Source: an optimization exercise on an open RTL-to-GDS flow (aim: small area). Production flows keep margins and buffers that such runs may drop.
Only simulation tests tie the RTL to the original design; equivalence was not proved.
Some runs may be left out. An edit can pass the tests and still lose a function that they never use.
The flow treats the clock pin as an ideal source, which a real chip does not have.
Power is estimated from default activity; no workload was simulated.

--- design/flow/design.v ---
module lab4_branch_BranchGShareCtrl
#(
    parameter PHT_size  = 2048
)
(
    input  logic clk,
    input  logic reset,
    input  logic update_en,
    input  logic update_val,
    input logic entry_upper_reached,
    input logic entry_lower_reached,
    output logic update_ghr,
    output logic increment_entry,
    output logic decrement_entry
);
always_comb begin
    if (reset) begin
        update_ghr = 1'b0;
        increment_entry = 1'b0;
        decrement_entry = 1'b0;
    end else if (update_en) begin
        update_ghr = 1'b1;
        increment_entry = update_val && !entry_upper_reached;
        decrement_entry = !update_val && !entry_lower_reached;
    end else begin
        update_ghr = 1'b0;
        increment_entry = 1'b0;
        decrement_entry = 1'b0;
    end
end
endmodule
module lab4_branch_BranchGShareDpath
#(
  parameter PHT_size  = 2048
)
(
  input  logic clk,
  input  logic reset,
  input  logic update_val,
  input  logic[31:0] PC,
  output logic prediction,
  output logic entry_upper_reached,
  output logic entry_lower_reached,
  input logic update_ghr,
  input logic increment_entry,
  input logic decrement_entry
);
localparam ghr_length = $clog2(PHT_size);
logic [PHT_size-1:0][1:0] counts;  
logic [ghr_length-1:0] ghr;
logic [ghr_length-1:0] pc_index;
assign pc_index = PC[ghr_length+1:2];
logic [ghr_length-1:0] pht_index;
assign pht_index = pc_index ^ ghr;
always_ff @(posedge clk) begin
  if (reset) begin
    ghr <= {ghr_length{1'b0}};
    counts <= {PHT_size{2'b0}};
  end
  else if (increment_entry) counts[pht_index] <= counts[pht_index] + 1'b1;  
  else if (decrement_entry) counts[pht_index] <= counts[pht_index] - 1'b1;  
  if (!reset && update_ghr) ghr <= ((ghr << 1) | {{(ghr_length-1){1'b0}}, update_val});  
end
assign entry_upper_reached = counts[pht_index] == 2'b11;
assign entry_lower_reached = counts[pht_index] == 2'b00;
assign prediction = counts[pht_index][1];  
endmodule
module lab4_branch_BranchGShare
#(
  parameter PHT_size  = 2048
)
(
  input  logic clk,
  input  logic reset,
  input  logic update_en,
  input  logic update_val,
  input  logic [31:0] PC,
  output logic prediction
);
logic entry_upper_reached;
logic entry_lower_reached;
logic update_ghr;
logic increment_entry;
logic decrement_entry;
lab4_branch_BranchGShareCtrl
#(
  .PHT_size(PHT_size)
)
ctrl
(
  .*
);
lab4_branch_BranchGShareDpath
#(
  .PHT_size(PHT_size)
)
dpath
(
  .*
);
endmodule
--- design/flow/run.sh ---
#!/bin/bash
# synth_recipe.tcl (not shown) runs the flow's synth.tcl, then flattens the netlist and writes it again
# the make line also repeats each setting of config.mk as NAME=value (left out here)
make -C /OpenROAD-flow-scripts/flow DESIGN_CONFIG=/design/flow/config.mk WORK_HOME=/design/flow/orfs CLKGATE_MAP_FILE= SYNTH_SCRIPT=/design/flow/synth_recipe.tcl finish
--- design/flow/config.mk ---
export PLATFORM = sky130hd
export DESIGN_NAME = lab4_branch_BranchGShare
export DESIGN_NICKNAME = lab4_branch_BranchGShare
export VERILOG_FILES = /design/flow/design.v
export SDC_FILE = /design/flow/constraint.sdc
export NUM_CORES = 8
export LEC_CHECK = 0
export CAP_MARGIN = 20
export CORE_MARGIN = 2
export CORE_UTILIZATION = 40
export SLEW_MARGIN = 20
--- design/flow/constraint.sdc ---
create_clock -name core_clock -period 12.0 [get_ports {clk}]
set_input_delay 2.4000 -clock core_clock [delete_from_list [all_inputs] [get_ports {clk}]]
set_output_delay 2.4000 -clock core_clock [all_outputs]
set_load 0.01 [all_outputs]
**Run 1: the clock tree on the layout**

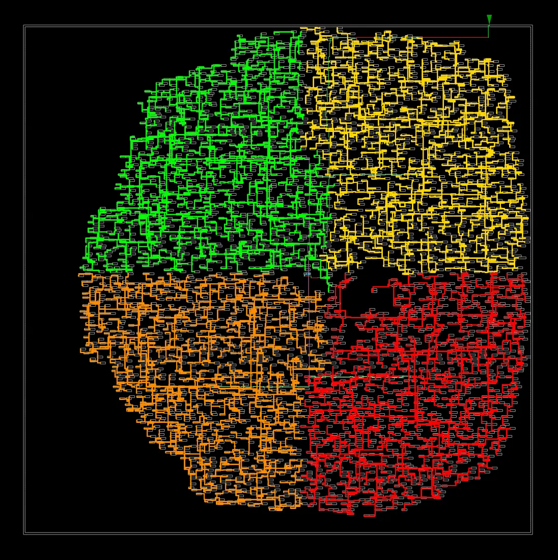
CTS H-tree depth: 5
CTS Root Cell: clkbuf_16
Sink Count: 4107
seq_cells: 4107

**Run 1: I/O nets highlighted**

The bar under the picture is 200 um long.
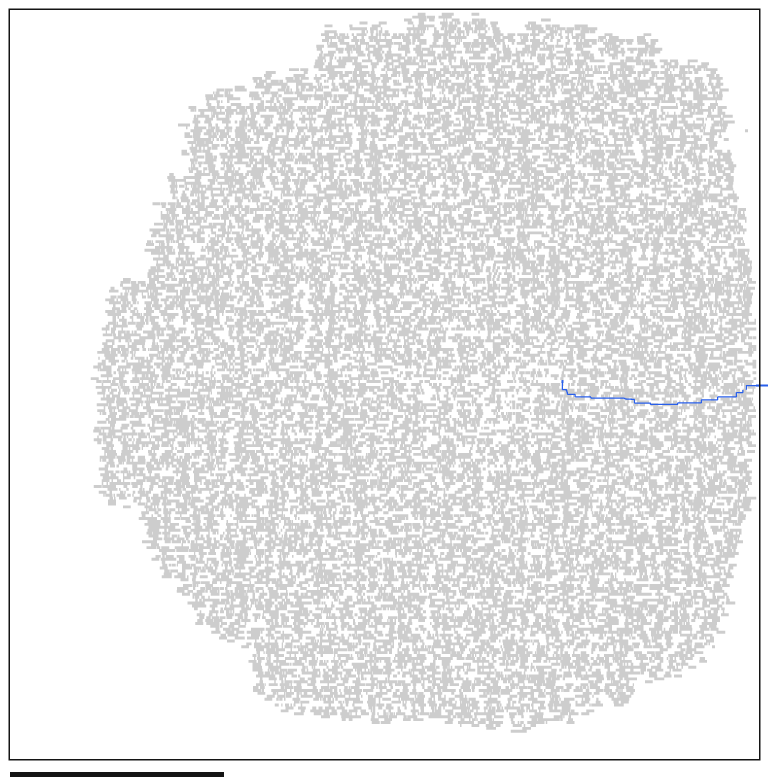
Blue shows prediction, bits 1, direction output, end cells 1, buffers 1, wire 219 um.

**Run 1: sequential cells colored by netlist name**

The bar under the picture is 200 um long. Other cells in gray.
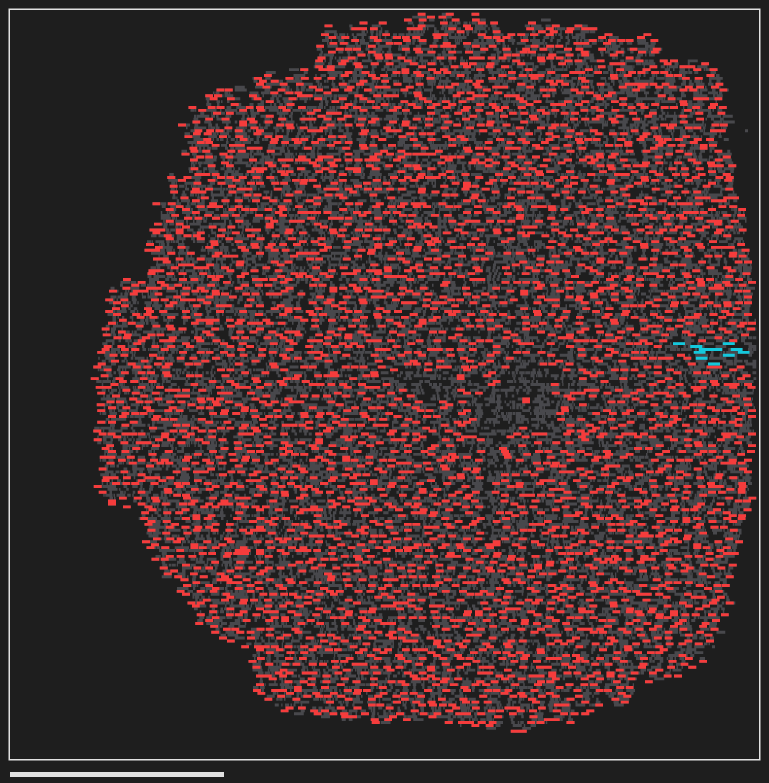
Red shows dpath.counts, flops 4096, where all over the die. Cyan shows dpath.ghr, flops 11, where middle right.

==> summary.md, run 1 <==
| Metric | Value |
|---|---|
| Num ports | `37` |
| Status | `complete, no violations` |
| Share of flip-flops with an asynchronous set or reset | `0%` |
| Metal-1 WL | `305000 um` |
| CP most frequent cell | `clkdlybuf4s50_1` |
| GR Util All Layers | `30.1%` |
| Setup tns final | `0 ns` |
| Type of origin of the critical path | `input pin` |
| Clock skew | `0.0791 ns` |
| Mux contribution to synthesized area | `22.5%` |
| WL met2 | `321000 um` |
| Initial antenna violation count | `62` |
| Buf+Inv Stages, Crit Path | `5` |
| Maximum vdd drop | `128 uV` |
| Internal power | `0.0225 W` |
| Die ar. | `488000 um2` |
| Finish-stage setup viols | `0` |
| RSZ-0062 raised after global routing | `no` |
| Synth cell types | `76` |
| Hold Slack | `0.452 ns` |
| Longest Clk Path Bufs | `4` |
| Drt first pass iters | `8` |
| Final Core Density | `44.3%` |
| Pre-CTS setup slack | `1.25 ns` |
| Max layer used | `met5` |
| # rows | `255` |
| Nets | `18600` |
| Hold Vio Cnt, Final | `0` |
| NetSw | `0.0103 W` |
| Tightest Hold Check Type | `flop to flop` |
| Drt total wl | `769000 um` |
| Mean Syn Cell Area | `9.86 um2` |
| Initial Util | `40.1%` |
| Non-Filler Instances | `25400` |
| Vias in the first global route | `154000` |
| #FFs+latches synth | `4107` |
| # port buffers | `15` |
| Max-cap violations | `0` |
| Simple-gate share of the synthesized area | `14.1%` |
| Actual slew at the worst max-slew pin | `1.39 ns` |
| Layout cells sized above 1 | `13.1%` |
| Total power draw | `0.0329 W` |
| Post-synthesis xor/xnor area fraction | `0.139%` |
| Routed Antenna Nets | `0` |
| YS warnings | `2` |
-- run 1: tightest hold or removal path, delay by kind of cell (launching register included) --
| family | cells | cell delay [ns] |
|---|---|---|
| simple gates | 1 | 0.05 |
| flops | 1 | 0.30 |
| mux | 1 | 0.05 |
-- run 1: cell usage in the layout (no fill, tap or decap), types with 78 or more instances in the layout --
master | netlist | routed
diode_2 | 0 | 78
clkbuf_1 | 1086 | 124
inv_1 | 2025 | 2025
nor4_1 | 1912 | 1906
o21ai_0 | 91 | 84
buf_12 | 1 | 136
nor4_2 | 132 | 138
nor2_1 | 201 | 110
clkbuf_8 | 0 | 99
nand3_1 | 113 | 112
nand2_1 | 3002 | 2987
mux2i_1 | 2127 | 2126
a21oi_1 | 111 | 111
o22ai_1 | 131 | 131
dfxtp_1 | 4096 | 4096
buf_4 | 193 | 411
o32ai_1 | 2028 | 2028
mux4_2 | 986 | 986
clkbuf_16 | 0 | 439
-- run 1: flip-flops by register name, summed over array words and instances, names as in the netlist --
signal,cells
dpath.counts,4096
dpath.ghr,11
-- run 1: power groups by stage --
stage / registers [W] / clock network [W] / logic, W
2_1_floorplan: 0.0140 / 0 / 0.00299
3_3_place_gp: 0.0140 / 0 / 0.00513
6_report: 0.0137 / 0.0138 / 0.00539
5_1_grt: 0.0136 / 0.0145 / 0.00537
4_1_cts: 0.0137 / 0.0139 / 0.00513
3_5_place_dp: 0.0140 / 0 / 0.00513
-- run 1: per-layer routing --
layer / track usage (%) / up-vias
li1: - / 71100
met1: 39.9 / 82600
met2: 43.0 / 9494
met3: 9.15 / 2001
met4: 17.9 / 24
met5: 0 / -
-- run 1: area by class of cell --
| cell class | instances | area [um2] |
|---|---|---|
| Antenna cell | 78 | 195 |
| Sequential cell | 4107 | 82300 |
| Tap cell | 6425 | 8040 |
| Timing Repair Buffer | 568 | 6090 |
| Multi-Input combinational cell | 11400 | 94600 |
| Clock inverter | 114 | 1540 |
| Fill cell | 45400 | 268000 |
| Clock buffer | 662 | 12800 |
| Inverter | 2029 | 7630 |
-- run 1: path summary, 6_finish.rpt --
kind	startpoint	endpoint	slack, ns	cells after the start
setup / recovery	PC[3]	prediction	0.84	14
hold / removal	dpath.counts[3640]	dpath.counts[3640]	0.45	2
setup reg to reg	dpath.ghr[2]	dpath.counts[2106]	3.41	16
hold reg to reg	dpath.counts[3640]	dpath.counts[3640]	0.45	2
==> run 2: a larger rewrite; changed files in full <==
==> design/flow/design.v <==
module lab4_branch_BranchGShareCtrl
(
    input  logic       update_en,
    input  logic       update_val,
    input  logic [1:0] cur_cnt,
    output logic [1:0] next_cnt
);
always_comb begin
    if (update_en && update_val && cur_cnt != 2'b11)
        next_cnt = cur_cnt + 2'b01;
    else if (update_en && !update_val && cur_cnt != 2'b00)
        next_cnt = cur_cnt - 2'b01;
    else
        next_cnt = cur_cnt;
end
endmodule
module lab4_branch_BranchGShareBit
(
  input  logic clk,
  input  logic sel,
  input  logic rowb,
  input  logic colc,
  output logic q
);
always_ff @(posedge clk)
  q <= ~((q | sel) & (rowb | colc));
endmodule
module lab4_branch_BranchGShareRead8
(
  input  logic [7:0] sel,
  input  logic [7:0] s,
  output logic       rd
);
assign rd = |(sel & s);
endmodule
module lab4_branch_BranchGShareRow
#(
  parameter COLS = 32
)
(
  input  logic            clk,
  input  logic            row_n,     
  input  logic            rowb,
  input  logic [COLS-1:0] col_n,     
  input  logic [COLS-1:0] colc0,
  input  logic [COLS-1:0] colc1,
  output logic            rd0,       
  output logic            rd1
);
logic [COLS-1:0] sel;
logic [COLS-1:0] s0;
logic [COLS-1:0] s1;
assign sel = ~(col_n | {COLS{row_n}});
genvar k;
generate
  for (k = 0; k < COLS; k++) begin : g_ent
    lab4_branch_BranchGShareBit b0
    (
      .clk  (clk),
      .sel  (sel[k]),
      .rowb (rowb),
      .colc (colc0[k]),
      .q    (s0[k])
    );
    lab4_branch_BranchGShareBit b1
    (
      .clk  (clk),
      .sel  (sel[k]),
      .rowb (rowb),
      .colc (colc1[k]),
      .q    (s1[k])
    );
  end
endgenerate
logic [COLS/8-1:0] rd0_p, rd1_p;
generate
  for (k = 0; k < COLS/8; k++) begin : g_rd
    lab4_branch_BranchGShareRead8 r0
    (
      .sel (sel[8*k+7:8*k]),
      .s   (s0[8*k+7:8*k]),
      .rd  (rd0_p[k])
    );
    lab4_branch_BranchGShareRead8 r1
    (
      .sel (sel[8*k+7:8*k]),
      .s   (s1[8*k+7:8*k]),
      .rd  (rd1_p[k])
    );
  end
endgenerate
assign rd0 = |rd0_p;
assign rd1 = |rd1_p;
endmodule
module lab4_branch_BranchGShareDpath
#(
  parameter PHT_size  = 2048
)
(
  input  logic       clk,
  input  logic       reset,
  input  logic       update_en,
  input  logic       update_val,
  input  logic[31:0] PC,
  input  logic [1:0] next_cnt,
  output logic [1:0] cur_cnt,
  output logic       prediction
);
localparam IW   = $clog2(PHT_size);
localparam CW   = 5;
localparam RW   = IW - CW;
localparam COLS = 1 << CW;
localparam ROWS = 1 << RW;
logic [IW-1:0] ghr;
logic          phase;
logic [IW-1:0] idx;
assign idx = PC[IW+1:2] ^ ghr;
logic [RW-1:0] ridx;
logic [CW-1:0] cidx;
assign ridx = idx[IW-1:CW];
assign cidx = idx[CW-1:0];
logic [ROWS-1:0] rsel;
logic [COLS-1:0] csel;
genvar j, k;
generate
  for (j = 0; j < ROWS; j++) begin : g_rsel
    assign rsel[j] = (ridx == j);
  end
  for (k = 0; k < COLS; k++) begin : g_csel
    assign csel[k] = (cidx == k);
  end
endgenerate
logic [ROWS-1:0] rowb;
logic [COLS-1:0] colc0, colc1;
logic            w0, w1;    
assign w0 = next_cnt[0] ^ phase;
assign w1 = next_cnt[1] ^ phase;
assign rowb  = reset ? {ROWS{1'b0}} : ~rsel;
assign colc0 = reset ? {COLS{1'b0}} : (~csel | {COLS{w0}});
assign colc1 = reset ? {COLS{1'b0}} : (~csel | {COLS{w1}});
logic [ROWS-1:0] rd0, rd1;
generate
  for (j = 0; j < ROWS; j++) begin : g_row
    lab4_branch_BranchGShareRow #(.COLS(COLS)) row
    (
      .clk   (clk),
      .row_n (~rsel[j]),
      .rowb  (rowb[j]),
      .col_n (~csel),
      .colc0 (colc0),
      .colc1 (colc1),
      .rd0   (rd0[j]),
      .rd1   (rd1[j])
    );
  end
endgenerate
logic s0, s1;    
assign s0 = |rd0;
assign s1 = |rd1;
assign cur_cnt    = {s1 ^ phase, s0 ^ phase};
assign prediction = s1 ^ phase;
always_ff @(posedge clk) begin
  phase <= reset | ~phase;
  if (reset)          ghr <= {IW{1'b0}};
  else if (update_en) ghr <= {ghr[IW-2:0], update_val};
end
endmodule
module lab4_branch_BranchGShare
#(
  parameter PHT_size  = 2048
)
(
  input  logic clk,
  input  logic reset,
  input  logic update_en,
  input  logic update_val,
  input  logic [31:0] PC,
  output logic prediction
);
logic [1:0] cur_cnt;
logic [1:0] next_cnt;
lab4_branch_BranchGShareCtrl ctrl
(
  .update_en  (update_en),
  .update_val (update_val),
  .cur_cnt    (cur_cnt),
  .next_cnt   (next_cnt)
);
lab4_branch_BranchGShareDpath
#(
  .PHT_size(PHT_size)
)
dpath
(
  .clk        (clk),
  .reset      (reset),
  .update_en  (update_en),
  .update_val (update_val),
  .PC         (PC),
  .next_cnt   (next_cnt),
  .cur_cnt    (cur_cnt),
  .prediction (prediction)
);
endmodule
==> design/flow/config.mk <==
export PLATFORM = sky130hd
export DESIGN_NAME = lab4_branch_BranchGShare
export DESIGN_NICKNAME = lab4_branch_BranchGShare
export VERILOG_FILES = /design/flow/design.v
export SDC_FILE = /design/flow/constraint.sdc
export NUM_CORES = 8
export LEC_CHECK = 0
export CAP_MARGIN = 0
export CORE_MARGIN = 2
export CORE_UTILIZATION = 70
export CTS_CLUSTER_DIAMETER = 80
export CTS_CLUSTER_SIZE = 40
export GPL_TIMING_DRIVEN = 0
export SLEW_MARGIN = 0
export SYNTH_HIERARCHICAL = 1
==> summary.md, run 2 <==
| Metric | Value |
|---|---|
| Commonest cells post-synth | `dfxtp_1, o22ai_1, nor2_1` |
| Die height | `448 um` |
| Post-CTS Hold Fix Bufs | `0` |
| CTS H-tree depth | `4 (-1)` |
| Status | `aborted with a tool error` |
| CTS Root Cell | `clkbuf_16` |
| Sequential share of the synthesized area | `59.5%` |
| Largest net degree at the start of global routing | `52` |
| Synth cell types | `23 (-70%)` |
| Num ports | `37 (unchanged)` |
| Mean Syn Cell Area | `10.2 um2 (+3.3%)` |
| Post-synth EDFFs | `0` |
| Grt ovf | `56` |
| Die X | `448 um` |
| # port buffers | `14 (-1)` |
| # rows | `163 (-36%)` |
| Synth Cell Area | `138000 um2` |
| Yosys top cell by area | `dfxtp_1` |
| Longest Clk Path Bufs | `3 (-1)` |
| Initial Util | `70.2% (+30 points)` |
| Top cell type's share of synthesized area | `59.5%` |
| Ranking of synthesized cells by area | `dfxtp_1, o22ai_1, a22oi_1, nor2_1, nand4_1` |
| RD Place Congestion | `0.890` |
| Top-count cell post-synth | `dfxtp_1` |
| Synthesized Nets | `13600` |
| Post-synthesis cell count | `13600` |
| GR Util All Layers | `70.0%` |
| CTS buffer count | `144` |
| Top FF cell, synth | `dfxtp_1` |
| Share of flip-flops with an asynchronous set or reset | `0% (unchanged)` |
| Halt Stage | `global routing` |
| Hpwl dp | `417000 um` |
| Sink Count | `4108 (+0.024%)` |
| #FFs+latches synth | `4108 (+0.024%)` |
| YS warnings | `9 (+7)` |
| Dpl cell area | `153000 um2` |
| Run Error | `[ERROR GRT-0232] Routing congestion too high. Check the congestion heatmap in the GUI.` |
-- run 2: changes by cell type after synthesis, sizes merged, moves of 746 or more --
cell    change
a22oi    +1976
buf       -746
clkbuf   -1060
inv      -1995
mux2i    -2115
mux4      -986
nand2    -2925
nor2     +1912
nor4     -2010
o22ai    +3964
o32ai    -2029
-- run 2: worst max path at each step --
stage            from                                 end  cells past startpoint
2_1_floorplan   PC[3]    dpath.g_row[0].row.g_ent[0].b1.q                     22
3_3_place_gp    PC[3]   dpath.g_row[6].row.g_ent[12].b0.q                     22
3_5_place_dp   PC[12]  dpath.g_row[32].row.g_ent[12].b0.q                     28
4_1_cts        PC[12]                          prediction                     15
-- run 2: modules after synthesis (local to each module, per instance), excerpt --
module                         cells  area [um2]  flops+latches
lab4_branch_BranchGShareRead8      5        36.3              0
lab4_branch_BranchGShareCtrl      14         103              0
lab4_branch_BranchGShareBit        2        26.3              1
-- run 2: power groups by stage --
stage	Sequential, W	Combinational, W	Clock, W
after floorplan	0.0168	0.00177	0
after global placement	0.0170	0.00283	0
after detailed placement	0.0171	0.00351	0
after CTS	0.0169	0.00355	0.00700
-- run 2: kinds of logic after synthesis --
family                   synth area share [%]
adder cells (fa/ha/maj)                0.0181
buffers and inverters                   0.900
XOR/XNOR                                0.171
AO/OA/AOI/OAI                            30.1
flip-flops                               59.5
AND/OR/NAND/NOR                          9.19
multiplexers                           0.0869
-- run 2: metal layers --
layer | global-route usage (%) | overflow
met1 | 73.3 | 2
met5 | 32.8 | 0
met2 | 86.0 | 32
met4 | 65.3 | 21
met3 | 51.9 | 1
-- run 2: timing repair --
| item | in CTS |
|---|---|
| gates resized for setup | 6 |
| hold endpoints to repair | 0 |
| cloned | 0 |
| pin swaps | 0 |
| buffers inserted | 0 |
| endpoints found under the setup margin | 2565 |
-- run 2: through the flow --
| stage | hold WS [ns] | utilization (%) | power, W | setup slack, ns | cells |
|---|---|---|---|---|---|
| 2_1_floorplan | 0.422 | - | 0.0186 | 2.21 | 13600 |
| 3_3_place_gp | 0.429 | 72.0 | 0.0198 | -13.74 | 16200 |
| 3_5_place_dp | 0.437 | 77.9 | 0.0206 | -1.34 | 16700 |
| 4_1_cts | 0.453 | 80.4 | 0.0274 | 0.128 | 16900 |
==> inputs of run 3 (changes only) <==
==> design/flow/config.mk (replaced) <==
export PLATFORM = sky130hd
export DESIGN_NAME = lab4_branch_BranchGShare
export DESIGN_NICKNAME = lab4_branch_BranchGShare
export VERILOG_FILES = /design/flow/design.v
export SDC_FILE = /design/flow/constraint.sdc
export NUM_CORES = 8
export LEC_CHECK = 0
export CAP_MARGIN = 20
export CORE_MARGIN = 2
export CORE_UTILIZATION = 60
export SLEW_MARGIN = 20
export SYNTH_HIERARCHICAL = 1
**Run 3: sequential cells colored by netlist name**

The bar under the picture is 100 um long. Other sequential cells in the stronger gray, the rest of the logic in the fainter gray.
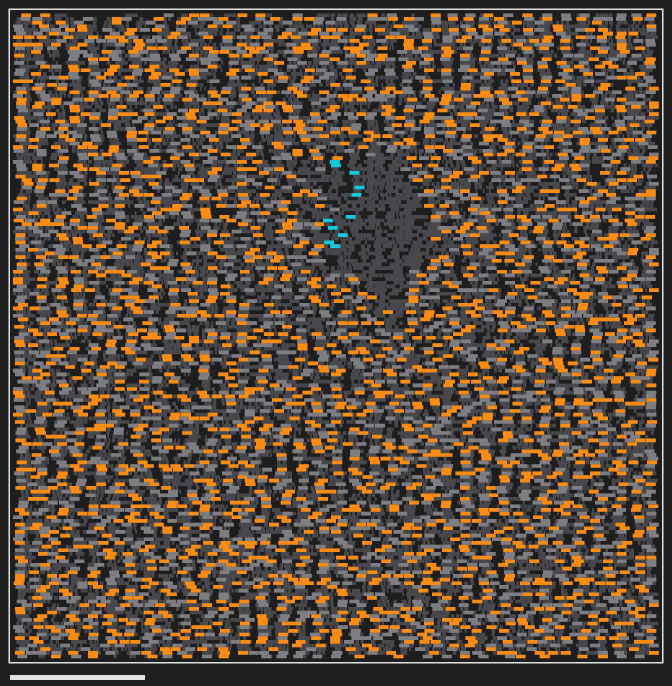
Cyan shows dpath.ghr, flops 11. Orange shows dpath.g_row.row.g_ent.b1.q, flops 2048, where all over the die.
Another 2049 sequential cells are not colored.
sequential cell area share: 50.4%
seq pwr: 0.0169 W
Final Core Density: 71.1%
register area: 82200 um2

**Run 3: I/O nets highlighted**

The bar under the picture is 100 um long.
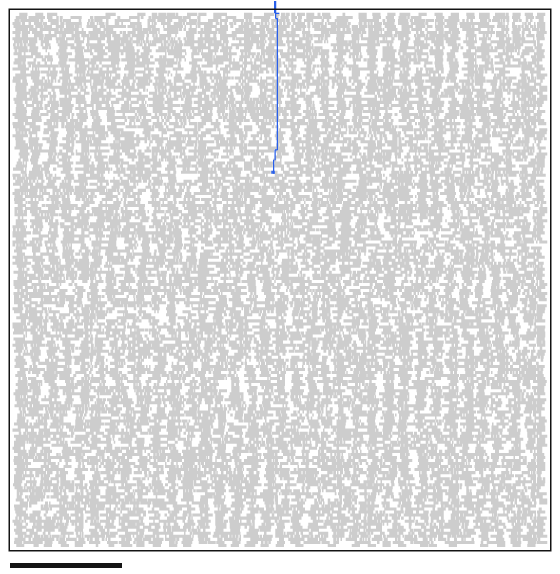
Blue shows prediction, bits 1, direction output, end cells 1, buffers 2, wire 154 um.

==> summary.md, run 3 <==
| Metric | Value |
|---|---|
| Status | `complete, no violations` |
| Hold depth | `1` |
| DRC violations left | `0` |
| Commonest cells post-synth | `dfxtp_1, o22ai_1, nor2_1` |
| GR Layer Usage met1 | `59.9%` |
| Mux contribution to synthesized area | `0.0869% (unchanged)` |
| Longest Clk Path Bufs | `4 (+1)` |
| R2R Path Start | `dpath.ghr[1]` |
| Reg-to-reg slack, setup | `3.09 ns` |
| Top cell type's share of synthesized area | `59.5% (unchanged)` |
| Critical Path Start | `PC[12]` |
| Top-count cell post-synth | `dfxtp_1` |
| CTS buffer count | `408 (+180%)` |
| Post-CTS Hold Fix Bufs | `0 (unchanged)` |
| Compound-Gate Fraction of Synth Area | `30.1% (unchanged)` |
| Finish-stage setup viols | `0` |
| GR Util All Layers | `48.0%` |
| Tcrit/Tclk final | `97.3%` |
| Post-synthesis xor/xnor area fraction | `0.171% (unchanged)` |
| Ranking of synthesized cells by area | `dfxtp_1, o22ai_1, a22oi_1, nor2_1, nand4_1` |
| # rows | `176 (+8.0%)` |
| Leakage | `56.5 nW` |
| Grt ovf | `0` |
| Largest net degree at the start of global routing | `65` |
| Post-CTS Setup Bufs | `0 (unchanged)` |
| Top FF cell, synth | `dfxtp_1` |
| Synth cell types | `23 (unchanged)` |
| Most Crowded Layer GR | `met2` |
| CP Max Fanout | `28` |
| Synthesized Nets | `13600 (unchanged)` |
| Mean Syn Cell Area | `10.2 um2 (unchanged)` |
| Peak per-stage delay on the critical path | `0.67 ns` |
| #FFs+latches synth | `4108 (unchanged)` |
| Yosys top cell by area | `dfxtp_1` |
| Pwr dens | `204 nW/um2` |
| CTS H-tree depth | `5 (+1)` |
| Met3 Use GR | `16.4%` |
| Post-synth EDFFs | `0 (unchanged)` |
| Synth Area in Adders | `0.0181% (unchanged)` |
| Area Overhead vs Synth | `18.0%` |
| Crit path required time | `9.60 ns` |
| Simple-gate share of the synthesized area | `9.19% (unchanged)` |
| Post-CTS Resized | `0 (-6)` |
| Sink Count | `4108 (unchanged)` |
| Sequential share of the synthesized area | `59.5% (unchanged)` |
| RD Place Congestion | `0.916 (+3.0%)` |
| Hpwl dp | `359000 um (-14%)` |
| Num ports | `37 (unchanged)` |
| YS warnings | `9 (unchanged)` |
| Hold Startpoint | `dpath.g_row[45].row.g_ent[31].b0.q` |
| Largest family of logic cells by synthesized area | `compound AO/OA/AOI/OAI gates` |
| CTS Root Cell | `clkbuf_16` |
| CP Capture Type | `output port` |
| GR Util met2 | `68.3%` |
| Share of flip-flops with an asynchronous set or reset | `0% (unchanged)` |
| Worst hold endpoint | `dpath.g_row[45].row.g_ent[31].b0.q` |
| Synth Cell Area | `138000 um2 (unchanged)` |
| Post-synthesis cell count | `13600 (unchanged)` |
**Run 3: ports around the boundary**

The bar under the picture is 100 um long. Pins as bars across the die edge, other pins in gray.
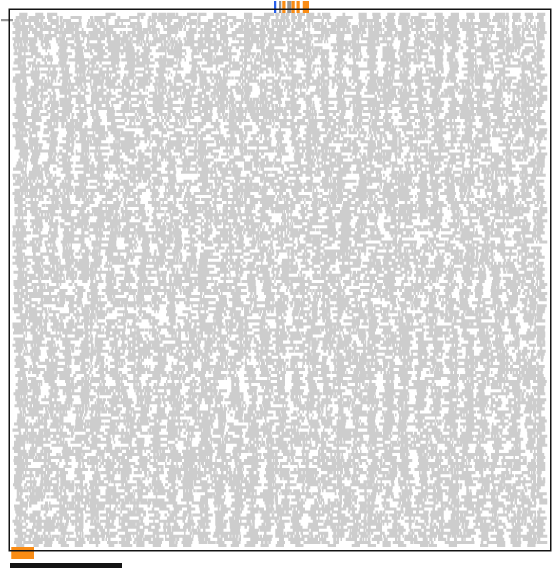
Blue shows prediction, pins 1, direction output, edge top. Orange shows PC, pins 32, direction input, edge 21 bottom, 11 top.
All pins by edge: 21 bottom, 15 top, 1 left.
die height: 484 um
Die X: 484 um
# port buffers: 15

**Run 3: cell density map**

The die is cut into 24 by 24 equal tiles; black is low, pale yellow is high, 0 to 100% covered.
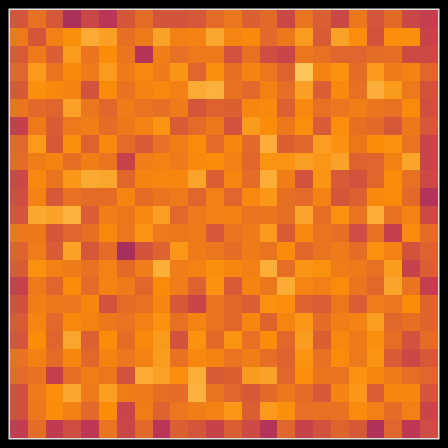
The mean over all tiles is 68%. The fullest tile reaches 88%. 19% of the tiles are over 75% full.
floorplan core area: 229000 um2
Initial Util: 60.2%

-- run 3: cell counts after synthesis --
No cell type changed its count.
-- run 3: cell families after synthesis --
kind of cell / count (synthesis)
compound gates: 6275
xor+xnor: 27
fa+ha+maj: 2
buf+inv: 263
flops: 4108
mux: 12
simple gates: 2883
-- run 3: cell type report --
type / count / area [um2]
Tap cell: 3026 / 3790
Inverter: 34 / 288
Sequential cell: 4108 / 82200
Multi-Input combinational cell: 9199 / 56400
Clock buffer: 598 / 12100
Fill cell: 16500 / 66400
Antenna cell: 24 / 60.1
Clock inverter: 120 / 1650
Timing Repair Buffer: 551 / 6620
-- run 3: through the flow --
| stage | setup WS [ns] | area, um2 | util (%) | instances | hold WS, ns |
|---|---|---|---|---|---|
| detailed placement | 0.709 | 149000 | 65.0 | 16900 | 0.437 |
| global placement | 0.710 | 149000 | 65.0 | 16900 | 0.429 |
| CTS | 0.689 | 163000 | 71.0 | 17600 | 0.445 |
| floorplan | 2.21 | 138000 | - | 13600 | 0.422 |
| finish | 0.322 | 163000 | 71.1 | 17700 | 0.443 |
| global route | 0.446 | 163000 | 71.0 | 17600 | 0.453 |
-- run 3: worst max-delay path: cells and delay by family --
family / cells / cell delay [ns]
compound gates: 1 / 0.24
xor+xnor: 2 / 0.65
buf+inv: 7 / 2.56
simple gates: 8 / 3.41
-- run 3: worst max path at each step --
stage,end,slack (ns),cells past startpoint
3_3_place_gp,prediction,0.71,18
5_1_grt,prediction,0.45,18
6_report,prediction,0.32,18
3_5_place_dp,prediction,0.71,18
4_1_cts,prediction,0.69,18
2_1_floorplan,dpath.g_row[0].row.g_ent[0].b1.q,2.21,22
-- run 3: where the power goes --
part	internal (W)	leakage [nW]	switching, W
Sequential	0.0157	34.6	0.00114
Combinational	0.00126	15.1	0.00212
Clock	0.00775	6.76	0.00535
Total	0.0247	56.5	0.00861
-- run 3: layer usage --
layer  vias up  wire (um)
li1      57100          -
met1     65200     207000
met2     10600     240000
met3      3030      89300
met4        26      54300
met5         -        296
-- run 3: per-module statistics from Yosys (local to each module, per instance), a selection --
| module | cells | flip-flops and latches | copies in the design | area (um2) |
|---|---|---|---|---|
| lab4_branch_BranchGShareCtrl | 14 | 0 | 1 | 103 |
| lab4_branch_BranchGShareRead8 | 5 | 0 | 512 | 36.3 |
| lab4_branch_BranchGShareBit | 2 | 1 | 4096 | 26.3 |
**Run 3: the clock tree on the layout**

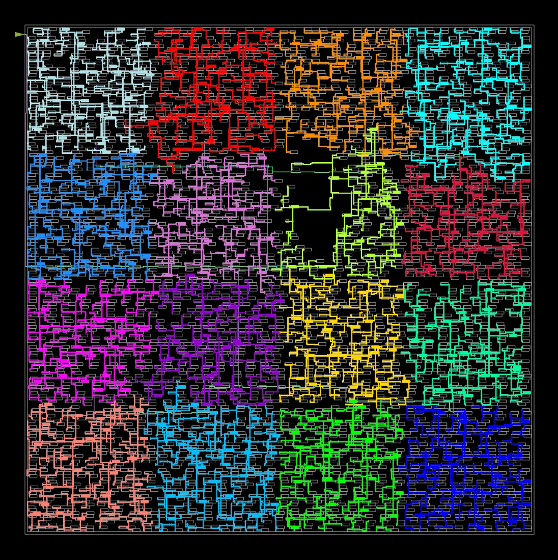

## Run 4: files that changed since run 3, shown whole
==> design/flow/design.v <==
module lab4_branch_BranchGShareCtrl
(
    input  logic       update_en,
    input  logic       update_val,
    input  logic [1:0] cur_cnt,
    output logic [1:0] next_cnt
);
always_comb begin
    if (update_en && update_val && cur_cnt != 2'b11)
        next_cnt = cur_cnt + 2'b01;
    else if (update_en && !update_val && cur_cnt != 2'b00)
        next_cnt = cur_cnt - 2'b01;
    else
        next_cnt = cur_cnt;
end
endmodule
module lab4_branch_BranchGShareBit
(
  input  logic clk,
  input  logic wr,
  input  logic wr_n,
  input  logic c,
  output logic s
);
always_ff @(posedge clk)
  s <= ~((s | wr) & (wr_n | c));
endmodule
module lab4_branch_BranchGShareRead8
(
  input  logic [7:0] s,
  input  logic [7:0] wr_n,
  output logic       rd
);
assign rd = |(~s & ~wr_n);
endmodule
module lab4_branch_BranchGShareCol
#(
  parameter ROWS = 64
)
(
  input  logic            clk,
  input  logic [ROWS-1:0] wr,
  input  logic [ROWS-1:0] wr_n,
  input  logic            c0,
  input  logic            c1,
  output logic            rd0_n,     
  output logic            rd1_n      
);
logic [ROWS-1:0] s0;
logic [ROWS-1:0] s1;
genvar j;
generate
  for (j = 0; j < ROWS; j++) begin : g_ent
    lab4_branch_BranchGShareBit b0
    (
      .clk  (clk),
      .wr   (wr[j]),
      .wr_n (wr_n[j]),
      .c    (c0),
      .s    (s0[j])
    );
    lab4_branch_BranchGShareBit b1
    (
      .clk  (clk),
      .wr   (wr[j]),
      .wr_n (wr_n[j]),
      .c    (c1),
      .s    (s1[j])
    );
  end
endgenerate
logic [ROWS/8-1:0] rd0_p, rd1_p;
generate
  for (j = 0; j < ROWS/8; j++) begin : g_rd
    lab4_branch_BranchGShareRead8 r0
    (
      .s    (s0[8*j+7:8*j]),
      .wr_n (wr_n[8*j+7:8*j]),
      .rd   (rd0_p[j])
    );
    lab4_branch_BranchGShareRead8 r1
    (
      .s    (s1[8*j+7:8*j]),
      .wr_n (wr_n[8*j+7:8*j]),
      .rd   (rd1_p[j])
    );
  end
endgenerate
assign rd0_n = |rd0_p;
assign rd1_n = |rd1_p;
endmodule
module lab4_branch_BranchGShareDpath
#(
  parameter PHT_size  = 2048
)
(
  input  logic       clk,
  input  logic       reset,
  input  logic       update_en,
  input  logic       update_val,
  input  logic[31:0] PC,
  input  logic [1:0] next_cnt,
  output logic [1:0] cur_cnt,
  output logic       prediction
);
localparam IW   = $clog2(PHT_size);
localparam CW   = 5;
localparam RW   = IW - CW;
localparam COLS = 1 << CW;
localparam ROWS = 1 << RW;
logic [IW-1:0] ghr;
logic          phase;
logic [IW-1:0] idx;
assign idx = PC[IW+1:2] ^ ghr;
logic [RW-1:0] ridx;
logic [CW-1:0] cidx;
assign ridx = idx[IW-1:CW];
assign cidx = idx[CW-1:0];
logic [ROWS-1:0] rsel;
logic [ROWS-1:0] wr, wr_n;
genvar j, k;
generate
  for (j = 0; j < ROWS; j++) begin : g_rsel
    assign rsel[j] = (ridx == j);
  end
endgenerate
assign wr   = rsel | {ROWS{reset}};
assign wr_n = ~rsel;
logic [COLS-1:0] c0, c1;
logic [COLS-1:0] rd0_n, rd1_n;
generate
  for (k = 0; k < COLS; k++) begin : g_col
    lab4_branch_BranchGShareCol #(.ROWS(ROWS)) col
    (
      .clk   (clk),
      .wr    (wr),
      .wr_n  (wr_n),
      .c0    (c0[k]),
      .c1    (c1[k]),
      .rd0_n (rd0_n[k]),
      .rd1_n (rd1_n[k])
    );
  end
endgenerate
logic s0, s1;    
assign s0 = ~rd0_n[cidx];
assign s1 = ~rd1_n[cidx];
assign cur_cnt    = {s1 ^ phase, s0 ^ phase};
assign prediction = s1 ^ phase;
logic w0, w1;    
assign w0 = next_cnt[0] ^ phase;
assign w1 = next_cnt[1] ^ phase;
generate
  for (k = 0; k < COLS; k++) begin : g_cl
    assign c0[k] = reset | ((cidx == k) ? w0 : ~rd0_n[k]);
    assign c1[k] = reset | ((cidx == k) ? w1 : ~rd1_n[k]);
  end
endgenerate
always_ff @(posedge clk) begin
  phase <= ~reset & ~phase;
  if (reset)          ghr <= {IW{1'b0}};
  else if (update_en) ghr <= {ghr[IW-2:0], update_val};
end
endmodule
module lab4_branch_BranchGShare
#(
  parameter PHT_size  = 2048
)
(
  input  logic clk,
  input  logic reset,
  input  logic update_en,
  input  logic update_val,
  input  logic [31:0] PC,
  output logic prediction
);
logic [1:0] cur_cnt;
logic [1:0] next_cnt;
lab4_branch_BranchGShareCtrl ctrl
(
  .update_en  (update_en),
  .update_val (update_val),
  .cur_cnt    (cur_cnt),
  .next_cnt   (next_cnt)
);
lab4_branch_BranchGShareDpath
#(
  .PHT_size(PHT_size)
)
dpath
(
  .clk        (clk),
  .reset      (reset),
  .update_en  (update_en),
  .update_val (update_val),
  .PC         (PC),
  .next_cnt   (next_cnt),
  .cur_cnt    (cur_cnt),
  .prediction (prediction)
);
endmodule
==> design/flow/config.mk <==
export PLATFORM = sky130hd
export DESIGN_NAME = lab4_branch_BranchGShare
export DESIGN_NICKNAME = lab4_branch_BranchGShare
export VERILOG_FILES = /design/flow/design.v
export SDC_FILE = /design/flow/constraint.sdc
export NUM_CORES = 8
export LEC_CHECK = 0
export CAP_MARGIN = 0
export CORE_MARGIN = 2
export CORE_UTILIZATION = 62
export CTS_BUF_LIST = sky130_fd_sc_hd__clkbuf_8
export CTS_CLUSTER_DIAMETER = 40
export CTS_CLUSTER_SIZE = 14
export SLEW_MARGIN = 0
export SYNTH_HIERARCHICAL = 1
**Run 4: the clock tree on the layout**

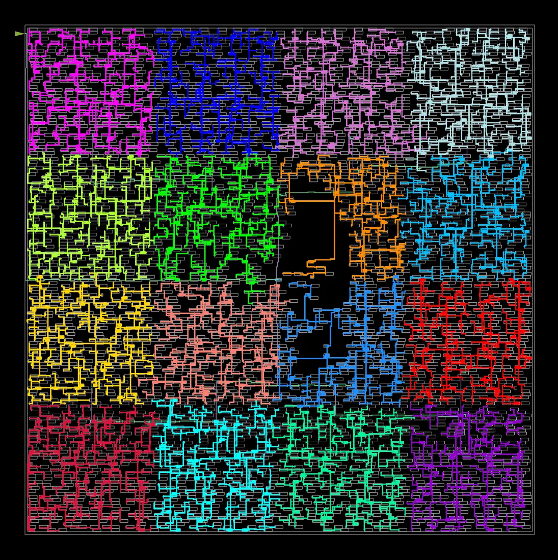
CTS buffer count: 480
seq_cells: 4108
Sink Count: 4108
CTS Root Cell: clkbuf_8

**Run 4: sequential cells colored by netlist name**

The bar under the picture is 100 um long. Other sequential cells in the stronger gray, the rest of the logic in the fainter gray.
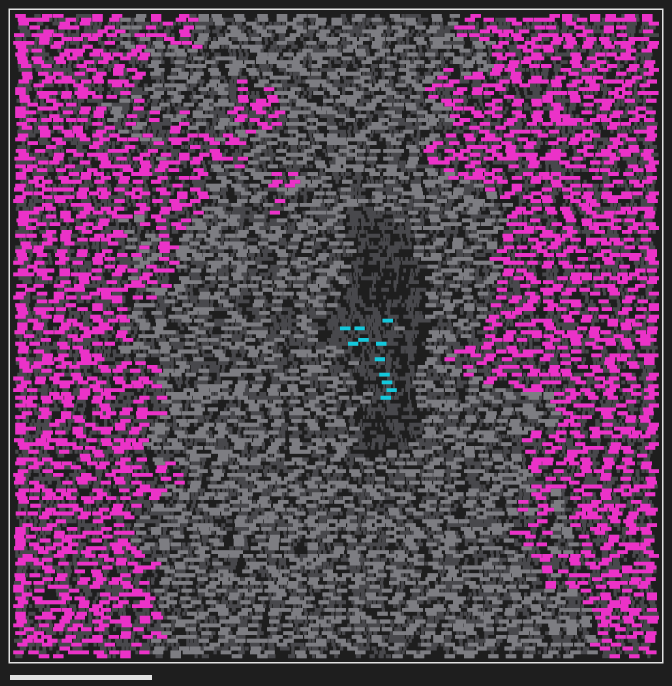
Magenta shows dpath.g_col.col.g_ent.b0.s, flops 2048, where all over the die. Cyan shows dpath.ghr, flops 11, where center.
seq pwr: 0.0154 W
sequential cell area share: 54.9%
Final Core Density: 72.4%

**Run 4: cell density map**

The die is cut into 23 by 23 equal tiles; black is low, pale yellow is high, 0 to 100% covered.
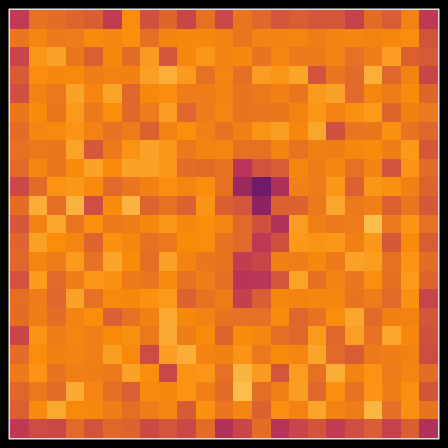
23% of the tiles are over 75% full. The mean over all tiles is 69%. The fullest tile reaches 86%.

**Run 4: ports around the boundary**

The bar under the picture is 100 um long. Pins as bars across the die edge, other pins in gray.
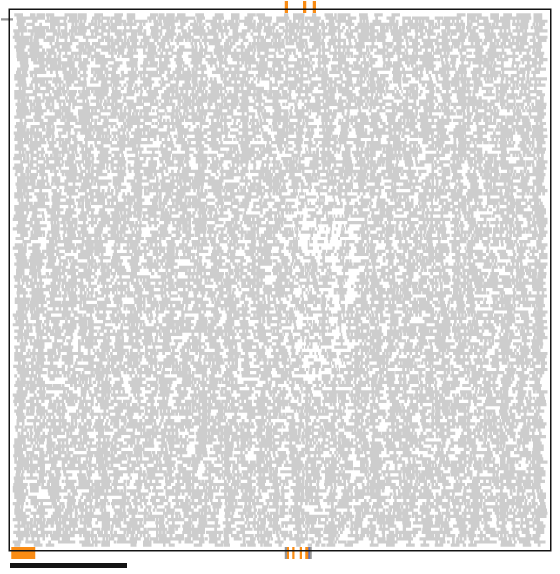
Blue shows prediction, pins 1, direction output, edge bottom. Orange shows PC, pins 32, direction input, edge 26 bottom, 6 top.
All pins by edge: 30 bottom, 6 top, 1 left.
die height: 460 um
Die X: 460 um

==> summary.md, run 4 <==
| Metric | Value |
|---|---|
| #FFs+latches synth | `4108 (unchanged)` |
| Crit path required time | `9.60 ns (about the same)` |
| DRC violations left | `0 (unchanged)` |
| Post-CTS Setup Bufs | `0 (unchanged)` |
| Peak per-stage delay on the critical path | `1.02 ns (+0.35 ns)` |
| Yosys top cell by area | `dfxtp_1` |
| CTS H-tree depth | `5 (unchanged)` |
| Worst hold endpoint | `dpath.g_col[17].col.g_ent[25].b0.s` |
| Longest Clk Path Bufs | `4 (unchanged)` |
| Finish-stage setup viols | `0 (unchanged)` |
| Pre-CTS setup slack | `0.917 ns (+0.208 ns)` |
| Num ports | `37 (unchanged)` |
| Leakage | `57.5 nW (+1.7%)` |
| Pwr dens | `200 nW/um2 (-2.4%)` |
| CP Capture Type | `output port` |
| Top cell type's share of synthesized area | `63.9% (+4.4 points)` |
| Status | `complete, no violations` |
| Sequential share of the synthesized area | `63.9% (+4.4 points)` |
| YS warnings | `9 (unchanged)` |
| Placed Cells | `14700 (-13%)` |
| Ranking of synthesized cells by area | `dfxtp_1, o22ai_1, or4_1, nand2_1, nor4_1` |
| # rows | `167 (-5.1%)` |
| RD Place Congestion | `0.964 (+5.2%)` |
| Synth Area in Adders | `0.0194% (+0.0013 points)` |
| Non-Filler Instances | `15500 (-12%)` |
| Tcrit/Tclk final | `93.5% (-3.8 points)` |
| Initial Util | `62.3% (+2.0 points)` |
| Area Overhead vs Synth | `16.4%` |
| Mean Syn Cell Area | `11.2 um2 (+9.9%)` |
| Mux contribution to synthesized area | `0.413% (+0.33 points)` |
| Dpl cell area | `139000 um2 (-7.2%)` |
| Top FF cell, synth | `dfxtp_1` |
| Synth cell types | `37 (+61%)` |
| Critical Path Start | `PC[11]` |
| Hold Startpoint | `dpath.g_col[17].col.g_ent[25].b0.s` |
| Simple-gate share of the synthesized area | `4.80% (-4.4 points)` |
| Largest net degree at the start of global routing | `125 (+92%)` |
| Compound-Gate Fraction of Synth Area | `30.5% (+0.40 points)` |
| Top-count cell post-synth | `o22ai_1` |
| Largest family of logic cells by synthesized area | `compound AO/OA/AOI/OAI gates` |
| Post-synthesis xor/xnor area fraction | `0.198% (+0.027 points)` |
| Grt ovf | `0 (unchanged)` |
| Post-route cell area | `150000 um2 (-8.1%)` |
| Hold depth | `1 (unchanged)` |
| Hold Slack | `0.445 ns (+0.00186 ns)` |
| Share of flip-flops with an asynchronous set or reset | `0% (unchanged)` |
| R2R Path Start | `dpath.ghr[9]` |
## run 4: changes by cell type after synthesis, sizes merged, moves of 94 or more
cell,previous run,this run
nor2,2113,70
or4,128,512
nand4,520,0
nand2,77,217
a21oi,129,1
o22ai,4096,6151
a22oi,2048,0
nor4,34,128
buf,203,5
## run 4: cell families (layout without fill, tap and decap cells)
family	after synthesis	count (layout)
multiplexers	36	36
flip-flops	4108	4108
other	0	12
AND/OR/NAND/NOR	1001	1001
adder cells (fa/ha/maj)	2	2
buffers and inverters	43	1370
XOR/XNOR	27	27
AO/OA/AOI/OAI	6284	6284
## run 4: Yosys stat by module, one instance, submodules excluded, a selection
module | flip-flops and latches | cell area [um2] | times used
lab4_branch_BranchGShareCtrl | 0 | 103 | 1
lab4_branch_BranchGShareRead8 | 0 | 32.5 | 512
lab4_branch_BranchGShareBit | 1 | 26.3 | 4096
## run 4: cell type report
cell class / instances / area (um2)
multi-input combinational: 7350 / 47600
clock inverter: 347 / 4130
timing repair buffer: 501 / 5360
tap: 2704 / 3380
clock buffer: 520 / 7160
inverter: 2 / 7.51
antenna: 12 / 30.0
fill: 14800 / 57000
sequential: 4108 / 82200
## run 4: critical path: cells and delay by family
family | cells | cell delay [ns]
AND/OR/NAND/NOR | 5 | 2.50
buffers and inverters | 3 | 1.96
XOR/XNOR | 2 | 0.88
AO/OA/AOI/OAI | 4 | 0.71
multiplexers | 1 | 0.33
## run 4: worst max-delay path by stage
| stage | end | slack, ns | depth (start not counted) |
|---|---|---|---|
| 6_report | prediction | 0.78 | 15 |
| 5_1_grt | prediction | 0.87 | 15 |
| 4_1_cts | prediction | 1.24 | 16 |
| 3_5_place_dp | dpath.g_col[24].col.g_ent[8].b1.s | 0.92 | 24 |
| 3_3_place_gp | dpath.g_col[24].col.g_ent[44].b0.s | 0.98 | 24 |
| 2_1_floorplan | dpath.g_col[0].col.g_ent[23].b1.s | 2.03 | 24 |
## run 4: metal layers
| metal | track usage (%) | wire length [um] | vias to the layer above |
|---|---|---|---|
| li1 | - | - | 51500 |
| met4 | 25.2 | 31500 | 20 |
| met1 | 59.5 | 190000 | 59200 |
| met5 | 0 | 327 | - |
| met3 | 12.0 | 63400 | 1738 |
| met2 | 64.2 | 204000 | 8231 |
## run 4: where the power goes
part           switching, W  internal [W]
clock               0.00550       0.00565
sequential         0.000592        0.0148
combinational       0.00225       0.00116
**Run 4: I/O nets highlighted**

The bar under the picture is 100 um long.
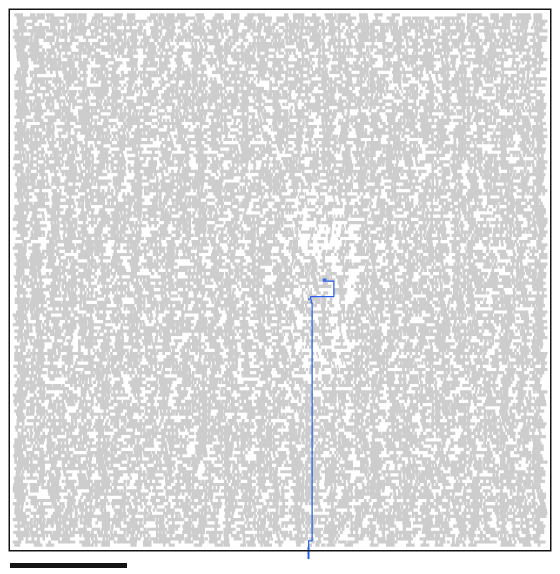

==> inputs of run 5 (changes only) <==
--- a/design/flow/config.mk
+++ b/design/flow/config.mk
@@ -8,8 +8,8 @@
 export CAP_MARGIN = 0
 export CORE_MARGIN = 2
 export CORE_UTILIZATION = 62
-export CTS_BUF_LIST = sky130_fd_sc_hd__clkbuf_8
-export CTS_CLUSTER_DIAMETER = 40
-export CTS_CLUSTER_SIZE = 14
+export CTS_BUF_LIST = sky130_fd_sc_hd__clkbuf_16
+export CTS_CLUSTER_DIAMETER = 60
+export CTS_CLUSTER_SIZE = 30
 export SLEW_MARGIN = 0
 export SYNTH_HIERARCHICAL = 1
**Run 5: I/O nets highlighted**

The bar under the picture is 100 um long.
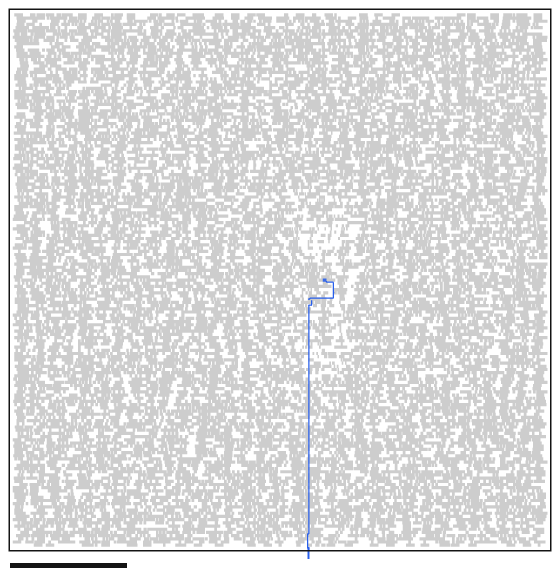
Blue shows prediction, bits 1, direction output, end cells 1, buffers 1, wire 260 um.
num ports: 37

**Run 5: ports around the boundary**

The bar under the picture is 100 um long. Pins as bars across the die edge, other pins in gray.
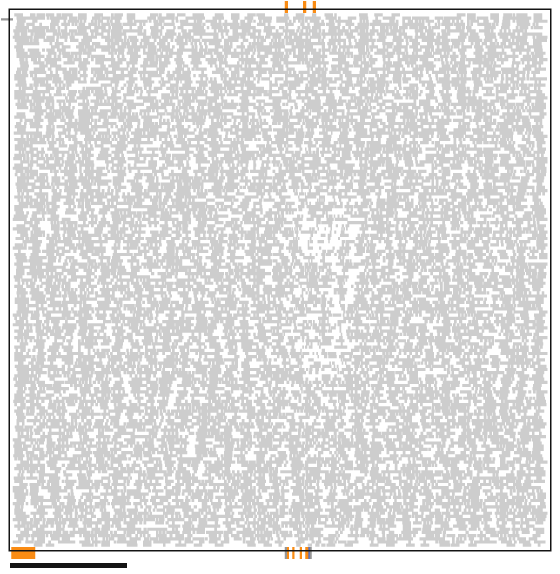
Blue shows prediction, pins 1, direction output, edge bottom. Orange shows PC, pins 32, direction input, edge 26 bottom, 6 top.
All pins by edge: 30 bottom, 6 top, 1 left.

**Run 5: cell density map**

The die is cut into 23 by 23 equal tiles; black is low, pale yellow is high, 0 to 100% covered.
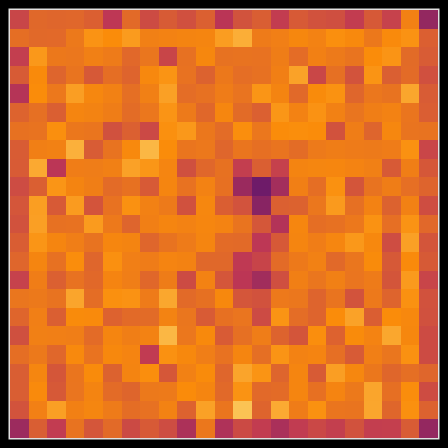
The mean over all tiles is 67%. The fullest tile reaches 87%. 14% of the tiles are over 75% full.

**Run 5: sequential cells colored by netlist name**

The bar under the picture is 100 um long. Other sequential cells in the stronger gray, the rest of the logic in the fainter gray.
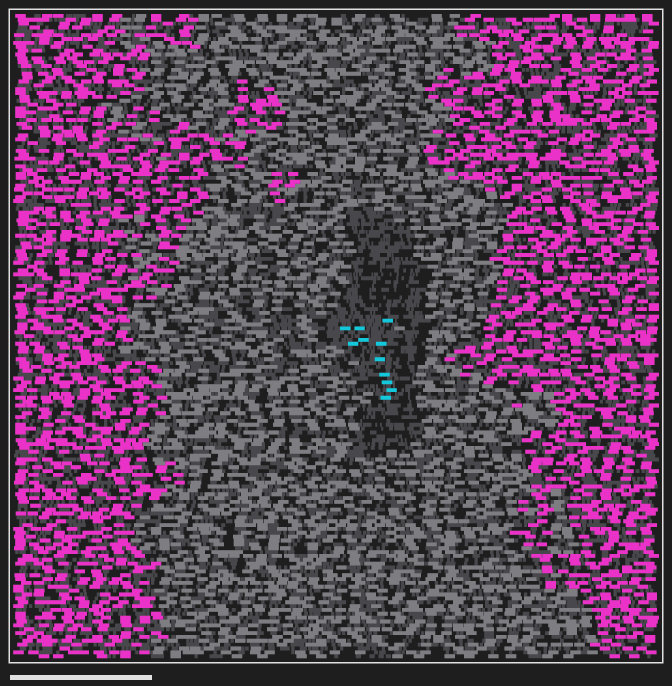
Magenta shows dpath.g_col.col.g_ent.b0.s, flops 2048, where all over the die. Cyan shows dpath.ghr, flops 11, where center.

==> summary.md, run 5 <==
| Metric | Value |
|---|---|
| Pre-CTS setup slack | `0.917 ns (unchanged)` |
| Area share of buffers outside the clock network | `3.69% (+0.11 points)` |
| Sequential share of the synthesized area | `63.9% (unchanged)` |
| Fraction of area in multi-input gates | `32.7% (+0.99 points)` |
| Top-count cell post-synth | `o22ai_1` |
| Status | `complete, no violations` |
| Area Overhead vs Synth | `12.9%` |
| CTS H-tree depth | `4 (-1)` |
| Post-route cell area | `145000 um2 (-3.0%)` |
| Share of flip-flops with an asynchronous set or reset | `0% (unchanged)` |
| Area occupied by multi-input gates | `47600 um2 (unchanged)` |
| Comb pwr share | `12.6% (+1.2 points)` |
| Longest Clk Path Bufs | `3 (-1)` |
| Post-CTS Setup Bufs | `0 (unchanged)` |
| Tcrit/Tclk final | `92.9% (-0.62 points)` |
| Fillers | `15300 (+2.8%)` |
| Die X | `460 um (unchanged)` |
| Count of non-CTS buffers in the layout | `501 (unchanged)` |
| Ranking of synthesized cells by area | `dfxtp_1, o22ai_1, or4_1, nand2_1, nor4_1` |
| Dpl cell area | `139000 um2 (unchanged)` |
| Sequential cell area share | `56.6% (+1.7 points)` |
| Initial Util | `62.3% (unchanged)` |
| CTS buffer count | `196 (-59%)` |
| Hold Slack | `0.447 ns (+0.00212 ns)` |
| Top FF cell, synth | `dfxtp_1` |
| Die height | `460 um (unchanged)` |
==> run 5: metal layers <==
metal	up-vias	track usage, %	wire [um]
met4	18	23.2	30300
met2	8009	63.8	202000
met3	1565	11.9	62500
met5	-	0	309
met1	58400	59.2	188000
li1	50700	-	-
==> run 5: cells by family (layout without fill, tap and decap cells) <==
kind of cell,count (synthesis),after routing,synth area share (%)
adders and majority gates,2,2,0.0194
AOI/OAI and AO/OA,6284,6284,30.5
DFF,4108,4108,63.9
xor gates and xnor gates,27,27,0.198
and+or+nand+nor,1001,1001,4.80
muxes,36,36,0.413
buffers and inverters,43,849,0.170
other,0,7,0
==> run 5: modules after synthesis, one instance, submodules excluded, a selection <==
module	flip-flops and latches	cells	cell area (um2)	copies in the design
lab4_branch_BranchGShareRead8	0	5	32.5	512
lab4_branch_BranchGShareBit	1	2	26.3	4096
lab4_branch_BranchGShareCtrl	0	14	103	1
==> run 5: path summary, 6_finish.rpt <==
| check | from | to | slack [ns] | cells past startpoint |
|---|---|---|---|---|
| max | PC[11] | prediction | 0.85 | 15 |
| min | dpath.g_col[13].col.g_ent[41].b1.s | dpath.g_col[13].col.g_ent[41].b1.s | 0.45 | 1 |
| max reg2reg | dpath.ghr[9] | dpath.g_col[24].col.g_ent[6].b0.s | 3.28 | 23 |
| min reg2reg | dpath.g_col[13].col.g_ent[41].b1.s | dpath.g_col[13].col.g_ent[41].b1.s | 0.45 | 1 |
==> run 5: power groups by stage <==
stage / sequential [W] / clock [W] / combinational, W
after floorplan: 0.0155 / 0 / 0.00187
after global routing: 0.0155 / 0.00872 / 0.00348
after global placement: 0.0156 / 0 / 0.00313
after CTS: 0.0153 / 0.00824 / 0.00324
after detailed placement: 0.0156 / 0 / 0.00324
final: 0.0154 / 0.00824 / 0.00340
==> run 5: worst max-delay path, stage by stage <==
cell             delay, ns
clkdlybuf4s50_1       0.67
xnor2_1               0.57
nor2_4                0.29
nand2_4               0.42
buf_4                 0.45
o22ai_1               0.14
or4_1                 0.59
nor4_1                0.96
nand2_1               0.24
mux2_2                0.34
o22ai_1               0.13
a32oi_1               0.09
a31oi_1               0.26
xor2_1                0.31
clkdlybuf4s50_1       0.83
**Run 5: the clock tree on the layout**

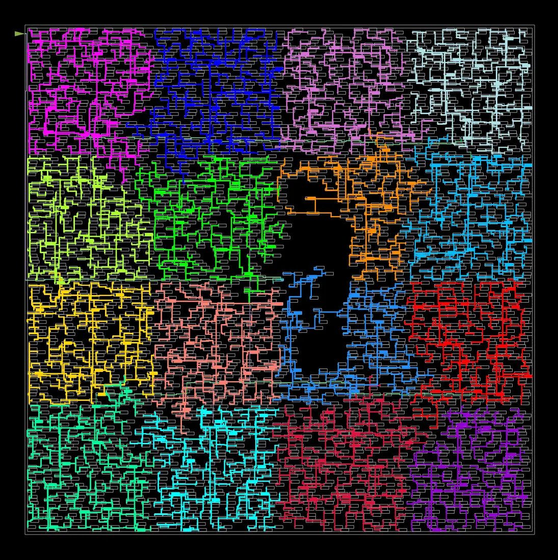

==> inputs of run 6 (changes only) <==
==> design/flow/flow/run.sh (new file) <==
#!/bin/bash
# Own layout flow: the standard synthesis unchanged, then the standard ORFS
# steps with a few settings changed. Each step's output goes to its own log.
set -euo pipefail
bash standard.sh synth > synth.log 2>&1
bash standard.sh GPL_TIMING_DRIVEN=0 \
  "BUFFER_PORTS_ARGS=-buffer_cell sky130_fd_sc_hd__buf_2" \
  finish > layout.log 2>&1
==> design/flow/standard.sh (new file) <==
#!/bin/bash
# synth_recipe.tcl (not shown) runs the flow's synth.tcl, then flattens the netlist and writes it again
# the make line also repeats each setting of config.mk as NAME=value (left out here)
make -C /OpenROAD-flow-scripts/flow DESIGN_CONFIG=/design/flow/config.mk WORK_HOME=/design/flow/orfs CLKGATE_MAP_FILE= SYNTH_SCRIPT=/design/flow/synth_recipe.tcl "${@:-finish}"
removed: design/flow/run.sh
**Run 6: the clock tree on the layout**

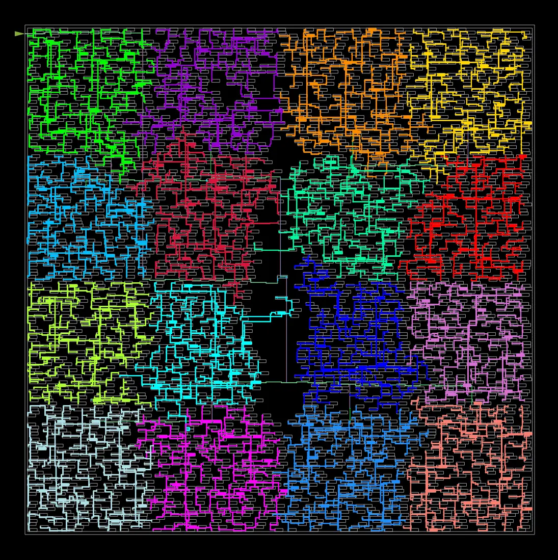
CTS Root Cell: clkbuf_16
CTS H-tree depth: 4
CTS buffer count: 197

**Run 6: I/O nets highlighted**

The bar under the picture is 100 um long.
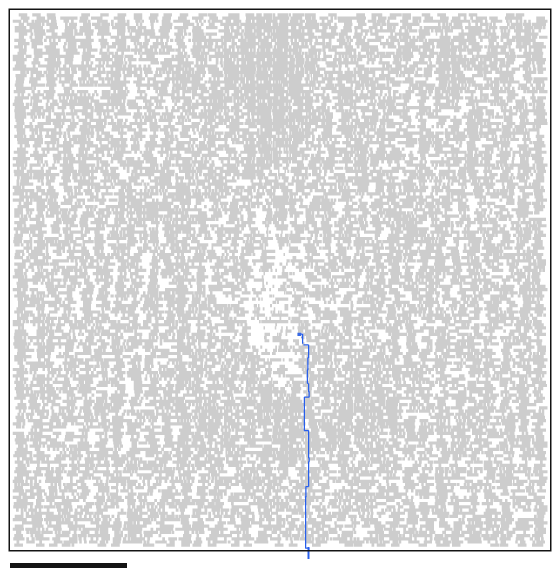
Blue shows prediction, bits 1, direction output, end cells 1, buffers 1, wire 205 um.

**Run 6: sequential cells colored by netlist name**

The bar under the picture is 100 um long. Other sequential cells in the stronger gray, the rest of the logic in the fainter gray.
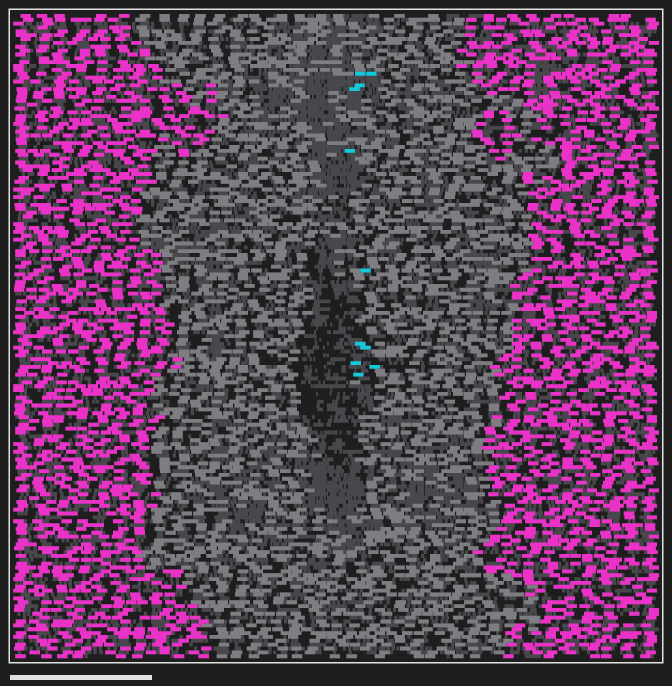
Magenta shows dpath.g_col.col.g_ent.b0.s, flops 2048, where all over the die. Cyan shows dpath.ghr, flops 11.
sequential cell area share: 56.1%
Final Core Density: 70.9%

**Run 6: cell density map**

The die is cut into 23 by 23 equal tiles; black is low, pale yellow is high, 0 to 100% covered.
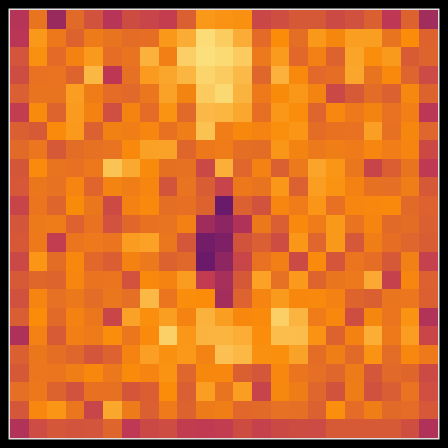
21% of the tiles are over 75% full. The fullest tile reaches 93%. The mean over all tiles is 68%.
floorplan core area: 207000 um2
Initial Util: 62.3%

==> summary.md, run 6 <==
| Metric | Value |
|---|---|
| Status | `finished with violations` |
| Layout violations | `capacitance limit, slew limit` |
| Grt ovf | `0` |
| Top-count cell post-synth | `o22ai_1` |
| Sequential share of the synthesized area | `63.9% (unchanged)` |
| Hold depth | `1 (unchanged)` |
| Post-route cell area | `147000 um2 (+0.90%)` |
| CP most frequent cell | `nand2_1` |
| R2R Path Start | `dpath.ghr[9]` |
| FF-to-FF path depth | `26 (+13%)` |
| Commonest cells post-synth | `o22ai_1, dfxtp_1, or4_1` |
| Buf+Inv Stages, Crit Path | `7 (+4)` |
| Worst path top cell family by delay | `simple AND/OR/NAND/NOR gates` |
| Hold Startpoint | `dpath.g_col[31].col.g_ent[58].b1.s` |
| Tcrit/Tclk final | `93.4% (+0.48 points)` |
| Num ports | `37 (unchanged)` |
| Post-CTS Setup Bufs | `0 (unchanged)` |
| Max-slew violations | `12` |
| Dpl cell area | `140000 um2 (+0.72%)` |
| Worst hold endpoint | `dpath.g_col[31].col.g_ent[58].b1.s` |
| Max-cap violations | `8` |
| Share of flip-flops with an asynchronous set or reset | `0% (unchanged)` |
| Longest Clk Path Bufs | `3 (unchanged)` |
| Peak per-stage delay on the critical path | `1.39 ns (+0.43 ns)` |
| Top FF cell, synth | `dfxtp_1` |
| Rel. slew slack | `-15.1%` |
| Ranking of synthesized cells by area | `dfxtp_1, o22ai_1, or4_1, nand2_1, nor4_1` |
| Die X | `460 um (unchanged)` |
| CP max stage cell | `nor4_1` |
| Hold Slack | `0.448 ns (+0.000885 ns)` |
| Reg-to-reg slack, setup | `1.97 ns (-1.31 ns)` |
| Die height | `460 um (unchanged)` |
[run 6: final cells by class]
class,instances,area (um2)
Timing Repair Buffer,267,6300
Antenna cell,11,27.5
Inverter,2,7.51
Multi-Input combinational cell,7350,47600
Clock inverter,144,1760
Buffer,41,211
Tap cell,2704,3380
Clock buffer,207,5180
Fill cell,14900,60200
Sequential cell,4108,82200
[run 6: how the worst max path moves through the flow]
stage	depth (start not counted)	start	slack [ns]	end
floorplan	24	PC[12]	2.03	dpath.g_col[0].col.g_ent[23].b1.s
global placement	24	PC[7]	-3.41	dpath.g_col[19].col.g_ent[60].b1.s
detailed placement	27	PC[12]	0.44	dpath.g_col[29].col.g_ent[3].b1.s
CTS	27	PC[12]	1.31	dpath.g_col[29].col.g_ent[39].b1.s
global route	27	PC[12]	0.95	dpath.g_col[18].col.g_ent[46].b0.s
finish	27	PC[12]	0.79	dpath.g_col[28].col.g_ent[54].b0.s
[run 6: per-module statistics from Yosys, one instance, submodules excluded, a selection]
module / flops+latches / cells inside / cell area (um2) / times used
lab4_branch_BranchGShareBit: 1 / 2 / 26.3 / 4096
lab4_branch_BranchGShareCtrl: 0 / 14 / 103 / 1
lab4_branch_BranchGShareRead8: 0 / 5 / 32.5 / 512
[run 6: layer usage]
layer | track usage (%) | routed length [um]
met1 | 58.2 | 185000
met4 | 24.4 | 31800
met2 | 65.8 | 206000
met5 | 0 | 69
met3 | 11.8 | 64600
[run 6: cell families (layout without fill, tap and decap cells)]
| family | after synthesis | count (layout) | share of synthesized area [%] |
|---|---|---|---|
| multiplexers | 36 | 36 | 0.413 |
| other | 0 | 11 | 0 |
| XOR/XNOR | 27 | 27 | 0.198 |
| flip-flops | 4108 | 4108 | 63.9 |
| adder cells (fa/ha/maj) | 2 | 2 | 0.0194 |
| buffers and inverters | 43 | 661 | 0.170 |
| AND/OR/NAND/NOR | 1001 | 1001 | 4.80 |
| AO/OA/AOI/OAI | 6284 | 6284 | 30.5 |
[run 6: report_power, final]
part	internal, W	switching (W)	total, W
Clock	0.00352	0.00483	0.00835
Combinational	0.00118	0.00217	0.00335
Sequential	0.0148	0.000594	0.0154
[run 6: metrics by stage]
stage          setup slack (ns)  total power [W]  cells
2_1_floorplan              2.03           0.0174  11500
3_3_place_gp              -3.41           0.0185  14200
3_5_place_dp              0.443           0.0188  14500
4_1_cts                    1.31           0.0268  14800
5_1_grt                   0.953           0.0277  14800
6_report                  0.794           0.0271  14800
**Run 6: ports around the boundary**

The bar under the picture is 100 um long. Pins as bars across the die edge, other pins in gray.
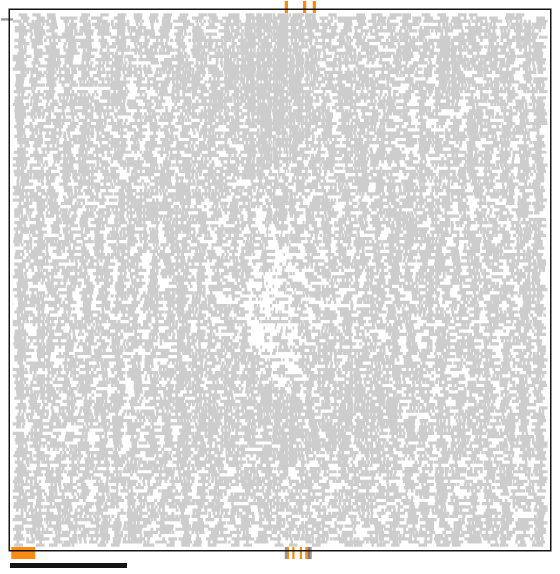

==> inputs of run 7 (changes only) <==
==> design/flow/flow/run.sh (replaced) <==
#!/bin/bash
# Own layout flow: the standard synthesis unchanged, then the standard ORFS
# steps with smaller buffers for the resizer, and a leaner clock tree.
# Each part's output goes to its own log in this folder.
set -euo pipefail
H=$(pwd)/flow/dont_use.tcl
bash standard.sh synth > synth.log 2>&1
export PRE_GLOBAL_PLACE_TCL=$H PRE_RESIZE_TCL=$H PRE_CTS_TCL=$H PRE_GLOBAL_ROUTE_TCL=$H
export BUFFER_PORTS_ARGS="-buffer_cell sky130_fd_sc_hd__buf_2"
export CTS_ARGS="-sink_clustering_enable -repair_clock_nets -buf_list sky130_fd_sc_hd__clkbuf_16 -sink_clustering_size 30 -sink_clustering_max_diameter 60 -dont_use_dummy_load"
bash standard.sh \
  PRE_GLOBAL_PLACE_TCL=$H PRE_RESIZE_TCL=$H PRE_CTS_TCL=$H PRE_GLOBAL_ROUTE_TCL=$H \
  "BUFFER_PORTS_ARGS=$BUFFER_PORTS_ARGS" "CTS_ARGS=$CTS_ARGS" \
  finish > layout.log 2>&1
==> design/flow/flow/dont_use.tcl (new file) <==
# Keep the resizer to small buffers: it otherwise drives the long row and
# column lines of the PHT array with buf_12/buf_16 cells.
set_dont_use {sky130_fd_sc_hd__buf_6 sky130_fd_sc_hd__buf_8 sky130_fd_sc_hd__buf_12
  sky130_fd_sc_hd__buf_16 sky130_fd_sc_hd__bufinv_8 sky130_fd_sc_hd__bufinv_16
  sky130_fd_sc_hd__bufbuf_8 sky130_fd_sc_hd__bufbuf_16}
**Run 7: ports around the boundary**

The bar under the picture is 100 um long. Pins as bars across the die edge, other pins in gray.
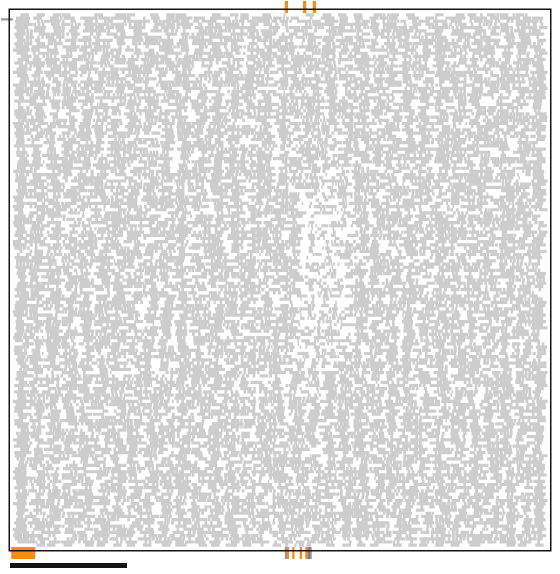
Orange shows PC, pins 32, direction input, edge 26 bottom, 6 top. Blue shows prediction, pins 1, direction output, edge bottom.

**Run 7: sequential cells colored by netlist name**

The bar under the picture is 100 um long. Other sequential cells in the stronger gray, the rest of the logic in the fainter gray.
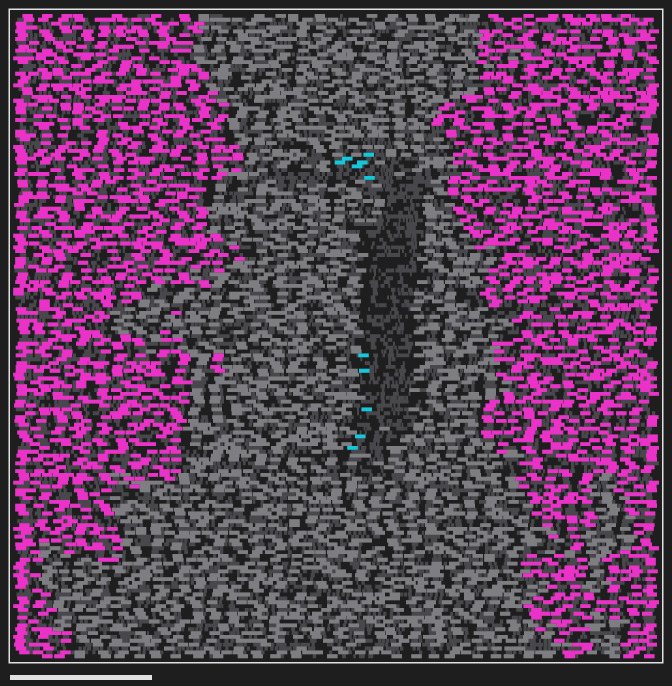
Cyan shows dpath.ghr, flops 11. Magenta shows dpath.g_col.col.g_ent.b0.s, flops 2048, where all over the die.
Another 2049 sequential cells are not colored.
sequential cell area share: 58.0%
Final Core Density: 68.6%

==> summary.md, run 7 <==
| Metric | Value |
|---|---|
| Status | `finished with violations` |
| Layout violations | `capacitance limit, slew limit` |
| Worst hold endpoint | `dpath.g_col[5].col.g_ent[44].b0.s` |
| Num ports | `37 (unchanged)` |
| R2R Path Start | `dpath.ghr[9]` |
| CTS buffer count | `197 (unchanged)` |
| Largest family of logic cells by synthesized area | `compound AO/OA/AOI/OAI gates` |
| Share of flip-flops with an asynchronous set or reset | `0% (unchanged)` |
| Post-synth EDFFs | `0` |
| Die height | `460 um (unchanged)` |
| Mux contribution to synthesized area | `0.413% (unchanged)` |
| Grt ovf | `0 (unchanged)` |
| Hold Startpoint | `dpath.g_col[5].col.g_ent[44].b0.s` |
| Rel. slew slack | `-5.54% (+9.6 points)` |
| Top FF cell, synth | `dfxtp_1` |
| Synth Cell Area | `129000 um2` |
| Die X | `460 um (unchanged)` |
| Ranking of synthesized cells by area | `dfxtp_1, o22ai_1, or4_1, nand2_1, nor4_1` |
| Initial Util | `62.3% (unchanged)` |
| Post-CTS Setup Bufs | `0 (unchanged)` |
| Max-slew violations | `3 (-9)` |
| Sequential share of the synthesized area | `63.9% (unchanged)` |
| Max-cap violations | `3 (-5)` |
| Total power draw | `0.0257 W (-5.0%)` |
| Critical Path Start | `PC[12]` |
| Pre-CTS setup slack | `1.22 ns (+0.775 ns)` |
| Synth Area in Adders | `0.0194% (unchanged)` |
| Floorplan core area | `207000 um2 (unchanged)` |
| Commonest cells post-synth | `o22ai_1, dfxtp_1, or4_1` |
| Post-synthesis xor/xnor area fraction | `0.198% (unchanged)` |
| Simple-gate share of the synthesized area | `4.80% (unchanged)` |
**Run 7: I/O nets highlighted**

The bar under the picture is 100 um long.
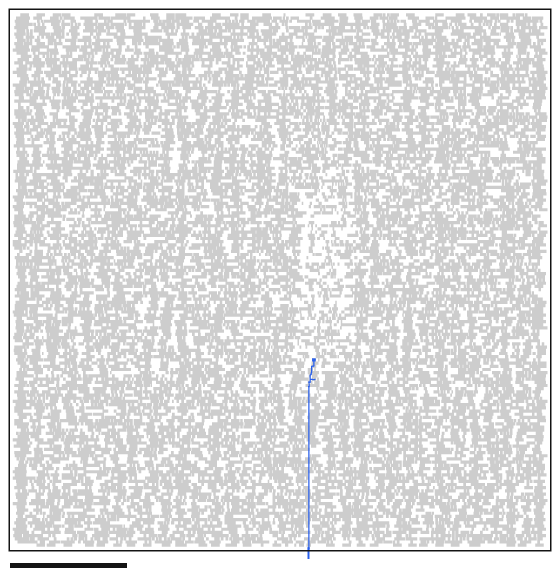
Blue shows prediction, bits 1, direction output, end cells 1, buffers 1, wire 173 um.

**Run 7: cell density map**

The die is cut into 23 by 23 equal tiles; black is low, pale yellow is high, 0 to 100% covered.
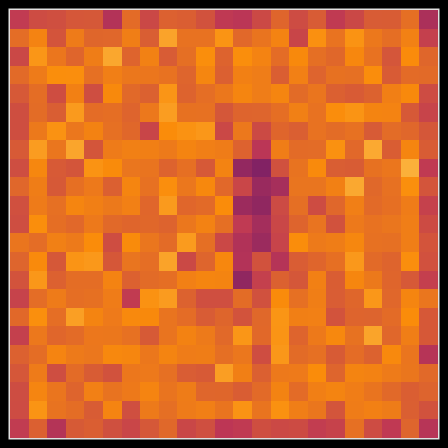
10% of the tiles are over 75% full. The fullest tile reaches 83%. The mean over all tiles is 66%.

run 7: power breakdown:
group          internal, W  total [W]  switching (W)
clock              0.00292    0.00707        0.00415
sequential          0.0148     0.0154       0.000595
combinational      0.00104    0.00328        0.00223
total               0.0187     0.0257        0.00698
run 7: worst max-delay path, cell delays in order:
cell and delay [ns]:
buf_2 0.15, xnor2_1 0.42, nor2_4 0.30, nand2_4 0.62, buf_4 0.33, o22ai_1 0.10, or4_1 0.59, nor4_2 1.19
nand2_1 0.29, mux4_1 0.63, o22ai_1 0.23, a211oi_2 0.05, a31oi_1 0.40, xor2_1 0.39, buf_2 0.29
run 7: routing by layer:
layer / vias to the layer above / track usage (%) / routed length, um
met4: 8 / 25.7 / 31800
met5: - / 0 / 59
li1: 50900 / - / -
met2: 7496 / 63.1 / 200000
met3: 1339 / 9.73 / 59600
met1: 58500 / 59.1 / 186000
run 7: worst max path at each step:
stage,end
floorplan,dpath.g_col[0].col.g_ent[23].b1.s
global placement,dpath.g_col[9].col.g_ent[30].b1.s
detailed placement,dpath.g_col[30].col.g_ent[27].b1.s
CTS,prediction
global route,prediction
finish,prediction
run 7: kinds of logic (layout without fill, tap and decap cells):
family          Yosys count  count (layout)
mux                      36              36
xor+xnor                 27              27
other cells               0              10
flops                  4108            4108
simple gates           1001            1001
fa+ha+maj                 2               2
compound gates         6284            6284
buf+inv                  43             889
run 7: modules after synthesis (local to each module, per instance), excerpt:
module | cells | area [um2]
lab4_branch_BranchGShareBit | 2 | 26.3
lab4_branch_BranchGShareRead8 | 5 | 32.5
lab4_branch_BranchGShareCtrl | 14 | 103
run 7: per-stage QoR:
stage	util [%]	hold WS [ns]	instances	cell area, um2
after floorplan	-	0.422	11500	129000
after global placement	66.2	0.429	14900	137000
after detailed placement	66.2	0.437	14900	137000
after CTS	68.6	0.446	15100	142000
after global routing	68.6	0.453	15100	142000
final	68.6	0.445	15100	142000
run 7: final cells by class:
cell class | instances | area (um2)
antenna | 10 | 25.0
clock buffer | 197 | 4930
fill | 15800 | 65000
inverter | 2 | 7.51
multi-input combinational | 7350 | 47500
sequential | 4108 | 82200
tap | 2704 | 3380
timing repair buffer | 690 | 3760
**Run 7: the clock tree on the layout**

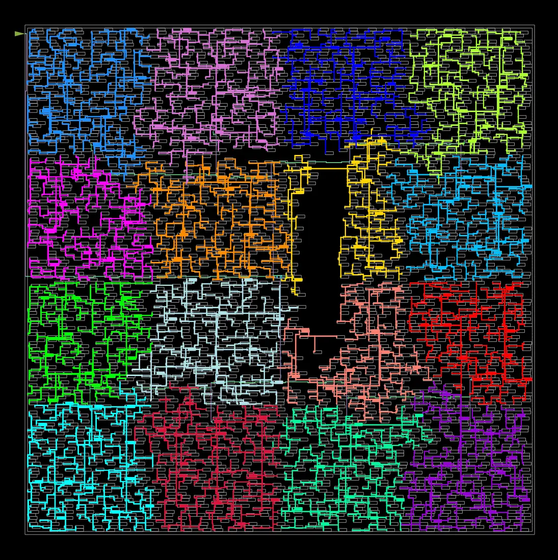

==> inputs of run 8 (changes only) <==
==> design/flow/flow/run.sh (replaced) <==
#!/bin/bash
# Own layout flow: the standard synthesis unchanged, then the standard ORFS
# steps with smaller buffers for the resizer, and a leaner clock tree.
# Each part's output goes to its own log in this folder.
set -euo pipefail
H=$(pwd)/flow/dont_use.tcl
G=$(pwd)/flow/grt_hook.tcl
bash standard.sh synth > synth.log 2>&1
export PRE_GLOBAL_PLACE_TCL=$H PRE_RESIZE_TCL=$H PRE_CTS_TCL=$H PRE_GLOBAL_ROUTE_TCL=$G
export BUFFER_PORTS_ARGS="-buffer_cell sky130_fd_sc_hd__buf_2"
export CTS_ARGS="-sink_clustering_enable -repair_clock_nets -buf_list sky130_fd_sc_hd__clkbuf_16 -sink_clustering_size 30 -sink_clustering_max_diameter 60 -dont_use_dummy_load"
bash standard.sh \
  PRE_GLOBAL_PLACE_TCL=$H PRE_RESIZE_TCL=$H PRE_CTS_TCL=$H PRE_GLOBAL_ROUTE_TCL=$G \
  "BUFFER_PORTS_ARGS=$BUFFER_PORTS_ARGS" "CTS_ARGS=$CTS_ARGS" \
  finish > layout.log 2>&1
==> design/flow/flow/grt_hook.tcl (new file) <==
source [file join [file dirname [info script]] dont_use.tcl]
set ::env(CAP_MARGIN) 45
set ::env(SLEW_MARGIN) 45
==> design/flow/config.mk (replaced) <==
export PLATFORM = sky130hd
export DESIGN_NAME = lab4_branch_BranchGShare
export DESIGN_NICKNAME = lab4_branch_BranchGShare
export VERILOG_FILES = /design/flow/design.v
export SDC_FILE = /design/flow/constraint.sdc
export NUM_CORES = 8
export LEC_CHECK = 0
export CAP_MARGIN = 20
export CORE_MARGIN = 2
export CORE_UTILIZATION = 66
export SLEW_MARGIN = 20
export SYNTH_HIERARCHICAL = 1
**Run 8: the clock tree on the layout**

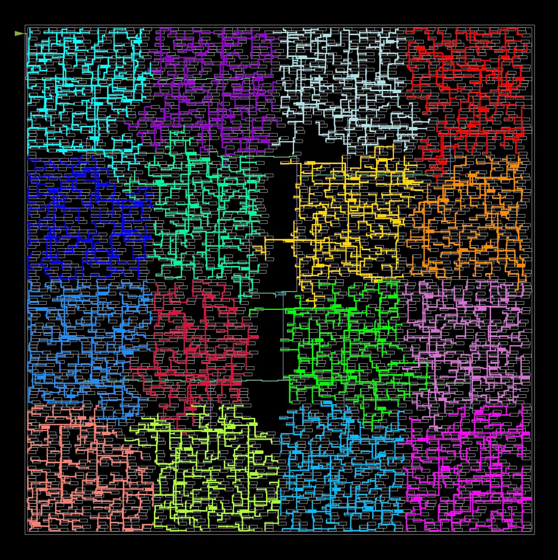
CTS buffer count: 194

**Run 8: cell density map**

The die is cut into 22 by 22 equal tiles; black is low, pale yellow is high, 0 to 100% covered.
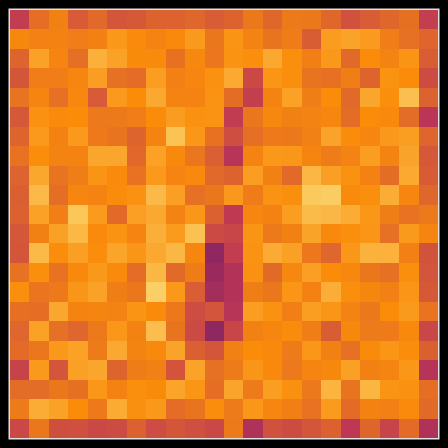
35% of the tiles are over 75% full. The fullest tile reaches 90%. The mean over all tiles is 71%.
Initial Util: 66.3%
floorplan core area: 194000 um2

**Run 8: sequential cells colored by netlist name**

The bar under the picture is 100 um long. Other sequential cells in the stronger gray, the rest of the logic in the fainter gray.
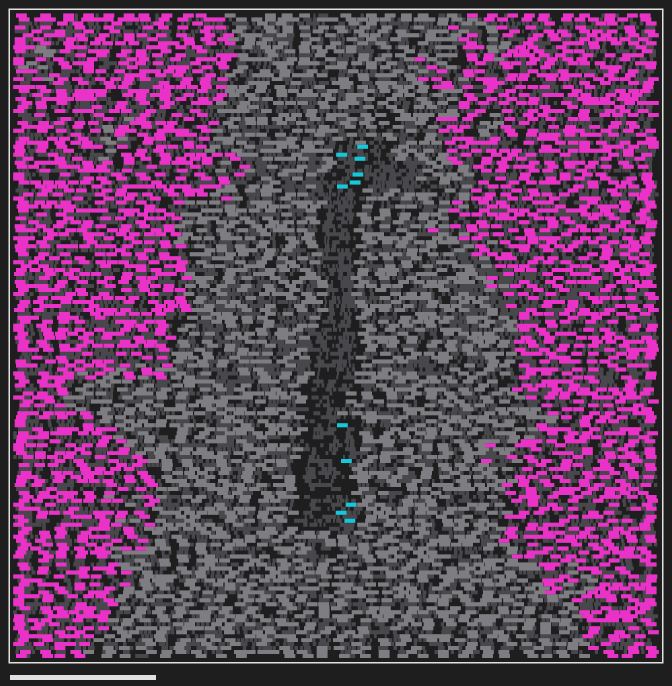
Cyan shows dpath.ghr, flops 11. Magenta shows dpath.g_col.col.g_ent.b0.s, flops 2048, where all over the die.
Another 2049 sequential cells are not colored.
Final Core Density: 74.0%
sequential cell area share: 57.2%

**Run 8: I/O nets highlighted**

The bar under the picture is 100 um long.
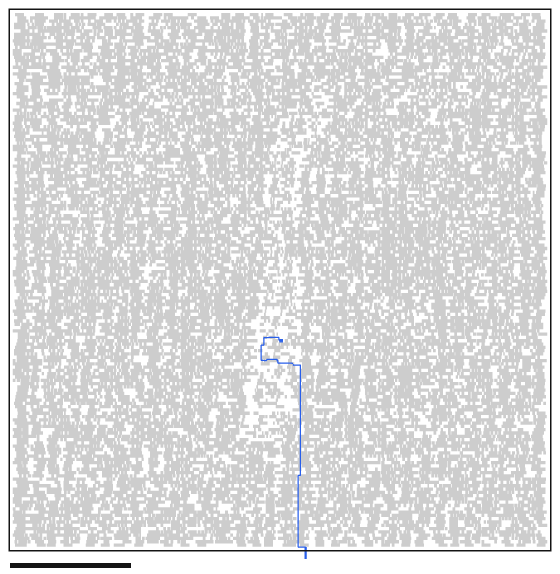
Blue shows prediction, bits 1, direction output, end cells 1, buffers 1, wire 237 um.

==> summary.md, run 8 <==
| Metric | Value |
|---|---|
| Data arrival, critical path | `8.30 ns` |
| Die X | `446 um (-3.1%)` |
| Flop pwr share | `59.8% (about the same)` |
| Commonest cells post-synth | `o22ai_1, dfxtp_1, or4_1` |
| Rel. slew slack | `35.8% (+41 points)` |
| Synthesized Nets | `11500` |
| First-pass GRT wire length | `684000 um` |
| Pre-CTS setup slack | `1.25 ns (+0.0305 ns)` |
| Hold Vio Cnt, Final | `0` |
| Max-slew violations | `0 (-3)` |
| Critical Path Start | `PC[11]` |
| Worst skew pair latency | `0.91 ns` |
| Post-route cell area | `144000 um2 (+1.4%)` |
| Reg2reg end | `dpath.g_col[30].col.g_ent[14].b1.s` |
| Worst hold endpoint | `dpath.g_col[27].col.g_ent[57].b0.s` |
| Drt total wl | `471000 um` |
| Initial antenna violation count | `27` |
| Dpl cell area | `136000 um2 (-0.38%)` |
| Routed Antenna Nets | `0` |
| Tcrit/Tclk final | `89.2%` |
| NetSw | `0.00692 W (-0.85%)` |
| Setup tns final | `0 ns` |
| Clk pwr | `0.00701 W (-0.8%)` |
| R2R Path Start | `dpath.ghr[9]` |
| Commonest non-fill, non-tap cell in the layout | `o22ai_1` |
| Die height | `446 um (-3.1%)` |
| Drt first pass iters | `9` |
| Max-cap violations | `0 (-3)` |
| Top FF cell, synth | `dfxtp_1` |
| DRC violations left | `0` |
| Sequential share of the synthesized area | `63.9% (unchanged)` |
| Worst setup endpoint | `prediction` |
| CTS tree | `done` |
| Internal power | `0.0188 W (+0.20%)` |
| Status | `complete, no violations` |
| Clock share of power | `27.3% (-0.2 points)` |
| Comb. pwr | `0.00330 W (about the same)` |
| Post-synth EDFFs | `0 (unchanged)` |
| Comb pwr share | `12.9% (+0.2 points)` |
| GR Util All Layers | `45.1%` |
| Switch share | `26.9% (-0.21 points)` |
| Hold Startpoint | `dpath.g_col[27].col.g_ent[57].b0.s` |
| Grt ovf | `0 (unchanged)` |
| Synth cell types | `37` |
| Num ports | `37 (unchanged)` |
| Seq pwr | `0.0154 W (about the same)` |
| Ranking of synthesized cells by area | `dfxtp_1, o22ai_1, or4_1, nand2_1, nor4_1` |
| Minimum clock period | `10.70 ns` |
| Synth Cell Area | `129000 um2 (unchanged)` |
| RD Place Congestion | `0.967` |
| Max power group | `sequential cells` |
| Share of flip-flops with an asynchronous set or reset | `0% (unchanged)` |
| Post-CTS Setup Bufs | `0 (unchanged)` |
| Die ar. | `199000 um2` |
| Maximum vdd drop | `164 uV` |
## run 8: cell types whose count changed in the layout (fill, tap and decap cells not counted), moves of 9 or more
cell,previous run,this run
buf_2,242,228
clkbuf_16,197,266
clkbuf_2,0,29
nor2_2,0,15
diode_2,10,19
nor2_1,66,50
nand2_8,0,17
clkbuf_8,0,24
nor4_2,15,29
nand2_4,64,47
buf_1,216,174
nor4_1,113,98
buf_4,232,209
## run 8: per-stage QoR
step	utilization, %	hold WS (ns)	power (W)	cells
6_report	74.0	0.443	0.0257	15000
5_1_grt	74.0	0.453	0.0263	14900
4_1_cts	72.7	0.445	0.0253	14800
3_5_place_dp	70.2	0.437	0.0187	14700
3_3_place_gp	70.2	0.429	0.0185	14700
2_1_floorplan	-	0.422	0.0174	11500
## run 8: critical path, cell delays in order
cell and delay [ns]:
buf_2 0.12, xnor2_1 0.43, nor2_4 0.14, clkbuf_8 0.25
buf_4 0.23, nand2_4 0.61, buf_4 0.40, o22ai_1 0.11
or4_1 0.61, nor4_1 0.72, buf_1 0.26, nand2_1 0.10
mux4_1 0.60, o22ai_1 0.21, a211oi_2 0.07, a31oi_1 0.23
xor2_1 0.46, buf_2 0.34
## run 8: Yosys stat by module (local to each module, per instance), a selection
module / flops+latches / cells / cell area [um2] / times used
lab4_branch_BranchGShareCtrl: 0 / 14 / 103 / 1
lab4_branch_BranchGShareRead8: 0 / 5 / 32.5 / 512
lab4_branch_BranchGShareBit: 1 / 2 / 26.3 / 4096
## run 8: logic make-up (layout without fill, tap and decap cells)
logic type	after synthesis	count (layout)	synth area share, %
flops	4108	4108	63.9
fa+ha+maj	2	2	0.0194
simple gates	1001	1001	4.80
buf+inv	43	933	0.170
compound gates	6284	6284	30.5
xor+xnor	27	27	0.198
other cells	0	19	0
mux	36	36	0.413
## run 8: layer usage
| layer | GRT usage, % | up-vias | wire length (um) |
|---|---|---|---|
| met4 | 26.7 | 8 | 28600 |
| li1 | - | 51000 | - |
| met5 | 0 | - | 231 |
| met2 | 66.7 | 8142 | 203000 |
| met3 | 12.1 | 1354 | 62000 |
| met1 | 59.3 | 58300 | 178000 |
## run 8: cell type report
cell class                 instances  area, um2
tap                             2542       3180
sequential                      4108      82200
inverter                           2       7.51
timing repair buffer             737       5650
antenna                           19       47.5
fill                           13600      50500
clock buffer                     194       4850
multi-input combinational       7350      47900
**Run 8: ports around the boundary**

The bar under the picture is 100 um long. Pins as bars across the die edge, other pins in gray.
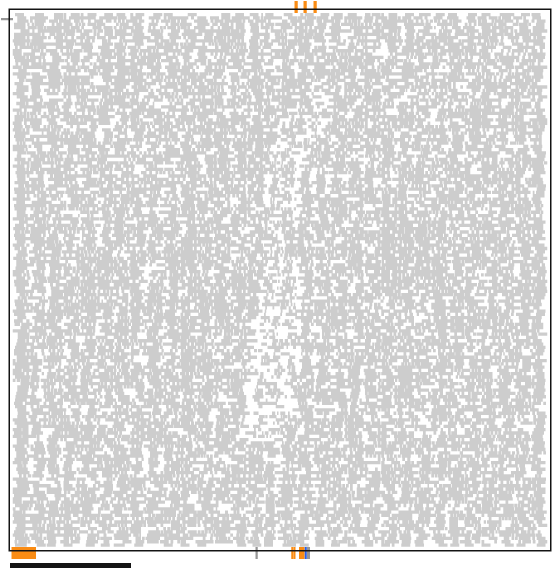

==> inputs of run 9 (changes only) <==
--- a/design/flow/config.mk
+++ b/design/flow/config.mk
@@ -7,6 +7,6 @@
 export LEC_CHECK = 0
 export CAP_MARGIN = 20
 export CORE_MARGIN = 2
-export CORE_UTILIZATION = 66
+export CORE_UTILIZATION = 62
 export SLEW_MARGIN = 20
 export SYNTH_HIERARCHICAL = 1
**Run 9: ports around the boundary**

The bar under the picture is 100 um long. Pins as bars across the die edge, other pins in gray.
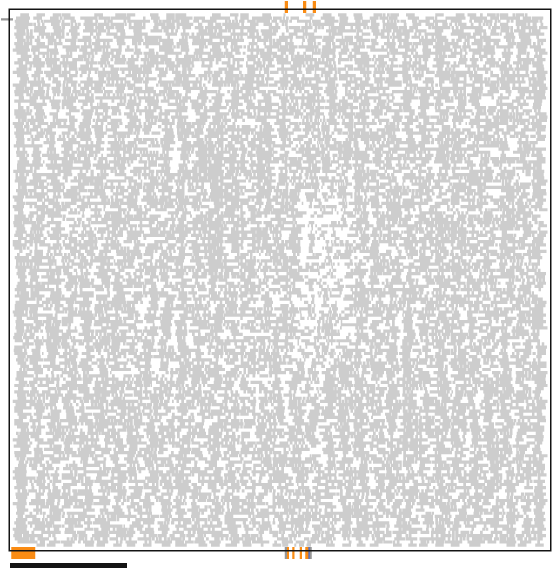
Blue shows prediction, pins 1, direction output, edge bottom. Orange shows PC, pins 32, direction input, edge 26 bottom, 6 top.

**Run 9: I/O nets highlighted**

The bar under the picture is 100 um long.
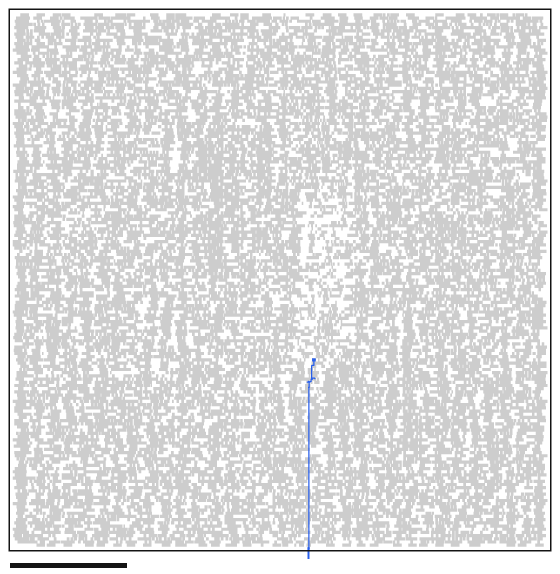
Blue shows prediction, bits 1, direction output, end cells 1, buffers 1, wire 175 um.

==> summary.md, run 9 <==
| Metric | Value |
|---|---|
| Status | `complete, no violations` |
| Most Crowded Layer GR | `met2` |
| Sequential share of the synthesized area | `63.9% (unchanged)` |
| Post-synth EDFFs | `0 (unchanged)` |
| Die X | `460 um (+3.1%)` |
| Initial antenna violation count | `22 (-19%)` |
| Minimum clock period | `10.75 ns (+0.0445 ns)` |
| Data arrival, critical path | `8.35 ns (+0.05 ns)` |
| First-pass GRT wire length | `695000 um (+1.6%)` |
| DRC violations left | `0 (unchanged)` |
| Routed Antenna Nets | `0 (unchanged)` |
| Commonest cells post-synth | `o22ai_1, dfxtp_1, or4_1` |
| Ranking of synthesized cells by area | `dfxtp_1, o22ai_1, or4_1, nand2_1, nor4_1` |
| NetSw | `0.00702 W (+1.5%)` |
| CTS buffer count | `197 (+1.5%)` |
| Met3 Use GR | `9.73% (-2.3 points)` |
| Max-cap violations | `0 (unchanged)` |
| Dpl cell area | `137000 um2 (+0.38%)` |
| Top FF cell, synth | `dfxtp_1` |
| Synthesized Nets | `11500 (unchanged)` |
| Worst path top cell family by delay | `simple AND/OR/NAND/NOR gates` |
| Drt total wl | `479000 um (+1.6%)` |
| Worst skew pair latency | `0.91 ns (about the same)` |
| Die ar. | `211000 um2 (+6.4%)` |
| Tcrit/Tclk final | `89.6% (+0.37 points)` |
| GR Util met2 | `63.1% (-3.6 points)` |
**Run 9: cell density map**

The die is cut into 23 by 23 equal tiles; black is low, pale yellow is high, 0 to 100% covered.
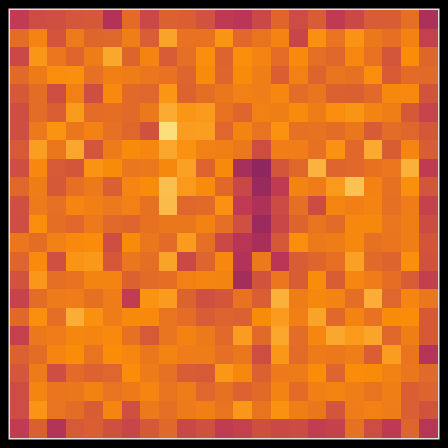
The mean over all tiles is 67%. 14% of the tiles are over 75% full. The fullest tile reaches 93%.
Initial Util: 62.3%
Final Core Density: 69.9%
floorplan core area: 207000 um2

**Run 9: sequential cells colored by netlist name**

The bar under the picture is 100 um long. Other sequential cells in the stronger gray, the rest of the logic in the fainter gray.
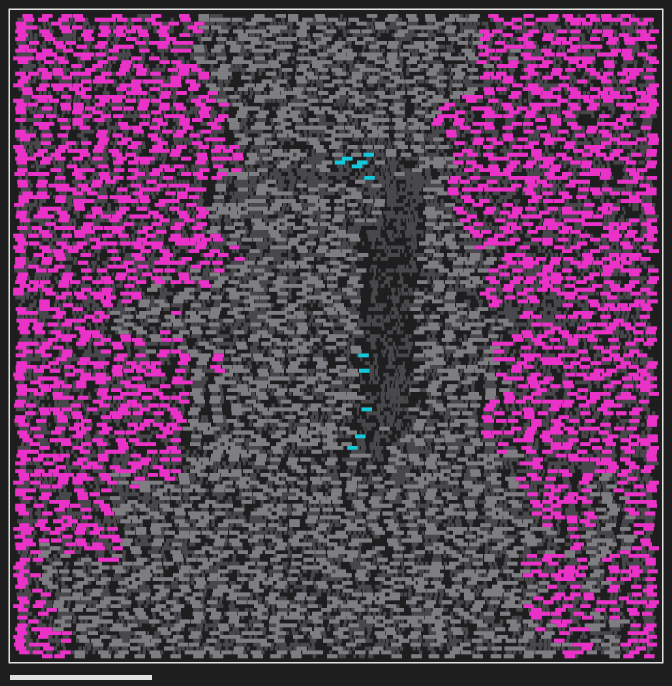
Magenta shows dpath.g_col.col.g_ent.b0.s, flops 2048, where all over the die. Cyan shows dpath.ghr, flops 11.
Another 2049 sequential cells are not colored.

run 9: metal layers:
metal	routed length [um]	vias up	part of all wire (%)
met5	48	-	0.010
met1	187000	58500	39
met4	29000	8	6.1
met3	59600	1245	12
met2	204000	7491	43
li1	-	51100	-
run 9: kinds of logic after synthesis:
| logic type | Yosys count | share of synthesized area, % |
|---|---|---|
| buffers and inverters | 43 | 0.170 |
| adder cells (fa/ha/maj) | 2 | 0.0194 |
| flip-flops | 4108 | 63.9 |
| multiplexers | 36 | 0.413 |
| AO/OA/AOI/OAI | 6284 | 30.5 |
| AND/OR/NAND/NOR | 1001 | 4.80 |
| XOR/XNOR | 27 | 0.198 |
run 9: cell type report:
type / count / area (um2)
Antenna cell: 10 / 25.0
Clock buffer: 197 / 4930
Fill cell: 15500 / 62300
Inverter: 2 / 7.51
Multi-Input combinational cell: 7350 / 48000
Sequential cell: 4108 / 82200
Tap cell: 2704 / 3380
Timing Repair Buffer: 780 / 5940
run 9: modules after synthesis (local to each module, per instance), excerpt:
module / cells inside / flops+latches
lab4_branch_BranchGShareBit: 2 / 1
lab4_branch_BranchGShareCtrl: 14 / 0
lab4_branch_BranchGShareRead8: 5 / 0
run 9: power groups by stage:
stage	logic, W	registers (W)	clock network [W]
after global placement	0.00302	0.0156	0
after global routing	0.00349	0.0155	0.00754
after floorplan	0.00187	0.0155	0
after detailed placement	0.00312	0.0156	0
final	0.00341	0.0154	0.00708
after CTS	0.00312	0.0153	0.00707
run 9: final timing paths:
path / from / end / slack, ns / depth (start not counted)
min: dpath.g_col[20].col.g_ent[36].b1.s / dpath.g_col[20].col.g_ent[36].b1.s / 0.44 / 1
min reg2reg: dpath.g_col[20].col.g_ent[36].b1.s / dpath.g_col[20].col.g_ent[36].b1.s / 0.44 / 1
max: PC[12] / prediction / 1.25 / 17
max reg2reg: dpath.ghr[10] / dpath.g_col[30].col.g_ent[27].b1.s / 3.16 / 26
run 9: through the flow:
step           std cells  setup slack (ns)  hold WS (ns)  utilization (%)  total power, W
2_1_floorplan      11500              2.03         0.422                -          0.0174
3_3_place_gp       14900              1.33         0.429             66.2          0.0186
3_5_place_dp       14900              1.22         0.437             66.2          0.0188
4_1_cts            15100              1.59         0.446             68.6          0.0255
5_1_grt            15100              1.28         0.453             69.9          0.0265
6_report           15200              1.25         0.444             69.9          0.0259
==> inputs of run 10 (changes only) <==
==> design/flow/flow/grt_hook.tcl (replaced) <==
# Global routing step: small buffers only, and before the resizer's repair,
# upsize the drivers of lightly loaded nets whose slew is well up.
set hook_dir [file dirname [info script]]
source [file join $hook_dir dont_use.tcl]
source [file join $hook_dir weak.tcl]
if {[info procs orig_repair_design_helper] eq ""} {
  rename repair_design_helper orig_repair_design_helper
  proc repair_design_helper {} {
    weak_upsize 0.55 4
    orig_repair_design_helper
  }
}
==> design/flow/flow/weak.tcl (new file) <==
proc weak_upsize {ratio maxfo} {
  set n 0
  set added 0.0
  foreach net [get_nets *] {
    set drv [get_pins -of_objects $net -filter "direction==output"]
    if {[llength $drv] != 1} continue
    set loads [get_pins -of_objects $net -filter "direction==input"]
    if {[llength $loads] > $maxfo || [llength $loads] == 0} continue
    set slew [get_property $drv slew_max]
    if {$slew <= $ratio * 1.5} continue
    set cell [get_cells -of_objects $drv]
    set ref [get_property $cell ref_name]
    if {![regexp {^(sky130_fd_sc_hd__[a-z0-9]+)_([0-9]+)$} $ref -> base size]} continue
    foreach s {2 4 8} {
      if {$s <= $size} continue
      set new [get_lib_cells -quiet */${base}_$s]
      if {[llength $new]} {
        replace_cell $cell $new
        incr n
        break
      }
    }
  }
  puts "weak_upsize: resized $n drivers"
}
==> summary.md, run 10 <==
| Metric | Value |
|---|---|
| Dpl cell area | `137000 um2 (unchanged)` |
| Top FF cell, synth | `dfxtp_1` |
| Synth cell types | `37` |
| Share of flip-flops with an asynchronous set or reset | `0%` |
| Hpwl dp | `294000 um` |
| Ranking of synthesized cells by area | `dfxtp_1, o22ai_1, or4_1, nand2_1, nor4_1` |
| Num ports | `37` |
| Placed Cells | `14900 (unchanged)` |
| Status | `aborted with a tool error` |
| Synthesized Nets | `11500 (unchanged)` |
| Top-count cell post-synth | `o22ai_1` |
| Mean Syn Cell Area | `11.2 um2` |
| Die height | `460 um` |
| CTS buffer count | `197 (unchanged)` |
| Sink Count | `4108` |
| #FFs+latches synth | `4108` |
| # port buffers | `15` |
| RD Place Congestion | `0.977` |
| Post-synth EDFFs | `0 (unchanged)` |
| Run Error | `[ERROR EST-0104] inconsistent parasitics state` |
| Sequential share of the synthesized area | `63.9% (unchanged)` |
| Post-CTS Setup Bufs | `0` |
| Largest net degree at the start of global routing | `67` |
| Commonest cells post-synth | `o22ai_1, dfxtp_1, or4_1` |
| Initial Util | `62.3% (unchanged)` |
| Top cell type's share of synthesized area | `63.9%` |
| Die X | `460 um (unchanged)` |
| YS warnings | `9` |
| # rows | `167` |
| Halt Stage | `global routing` |
| Post-synthesis cell count | `11500` |
| Yosys top cell by area | `dfxtp_1` |
| Synth Cell Area | `129000 um2` |
[run 10: cell counts after synthesis]
No cell type changed its count.
[run 10: cell families after synthesis]
| kind of cell | after synthesis | synth area share, % |
|---|---|---|
| compound gates | 6284 | 30.5 |
| flops | 4108 | 63.9 |
| simple gates | 1001 | 4.80 |
| buf+inv | 43 | 0.170 |
| mux | 36 | 0.413 |
| xor+xnor | 27 | 0.198 |
| fa+ha+maj | 2 | 0.0194 |
[run 10: worst min path at each step]
stage	to	slack, ns	cells after the start
2_1_floorplan	dpath.g_col[0].col.g_ent[0].b0.s	0.42	1
3_3_place_gp	dpath.g_col[6].col.g_ent[61].b1.s	0.43	1
3_5_place_dp	dpath.g_col[23].col.g_ent[53].b1.s	0.44	1
4_1_cts	dpath.g_col[28].col.g_ent[4].b1.s	0.45	1
[run 10: metrics by stage]
step	setup slack [ns]	hold slack [ns]
floorplan	2.03	0.422
global placement	1.33	0.429
detailed placement	1.22	0.437
CTS	1.59	0.446
[run 10: Yosys stat by module (local to each module, per instance), excerpt]
module	flops+latches	copies in the design	cells	cell area, um2
lab4_branch_BranchGShareCtrl	0	1	14	103
lab4_branch_BranchGShareBit	1	4096	2	26.3
lab4_branch_BranchGShareRead8	0	512	5	32.5
[run 10: power groups by stage]
| stage | combinational, W | clock, W | sequential [W] |
|---|---|---|---|
| 3_5_place_dp | 0.00312 | 0 | 0.0156 |
| 3_3_place_gp | 0.00302 | 0 | 0.0156 |
| 4_1_cts | 0.00312 | 0.00707 | 0.0153 |
| 2_1_floorplan | 0.00187 | 0 | 0.0155 |
==> inputs of run 11 (changes only) <==
--- a/design/flow/flow/grt_hook.tcl
+++ b/design/flow/flow/grt_hook.tcl
@@ -7,6 +7,7 @@
   rename repair_design_helper orig_repair_design_helper
   proc repair_design_helper {} {
     weak_upsize 0.55 4
+    estimate_parasitics -global_routing
     orig_repair_design_helper
   }
 }
==> summary.md, run 11 <==
| Metric | Value |
|---|---|
| Die height | `460 um (unchanged)` |
| Pre-CTS setup slack | `1.22 ns (unchanged)` |
| Post-CTS Resized | `0` |
| Status | `aborted with a tool error` |
| Sequential share of the synthesized area | `63.9% (unchanged)` |
| Sink Count | `4108 (unchanged)` |
| Synthesized Nets | `11500 (unchanged)` |
| Mean Syn Cell Area | `11.2 um2 (unchanged)` |
| Top cell type's share of synthesized area | `63.9% (unchanged)` |
| YS warnings | `9 (unchanged)` |
| Halt Stage | `global routing` |
| Commonest cells post-synth | `o22ai_1, dfxtp_1, or4_1` |
| Ranking of synthesized cells by area | `dfxtp_1, o22ai_1, or4_1, nand2_1, nor4_1` |
| Hpwl dp | `294000 um (unchanged)` |
| # port buffers | `15 (unchanged)` |
| Largest net degree at the start of global routing | `67` |
| # rows | `167 (unchanged)` |
| Top-count cell post-synth | `o22ai_1` |
| Initial Util | `62.3% (unchanged)` |
| Share of flip-flops with an asynchronous set or reset | `0% (unchanged)` |
| Post-synth EDFFs | `0 (unchanged)` |
| CTS buffer count | `197 (unchanged)` |
| Num ports | `37 (unchanged)` |
| Post-CTS Hold Fix Bufs | `0` |
| Synth cell types | `37 (unchanged)` |
| Post-synthesis cell count | `11500 (unchanged)` |
| Yosys top cell by area | `dfxtp_1` |
| Synth Cell Area | `129000 um2 (unchanged)` |
| #FFs+latches synth | `4108 (unchanged)` |
| RD Place Congestion | `0.977 (unchanged)` |
| Run Error | `[ERROR EST-0104] inconsistent parasitics state` |
| Die X | `460 um (unchanged)` |
| Post-CTS Setup Bufs | `0 (unchanged)` |
| Top FF cell, synth | `dfxtp_1` |
[run 11: worst max-delay path by stage]
stage / start / end / slack (ns)
after global placement: PC[12] / dpath.g_col[9].col.g_ent[30].b1.s / 1.33
after floorplan: PC[12] / dpath.g_col[0].col.g_ent[23].b1.s / 2.03
after detailed placement: PC[12] / dpath.g_col[30].col.g_ent[27].b1.s / 1.22
after CTS: PC[12] / prediction / 1.59
[run 11: logic make-up after synthesis]
group,count (synthesis),synth area share (%)
AOI/OAI and AO/OA,6284,30.5
DFF,4108,63.9
and+or+nand+nor,1001,4.80
buffers and inverters,43,0.170
muxes,36,0.413
xor gates and xnor gates,27,0.198
adders and majority gates,2,0.0194
[run 11: power groups by stage]
| stage | clock (W) | sequential, W | combinational, W |
|---|---|---|---|
| 4_1_cts | 0.00707 | 0.0153 | 0.00312 |
| 3_5_place_dp | 0 | 0.0156 | 0.00312 |
| 3_3_place_gp | 0 | 0.0156 | 0.00302 |
| 2_1_floorplan | 0 | 0.0155 | 0.00187 |
[run 11: modules after synthesis (local to each module, per instance), excerpt]
module / flip-flops and latches / area (um2) / copies in the design
lab4_branch_BranchGShareCtrl: 0 / 103 / 1
lab4_branch_BranchGShareRead8: 0 / 32.5 / 512
lab4_branch_BranchGShareBit: 1 / 26.3 / 4096
[run 11: per-stage QoR]
step                power, W  instances  instance area, um2
CTS                   0.0255      15100              142000
detailed placement    0.0188      14900              137000
global placement      0.0186      14900              137000
floorplan             0.0174      11500              129000
==> inputs of run 12 (changes only) <==
--- a/design/flow/design.v
+++ b/design/flow/design.v
@@ -89,6 +89,39 @@
 assign rd0_n = |rd0_p;
 assign rd1_n = |rd1_p;
 endmodule
+module lab4_branch_BranchGShareRowDrv
+(
+  input  logic hi,        
+  input  logic lo,        
+  input  logic hir_n,     
+  input  logic lor_n,     
+  output logic wr,
+  output logic wr_n
+);
+assign wr_n = ~(hi & lo);
+assign wr   = ~(hir_n | lor_n);
+endmodule
+module lab4_branch_BranchGShareColLine
+(
+  input  logic sel,
+  input  logic sel_n,
+  input  logic rd_n,      
+  input  logic wn,        
+  input  logic reset_n,
+  output logic c
+);
+assign c = ~((sel_n & rd_n & reset_n) | (sel & wn));
+endmodule
+module lab4_branch_BranchGShareColSel2
+(
+  input  logic sel_a_n,
+  input  logic rd_a_n,
+  input  logic sel_b_n,
+  input  logic rd_b_n,
+  output logic rd
+);
+assign rd = ~((sel_a_n | rd_a_n) & (sel_b_n | rd_b_n));
+endmodule
 module lab4_branch_BranchGShareDpath
 #(
   parameter PHT_size  = 2048
@@ -108,6 +141,8 @@
 localparam RW   = IW - CW;
 localparam COLS = 1 << CW;
 localparam ROWS = 1 << RW;
+localparam RH   = RW / 2;           
+localparam RL   = RW - RH;
 logic [IW-1:0] ghr;
 logic          phase;
 logic [IW-1:0] idx;
@@ -116,16 +151,33 @@
 logic [CW-1:0] cidx;
 assign ridx = idx[IW-1:CW];
 assign cidx = idx[CW-1:0];
-logic [ROWS-1:0] rsel;
+logic [(1<<RH)-1:0] hi, hir_n;
+logic [(1<<RL)-1:0] lo, lor_n;
+genvar j, k;
+generate
+  for (j = 0; j < (1 << RH); j++) begin : g_hi
+    assign hi[j]    = (ridx[RW-1:RL] == j);
+    assign hir_n[j] = ~(hi[j] | reset);
+  end
+  for (j = 0; j < (1 << RL); j++) begin : g_lo
+    assign lo[j]    = (ridx[RL-1:0] == j);
+    assign lor_n[j] = ~(lo[j] | reset);
+  end
+endgenerate
 logic [ROWS-1:0] wr, wr_n;
-genvar j, k;
-generate
-  for (j = 0; j < ROWS; j++) begin : g_rsel
-    assign rsel[j] = (ridx == j);
-  end
-endgenerate
-assign wr   = rsel | {ROWS{reset}};
-assign wr_n = ~rsel;
+generate
+  for (j = 0; j < ROWS; j++) begin : g_rdrv
+    lab4_branch_BranchGShareRowDrv rdrv
+    (
+      .hi    (hi[j >> RL]),
+      .lo    (lo[j % (1 << RL)]),
+      .hir_n (hir_n[j >> RL]),
+      .lor_n (lor_n[j % (1 << RL)]),
+      .wr    (wr[j]),
+      .wr_n  (wr_n[j])
+    );
+  end
+endgenerate
 logic [COLS-1:0] c0, c1;
 logic [COLS-1:0] rd0_n, rd1_n;
 generate
@@ -142,9 +194,51 @@
     );
   end
 endgenerate
+localparam CH = CW / 2;
+localparam CL = CW - CH;
+logic [(1<<CH)-1:0] chi, chi_n;
+logic [(1<<CL)-1:0] clo, clo_n;
+generate
+  for (k = 0; k < (1 << CH); k++) begin : g_chi
+    assign chi[k]   = (cidx[CW-1:CL] == k);
+    assign chi_n[k] = ~chi[k];
+  end
+  for (k = 0; k < (1 << CL); k++) begin : g_clo
+    assign clo[k]   = (cidx[CL-1:0] == k);
+    assign clo_n[k] = ~clo[k];
+  end
+endgenerate
+logic [COLS-1:0] csel, csel_n;
+generate
+  for (k = 0; k < COLS; k++) begin : g_csel
+    assign csel[k]   = ~(chi_n[k >> CL] | clo_n[k % (1 << CL)]);
+    assign csel_n[k] = ~(chi[k >> CL] & clo[k % (1 << CL)]);
+  end
+endgenerate
+logic [COLS/2-1:0] rs0, rs1;
+generate
+  for (k = 0; k < COLS/2; k++) begin : g_cmux
+    lab4_branch_BranchGShareColSel2 m0
+    (
+      .sel_a_n (csel_n[2*k]),
+      .rd_a_n  (rd0_n[2*k]),
+      .sel_b_n (csel_n[2*k+1]),
+      .rd_b_n  (rd0_n[2*k+1]),
+      .rd      (rs0[k])
+    );
+    lab4_branch_BranchGShareColSel2 m1
+    (
+      .sel_a_n (csel_n[2*k]),
+      .rd_a_n  (rd1_n[2*k]),
+      .sel_b_n (csel_n[2*k+1]),
+      .rd_b_n  (rd1_n[2*k+1]),
+      .rd      (rs1[k])
+    );
+  end
+endgenerate
 logic s0, s1;    
-assign s0 = ~rd0_n[cidx];
-assign s1 = ~rd1_n[cidx];
+assign s0 = |rs0;
+assign s1 = |rs1;
 assign cur_cnt    = {s1 ^ phase, s0 ^ phase};
 assign prediction = s1 ^ phase;
 logic w0, w1;    
@@ -152,8 +246,24 @@
 assign w1 = next_cnt[1] ^ phase;
 generate
   for (k = 0; k < COLS; k++) begin : g_cl
-    assign c0[k] = reset | ((cidx == k) ? w0 : ~rd0_n[k]);
-    assign c1[k] = reset | ((cidx == k) ? w1 : ~rd1_n[k]);
+    lab4_branch_BranchGShareColLine l0
+    (
+      .sel     (csel[k]),
+      .sel_n   (csel_n[k]),
+      .rd_n    (rd0_n[k]),
+      .wn      (~w0 & ~reset),
+      .reset_n (~reset),
+      .c       (c0[k])
+    );
+    lab4_branch_BranchGShareColLine l1
+    (
+      .sel     (csel[k]),
+      .sel_n   (csel_n[k]),
+      .rd_n    (rd1_n[k]),
+      .wn      (~w1 & ~reset),
+      .reset_n (~reset),
+      .c       (c1[k])
+    );
   end
 endgenerate
 always_ff @(posedge clk) begin
==> summary.md, run 12 <==
| Metric | Value |
|---|---|
| Status | `aborted with a tool error` |
| Halt Stage | `global routing` |
| Run Error | `[ERROR EST-0104] inconsistent parasitics state` |
| Top-count cell post-synth | `o22ai_1` |
| Dpl cell area | `138000 um2 (+0.82%)` |
| Post-CTS Resized | `0 (unchanged)` |
| Post-CTS Hold Fix Bufs | `0 (unchanged)` |
| #FFs+latches synth | `4108 (unchanged)` |
| Die height | `458 um (-0.34%)` |
| Mean Syn Cell Area | `11.2 um2 (+0.35%)` |
| Top cell type's share of synthesized area | `64.3% (+0.45 points)` |
| Initial Util | `62.4% (+0.19 points)` |
| Synth Cell Area | `128000 um2 (-0.70%)` |
| RD Place Congestion | `0.969 (-0.76%)` |
| Top FF cell, synth | `dfxtp_1` |
| Yosys top cell by area | `dfxtp_1` |
| Share of flip-flops with an asynchronous set or reset | `0% (unchanged)` |
| Sequential share of the synthesized area | `64.3% (+0.45 points)` |
| Synth cell types | `25 (-32%)` |
| Synthesized Nets | `11400 (-1.0%)` |
| Post-synthesis cell count | `11400 (-1.0%)` |
| # rows | `166 (-0.60%)` |
| Commonest cells post-synth | `o22ai_1, dfxtp_1, or4_1` |
| Post-synth EDFFs | `0 (unchanged)` |
| # port buffers | `15 (unchanged)` |
| Largest net degree at the start of global routing | `65` |
| Sink Count | `4108 (unchanged)` |
| YS warnings | `9 (unchanged)` |
| Hpwl dp | `303000 um (+3.2%)` |
| Ranking of synthesized cells by area | `dfxtp_1, o22ai_1, or4_1, nor4_1, nand2_1` |
| Post-CTS Setup Bufs | `0 (unchanged)` |
| CTS buffer count | `194 (-1.5%)` |
| Num ports | `37 (unchanged)` |
| Die X | `458 um (-0.34%)` |
## run 12: cell types whose count changed after synthesis, sizes merged, moves of 22 or more
cell	previous run	this run
a21o	60	0
nand2	217	165
a32oi	1	64
nand2b	65	0
nor3	2	24
o22ai	6151	6176
nor2	70	130
o21ai	63	0
clkbuf	36	3
## run 12: power groups by stage
stage	Clock, W	Sequential, W	Combinational [W]
floorplan	0	0.0168	0.00248
global placement	0	0.0169	0.00385
detailed placement	0	0.0170	0.00402
CTS	0.00698	0.0167	0.00402
## run 12: per-module statistics from Yosys (local to each module, per instance), a selection
module                           flops+latches  times used  area [um2]
lab4_branch_BranchGShareRead8                0         512        32.5
lab4_branch_BranchGShareColLine              0          64        8.76
lab4_branch_BranchGShareRowDrv               0          64        7.51
lab4_branch_BranchGShareCtrl                 0           1        98.8
lab4_branch_BranchGShareColSel2              0          32        6.26
lab4_branch_BranchGShareBit                  1        4096        26.3
## run 12: worst max-delay path by stage
stage | startpoint | endpoint | slack [ns] | cells after the start
after CTS | PC[9] | prediction | 1.88 | 15
after detailed placement | PC[9] | dpath.g_col[30].col.g_ent[63].b1.s | 1.23 | 26
after global placement | PC[9] | dpath.g_col[30].col.g_ent[51].b1.s | 1.08 | 26
after floorplan | PC[9] | dpath.g_col[10].col.g_ent[0].b1.s | 1.13 | 21
## run 12: metrics by stage
step | power (W) | std cells | worst slack (ns) | util, % | hold slack, ns
after CTS | 0.0277 | 15100 | 1.88 | 69.8 | 0.445
after detailed placement | 0.0211 | 14900 | 1.23 | 67.4 | 0.437
after global placement | 0.0208 | 14900 | 1.08 | 67.4 | 0.429
after floorplan | 0.0193 | 11400 | 1.13 | - | 0.422
## run 12: logic make-up after synthesis
group | share of synthesized area [%]
AO/OA/AOI/OAI | 30.7
flip-flops | 64.3
AND/OR/NAND/NOR | 4.69
XOR/XNOR | 0.197
multiplexers | 0.0939
buffers and inverters | 0.0333
adder cells (fa/ha/maj) | 0.0196
==> inputs of run 13 (changes only) <==
==> design/flow/flow/run.sh (replaced) <==
#!/bin/bash
# Own layout flow: the standard synthesis unchanged, then the standard ORFS
# steps with small buffers for the resizer, a clock tree of clkbuf_16 only,
# and after the clock tree, stronger drivers for long lightly loaded nets.
# Each part's output goes to its own log in this folder.
set -euo pipefail
H=$(pwd)/flow/dont_use.tcl
C=$(pwd)/flow/cts_post.tcl
bash standard.sh synth > synth.log 2>&1
export PRE_GLOBAL_PLACE_TCL=$H PRE_RESIZE_TCL=$H PRE_CTS_TCL=$H POST_CTS_TCL=$C PRE_GLOBAL_ROUTE_TCL=$H
export BUFFER_PORTS_ARGS="-buffer_cell sky130_fd_sc_hd__buf_2"
export CTS_ARGS="-sink_clustering_enable -repair_clock_nets -buf_list sky130_fd_sc_hd__clkbuf_16 -sink_clustering_size 30 -sink_clustering_max_diameter 60 -dont_use_dummy_load"
bash standard.sh \
  PRE_GLOBAL_PLACE_TCL=$H PRE_RESIZE_TCL=$H PRE_CTS_TCL=$H POST_CTS_TCL=$C PRE_GLOBAL_ROUTE_TCL=$H \
  "BUFFER_PORTS_ARGS=$BUFFER_PORTS_ARGS" "CTS_ARGS=$CTS_ARGS" \
  finish > layout.log 2>&1
==> design/flow/flow/cts_post.tcl (new file) <==
# After the clock tree: upsize the drivers of lightly loaded nets whose
# slew is already well up, then legalize.
source [file join [file dirname [info script]] weak.tcl]
estimate_parasitics -placement
weak_upsize 0.45 4
detailed_placement
check_placement
--- a/design/flow/flow/weak.tcl
+++ b/design/flow/flow/weak.tcl
@@ -1,6 +1,5 @@
 proc weak_upsize {ratio maxfo} {
   set n 0
-  set added 0.0
   foreach net [get_nets *] {
     set drv [get_pins -of_objects $net -filter "direction==output"]
     if {[llength $drv] != 1} continue
@@ -13,9 +12,9 @@
     if {![regexp {^(sky130_fd_sc_hd__[a-z0-9]+)_([0-9]+)$} $ref -> base size]} continue
     foreach s {2 4 8} {
       if {$s <= $size} continue
-      set new [get_lib_cells -quiet */${base}_$s]
-      if {[llength $new]} {
-        replace_cell $cell $new
+      set new [[ord::get_db] findMaster ${base}_$s]
+      if {$new ne "NULL"} {
+        [[ord::get_db_block] findInst [get_full_name $cell]] swapMaster $new
         incr n
         break
       }
removed: design/flow/flow/grt_hook.tcl
**Run 13: sequential cells colored by netlist name**

The bar under the picture is 100 um long. Other sequential cells in the stronger gray, the rest of the logic in the fainter gray.
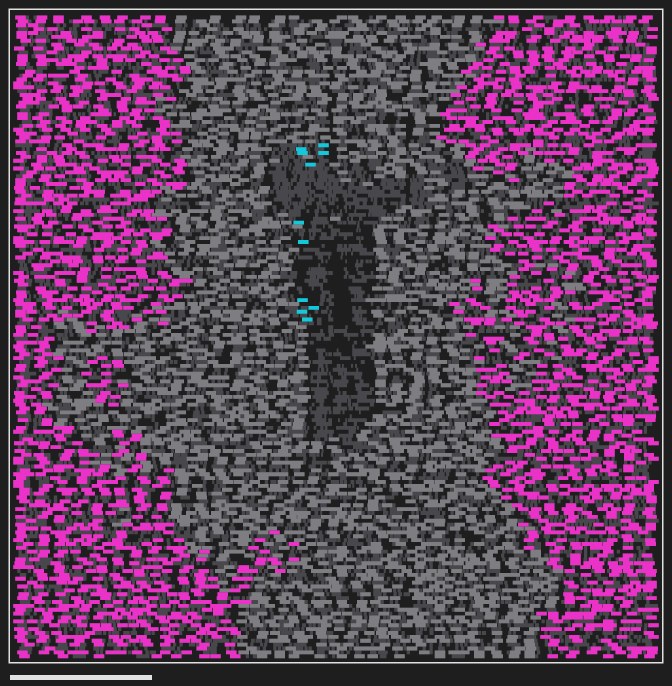
Magenta shows dpath.g_col.col.g_ent.b0.s, flops 2048, where all over the die. Cyan shows dpath.ghr, flops 11.
Another 2049 sequential cells are not colored.
Final Core Density: 70.0%
sequential cell area share: 57.4%
seq pwr: 0.0168 W

**Run 13: ports around the boundary**

The bar under the picture is 100 um long. Pins as bars across the die edge, other pins in gray.
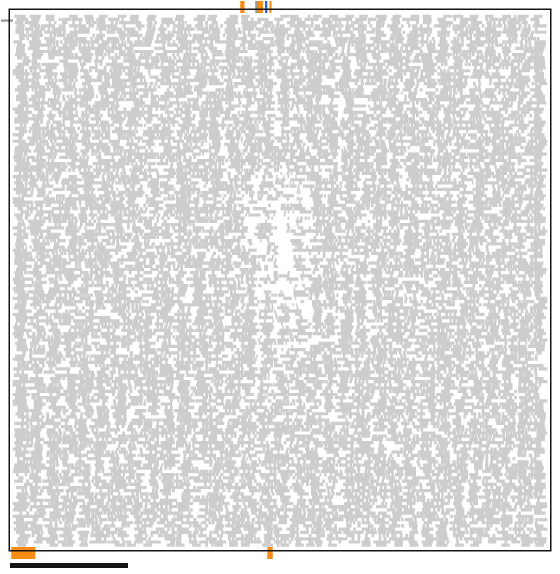
Blue shows prediction, pins 1, direction output, edge top. Orange shows PC, pins 32, direction input, edge 25 bottom, 7 top.
All pins by edge: 25 bottom, 11 top, 1 left.
Die X: 458 um
die height: 458 um

**Run 13: I/O nets highlighted**

The bar under the picture is 100 um long.
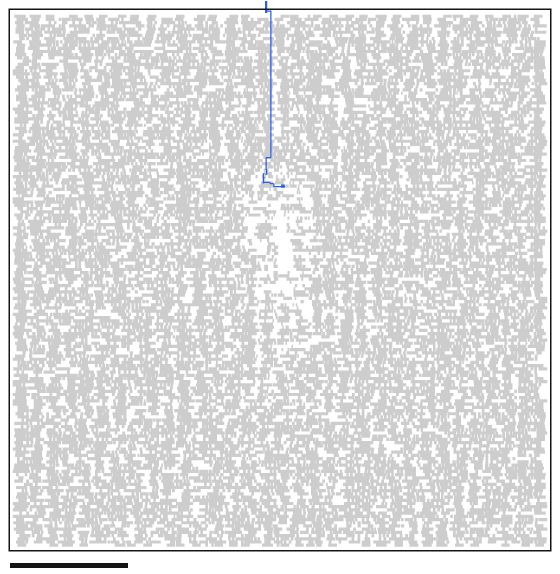
Blue shows prediction, bits 1, direction output, end cells 1, buffers 1, wire 181 um.

**Run 13: cell density map**

The die is cut into 23 by 23 equal tiles; black is low, pale yellow is high, 0 to 100% covered.
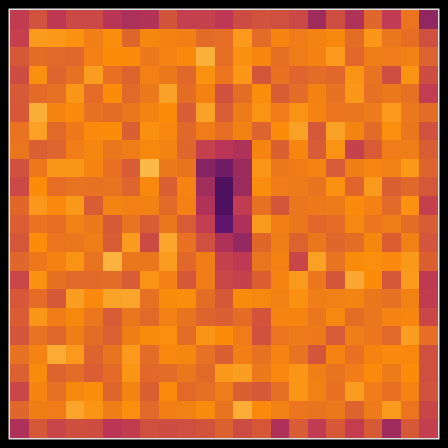
The mean over all tiles is 67%. The fullest tile reaches 85%. 16% of the tiles are over 75% full.
floorplan core area: 205000 um2
Initial Util: 62.4%

==> summary.md, run 13 <==
| Metric | Value |
|---|---|
| Status | `complete, no violations` |
| Commonest cells post-synth | `o22ai_1, dfxtp_1, or4_1` |
| First-pass GRT wire length | `701000 um` |
| Yosys top cell by area | `dfxtp_1` |
| Top cell type's share of synthesized area | `64.3% (unchanged)` |
| # port buffers | `15 (unchanged)` |
| #FFs+latches synth | `4108 (unchanged)` |
| Post-route cell area | `143000 um2` |
| Post-synth EDFFs | `0 (unchanged)` |
| Dpl cell area | `138000 um2 (unchanged)` |
| Synth Cell Area | `128000 um2 (unchanged)` |
| Top-count cell post-synth | `o22ai_1` |
| Layout cells sized above 1 | `8.53%` |
| Sequential share of the synthesized area | `64.3% (unchanged)` |
| Top FF cell, synth | `dfxtp_1` |
| Synthesized Nets | `11400 (unchanged)` |
| Num ports | `37 (unchanged)` |
| Hpwl dp | `303000 um (unchanged)` |
| Vias in the first global route | `110000` |
| Hold Startpoint | `dpath.g_col[1].col.g_ent[6].b1.s` |
| Largest net degree at the start of global routing | `65` |
| Sink Count | `4108 (unchanged)` |
| Share of flip-flops with an asynchronous set or reset | `0% (unchanged)` |
| Post-synthesis cell count | `11400 (unchanged)` |
| # rows | `166 (unchanged)` |
| Ranking of synthesized cells by area | `dfxtp_1, o22ai_1, or4_1, nor4_1, nand2_1` |
| Synth cell types | `25 (unchanged)` |
| Data arrival, critical path | `8.15 ns` |
| YS warnings | `9 (unchanged)` |
| RD Place Congestion | `0.969 (unchanged)` |
run 13: cell counts after synthesis:
Identical to the previous run, type by type.
run 13: logic make-up after synthesis:
kind of cell / synth area share (%)
XOR/XNOR: 0.197
adder cells (fa/ha/maj): 0.0196
multiplexers: 0.0939
AO/OA/AOI/OAI: 30.7
buffers and inverters: 0.0333
flip-flops: 64.3
AND/OR/NAND/NOR: 4.69
run 13: area by class of cell:
cell class              instances  area share [%]
well taps                    2688            2.35
diodes                         13          0.0227
inverters                       4          0.0140
repair buffers                799            3.15
flip-flops and latches       4108            57.4
clock buffers                 194            3.39
multi-input cells            7263            33.7
run 13: final timing paths:
path                                        end  depth (start not counted)
min reg2reg    dpath.g_col[1].col.g_ent[6].b1.s                          1
max reg2reg  dpath.g_col[30].col.g_ent[55].b1.s                         24
min            dpath.g_col[1].col.g_ent[6].b1.s                          1
max                                  prediction                         15
run 13: power by group:
group | total (W) | switching [W] | internal, W
Combinational | 0.00423 | 0.00273 | 0.00150
Clock | 0.00701 | 0.00413 | 0.00288
Sequential | 0.0168 | 0.00108 | 0.0157
run 13: layer usage:
metal	track usage (%)	part of all wire, %	vias up	routed length, um
met1	57.9	38	58000	182000
met2	65.4	43	7727	205000
met5	0	0.029	-	142
met4	25.2	6.6	22	32000
li1	-	-	51000	-
met3	11.4	13	1699	62200
run 13: Yosys stat by module, one instance, submodules excluded, a selection:
| module | cells inside | cell area (um2) | copies in the design |
|---|---|---|---|
| lab4_branch_BranchGShareColSel2 | 1 | 6.26 | 32 |
| lab4_branch_BranchGShareRowDrv | 2 | 7.51 | 64 |
| lab4_branch_BranchGShareCtrl | 13 | 98.8 | 1 |
| lab4_branch_BranchGShareRead8 | 5 | 32.5 | 512 |
| lab4_branch_BranchGShareBit | 2 | 26.3 | 4096 |
| lab4_branch_BranchGShareColLine | 1 | 8.76 | 64 |
run 13: critical path, delay by kind of cell:
kind | cells | cell delay [ns]
xor gates and xnor gates | 2 | 0.90
and+or+nand+nor | 7 | 2.92
buffers and inverters | 4 | 1.16
AOI/OAI and AO/OA | 2 | 0.72
run 13: through the flow:
stage / setup slack (ns) / instances / hold WS (ns) / utilization (%)
floorplan: 1.13 / 11400 / 0.422 / -
global placement: 1.08 / 14900 / 0.429 / 67.4
global route: 1.40 / 15100 / 0.455 / 70.0
finish: 1.45 / 15100 / 0.445 / 70.0
detailed placement: 1.23 / 14900 / 0.437 / 67.4

[static timing again, ports no longer ideal]
Ports are ideal in the flow. The routed layouts listed here were re-timed in OpenROAD.
Step 1, drivers: a clkbuf_16 drives clk and a buf_2 each remaining input, both assumed.
Step 2 adds t to the input delays and takes it off the output delays; t is the mean of the earliest and latest rising clock arrival at the registers after step 1. Input paths then give back, and output paths get back, about the clock's delay inside the block.
Slacks: no drivers / after step 1 / after step 2; pairs: no drivers / after step 1.
| run | shift t [ns] | setup WS [ns] | clock arrival spread, ns |
|---|---|---|---|
| run 1 | 1.155 | 0.841 / 0.815 / 0.815 | 0.079 / 0.080 |
| run 3 | 1.068 | 0.322 / 0.284 / 0.282 | 0.073 / 0.074 |
| run 4 | 1.239 | 0.777 / 0.755 / 0.405 | 0.071 / 0.070 |
| run 5 | 0.973 | 0.852 / 0.830 / 0.450 | 0.044 / 0.044 |
| run 6 | 0.995 | 0.794 / 0.879 / -0.116 | 0.051 / 0.052 |
| run 7 | 0.951 | 1.123 / 1.101 / 0.714 | 0.094 / 0.095 |
| run 8 | 0.973 | 1.296 / 1.220 / 0.860 | 0.083 / 0.082 |
| run 9 | 0.962 | 1.251 / 1.229 / 0.944 | 0.093 / 0.092 |
| run 13 | 0.950 | 1.452 / 1.427 / 0.839 | 0.081 / 0.081 |
For run 6, which loses most, drivers alone change the setup slack by +0.085 ns; drivers and shift together by -0.910 ns.
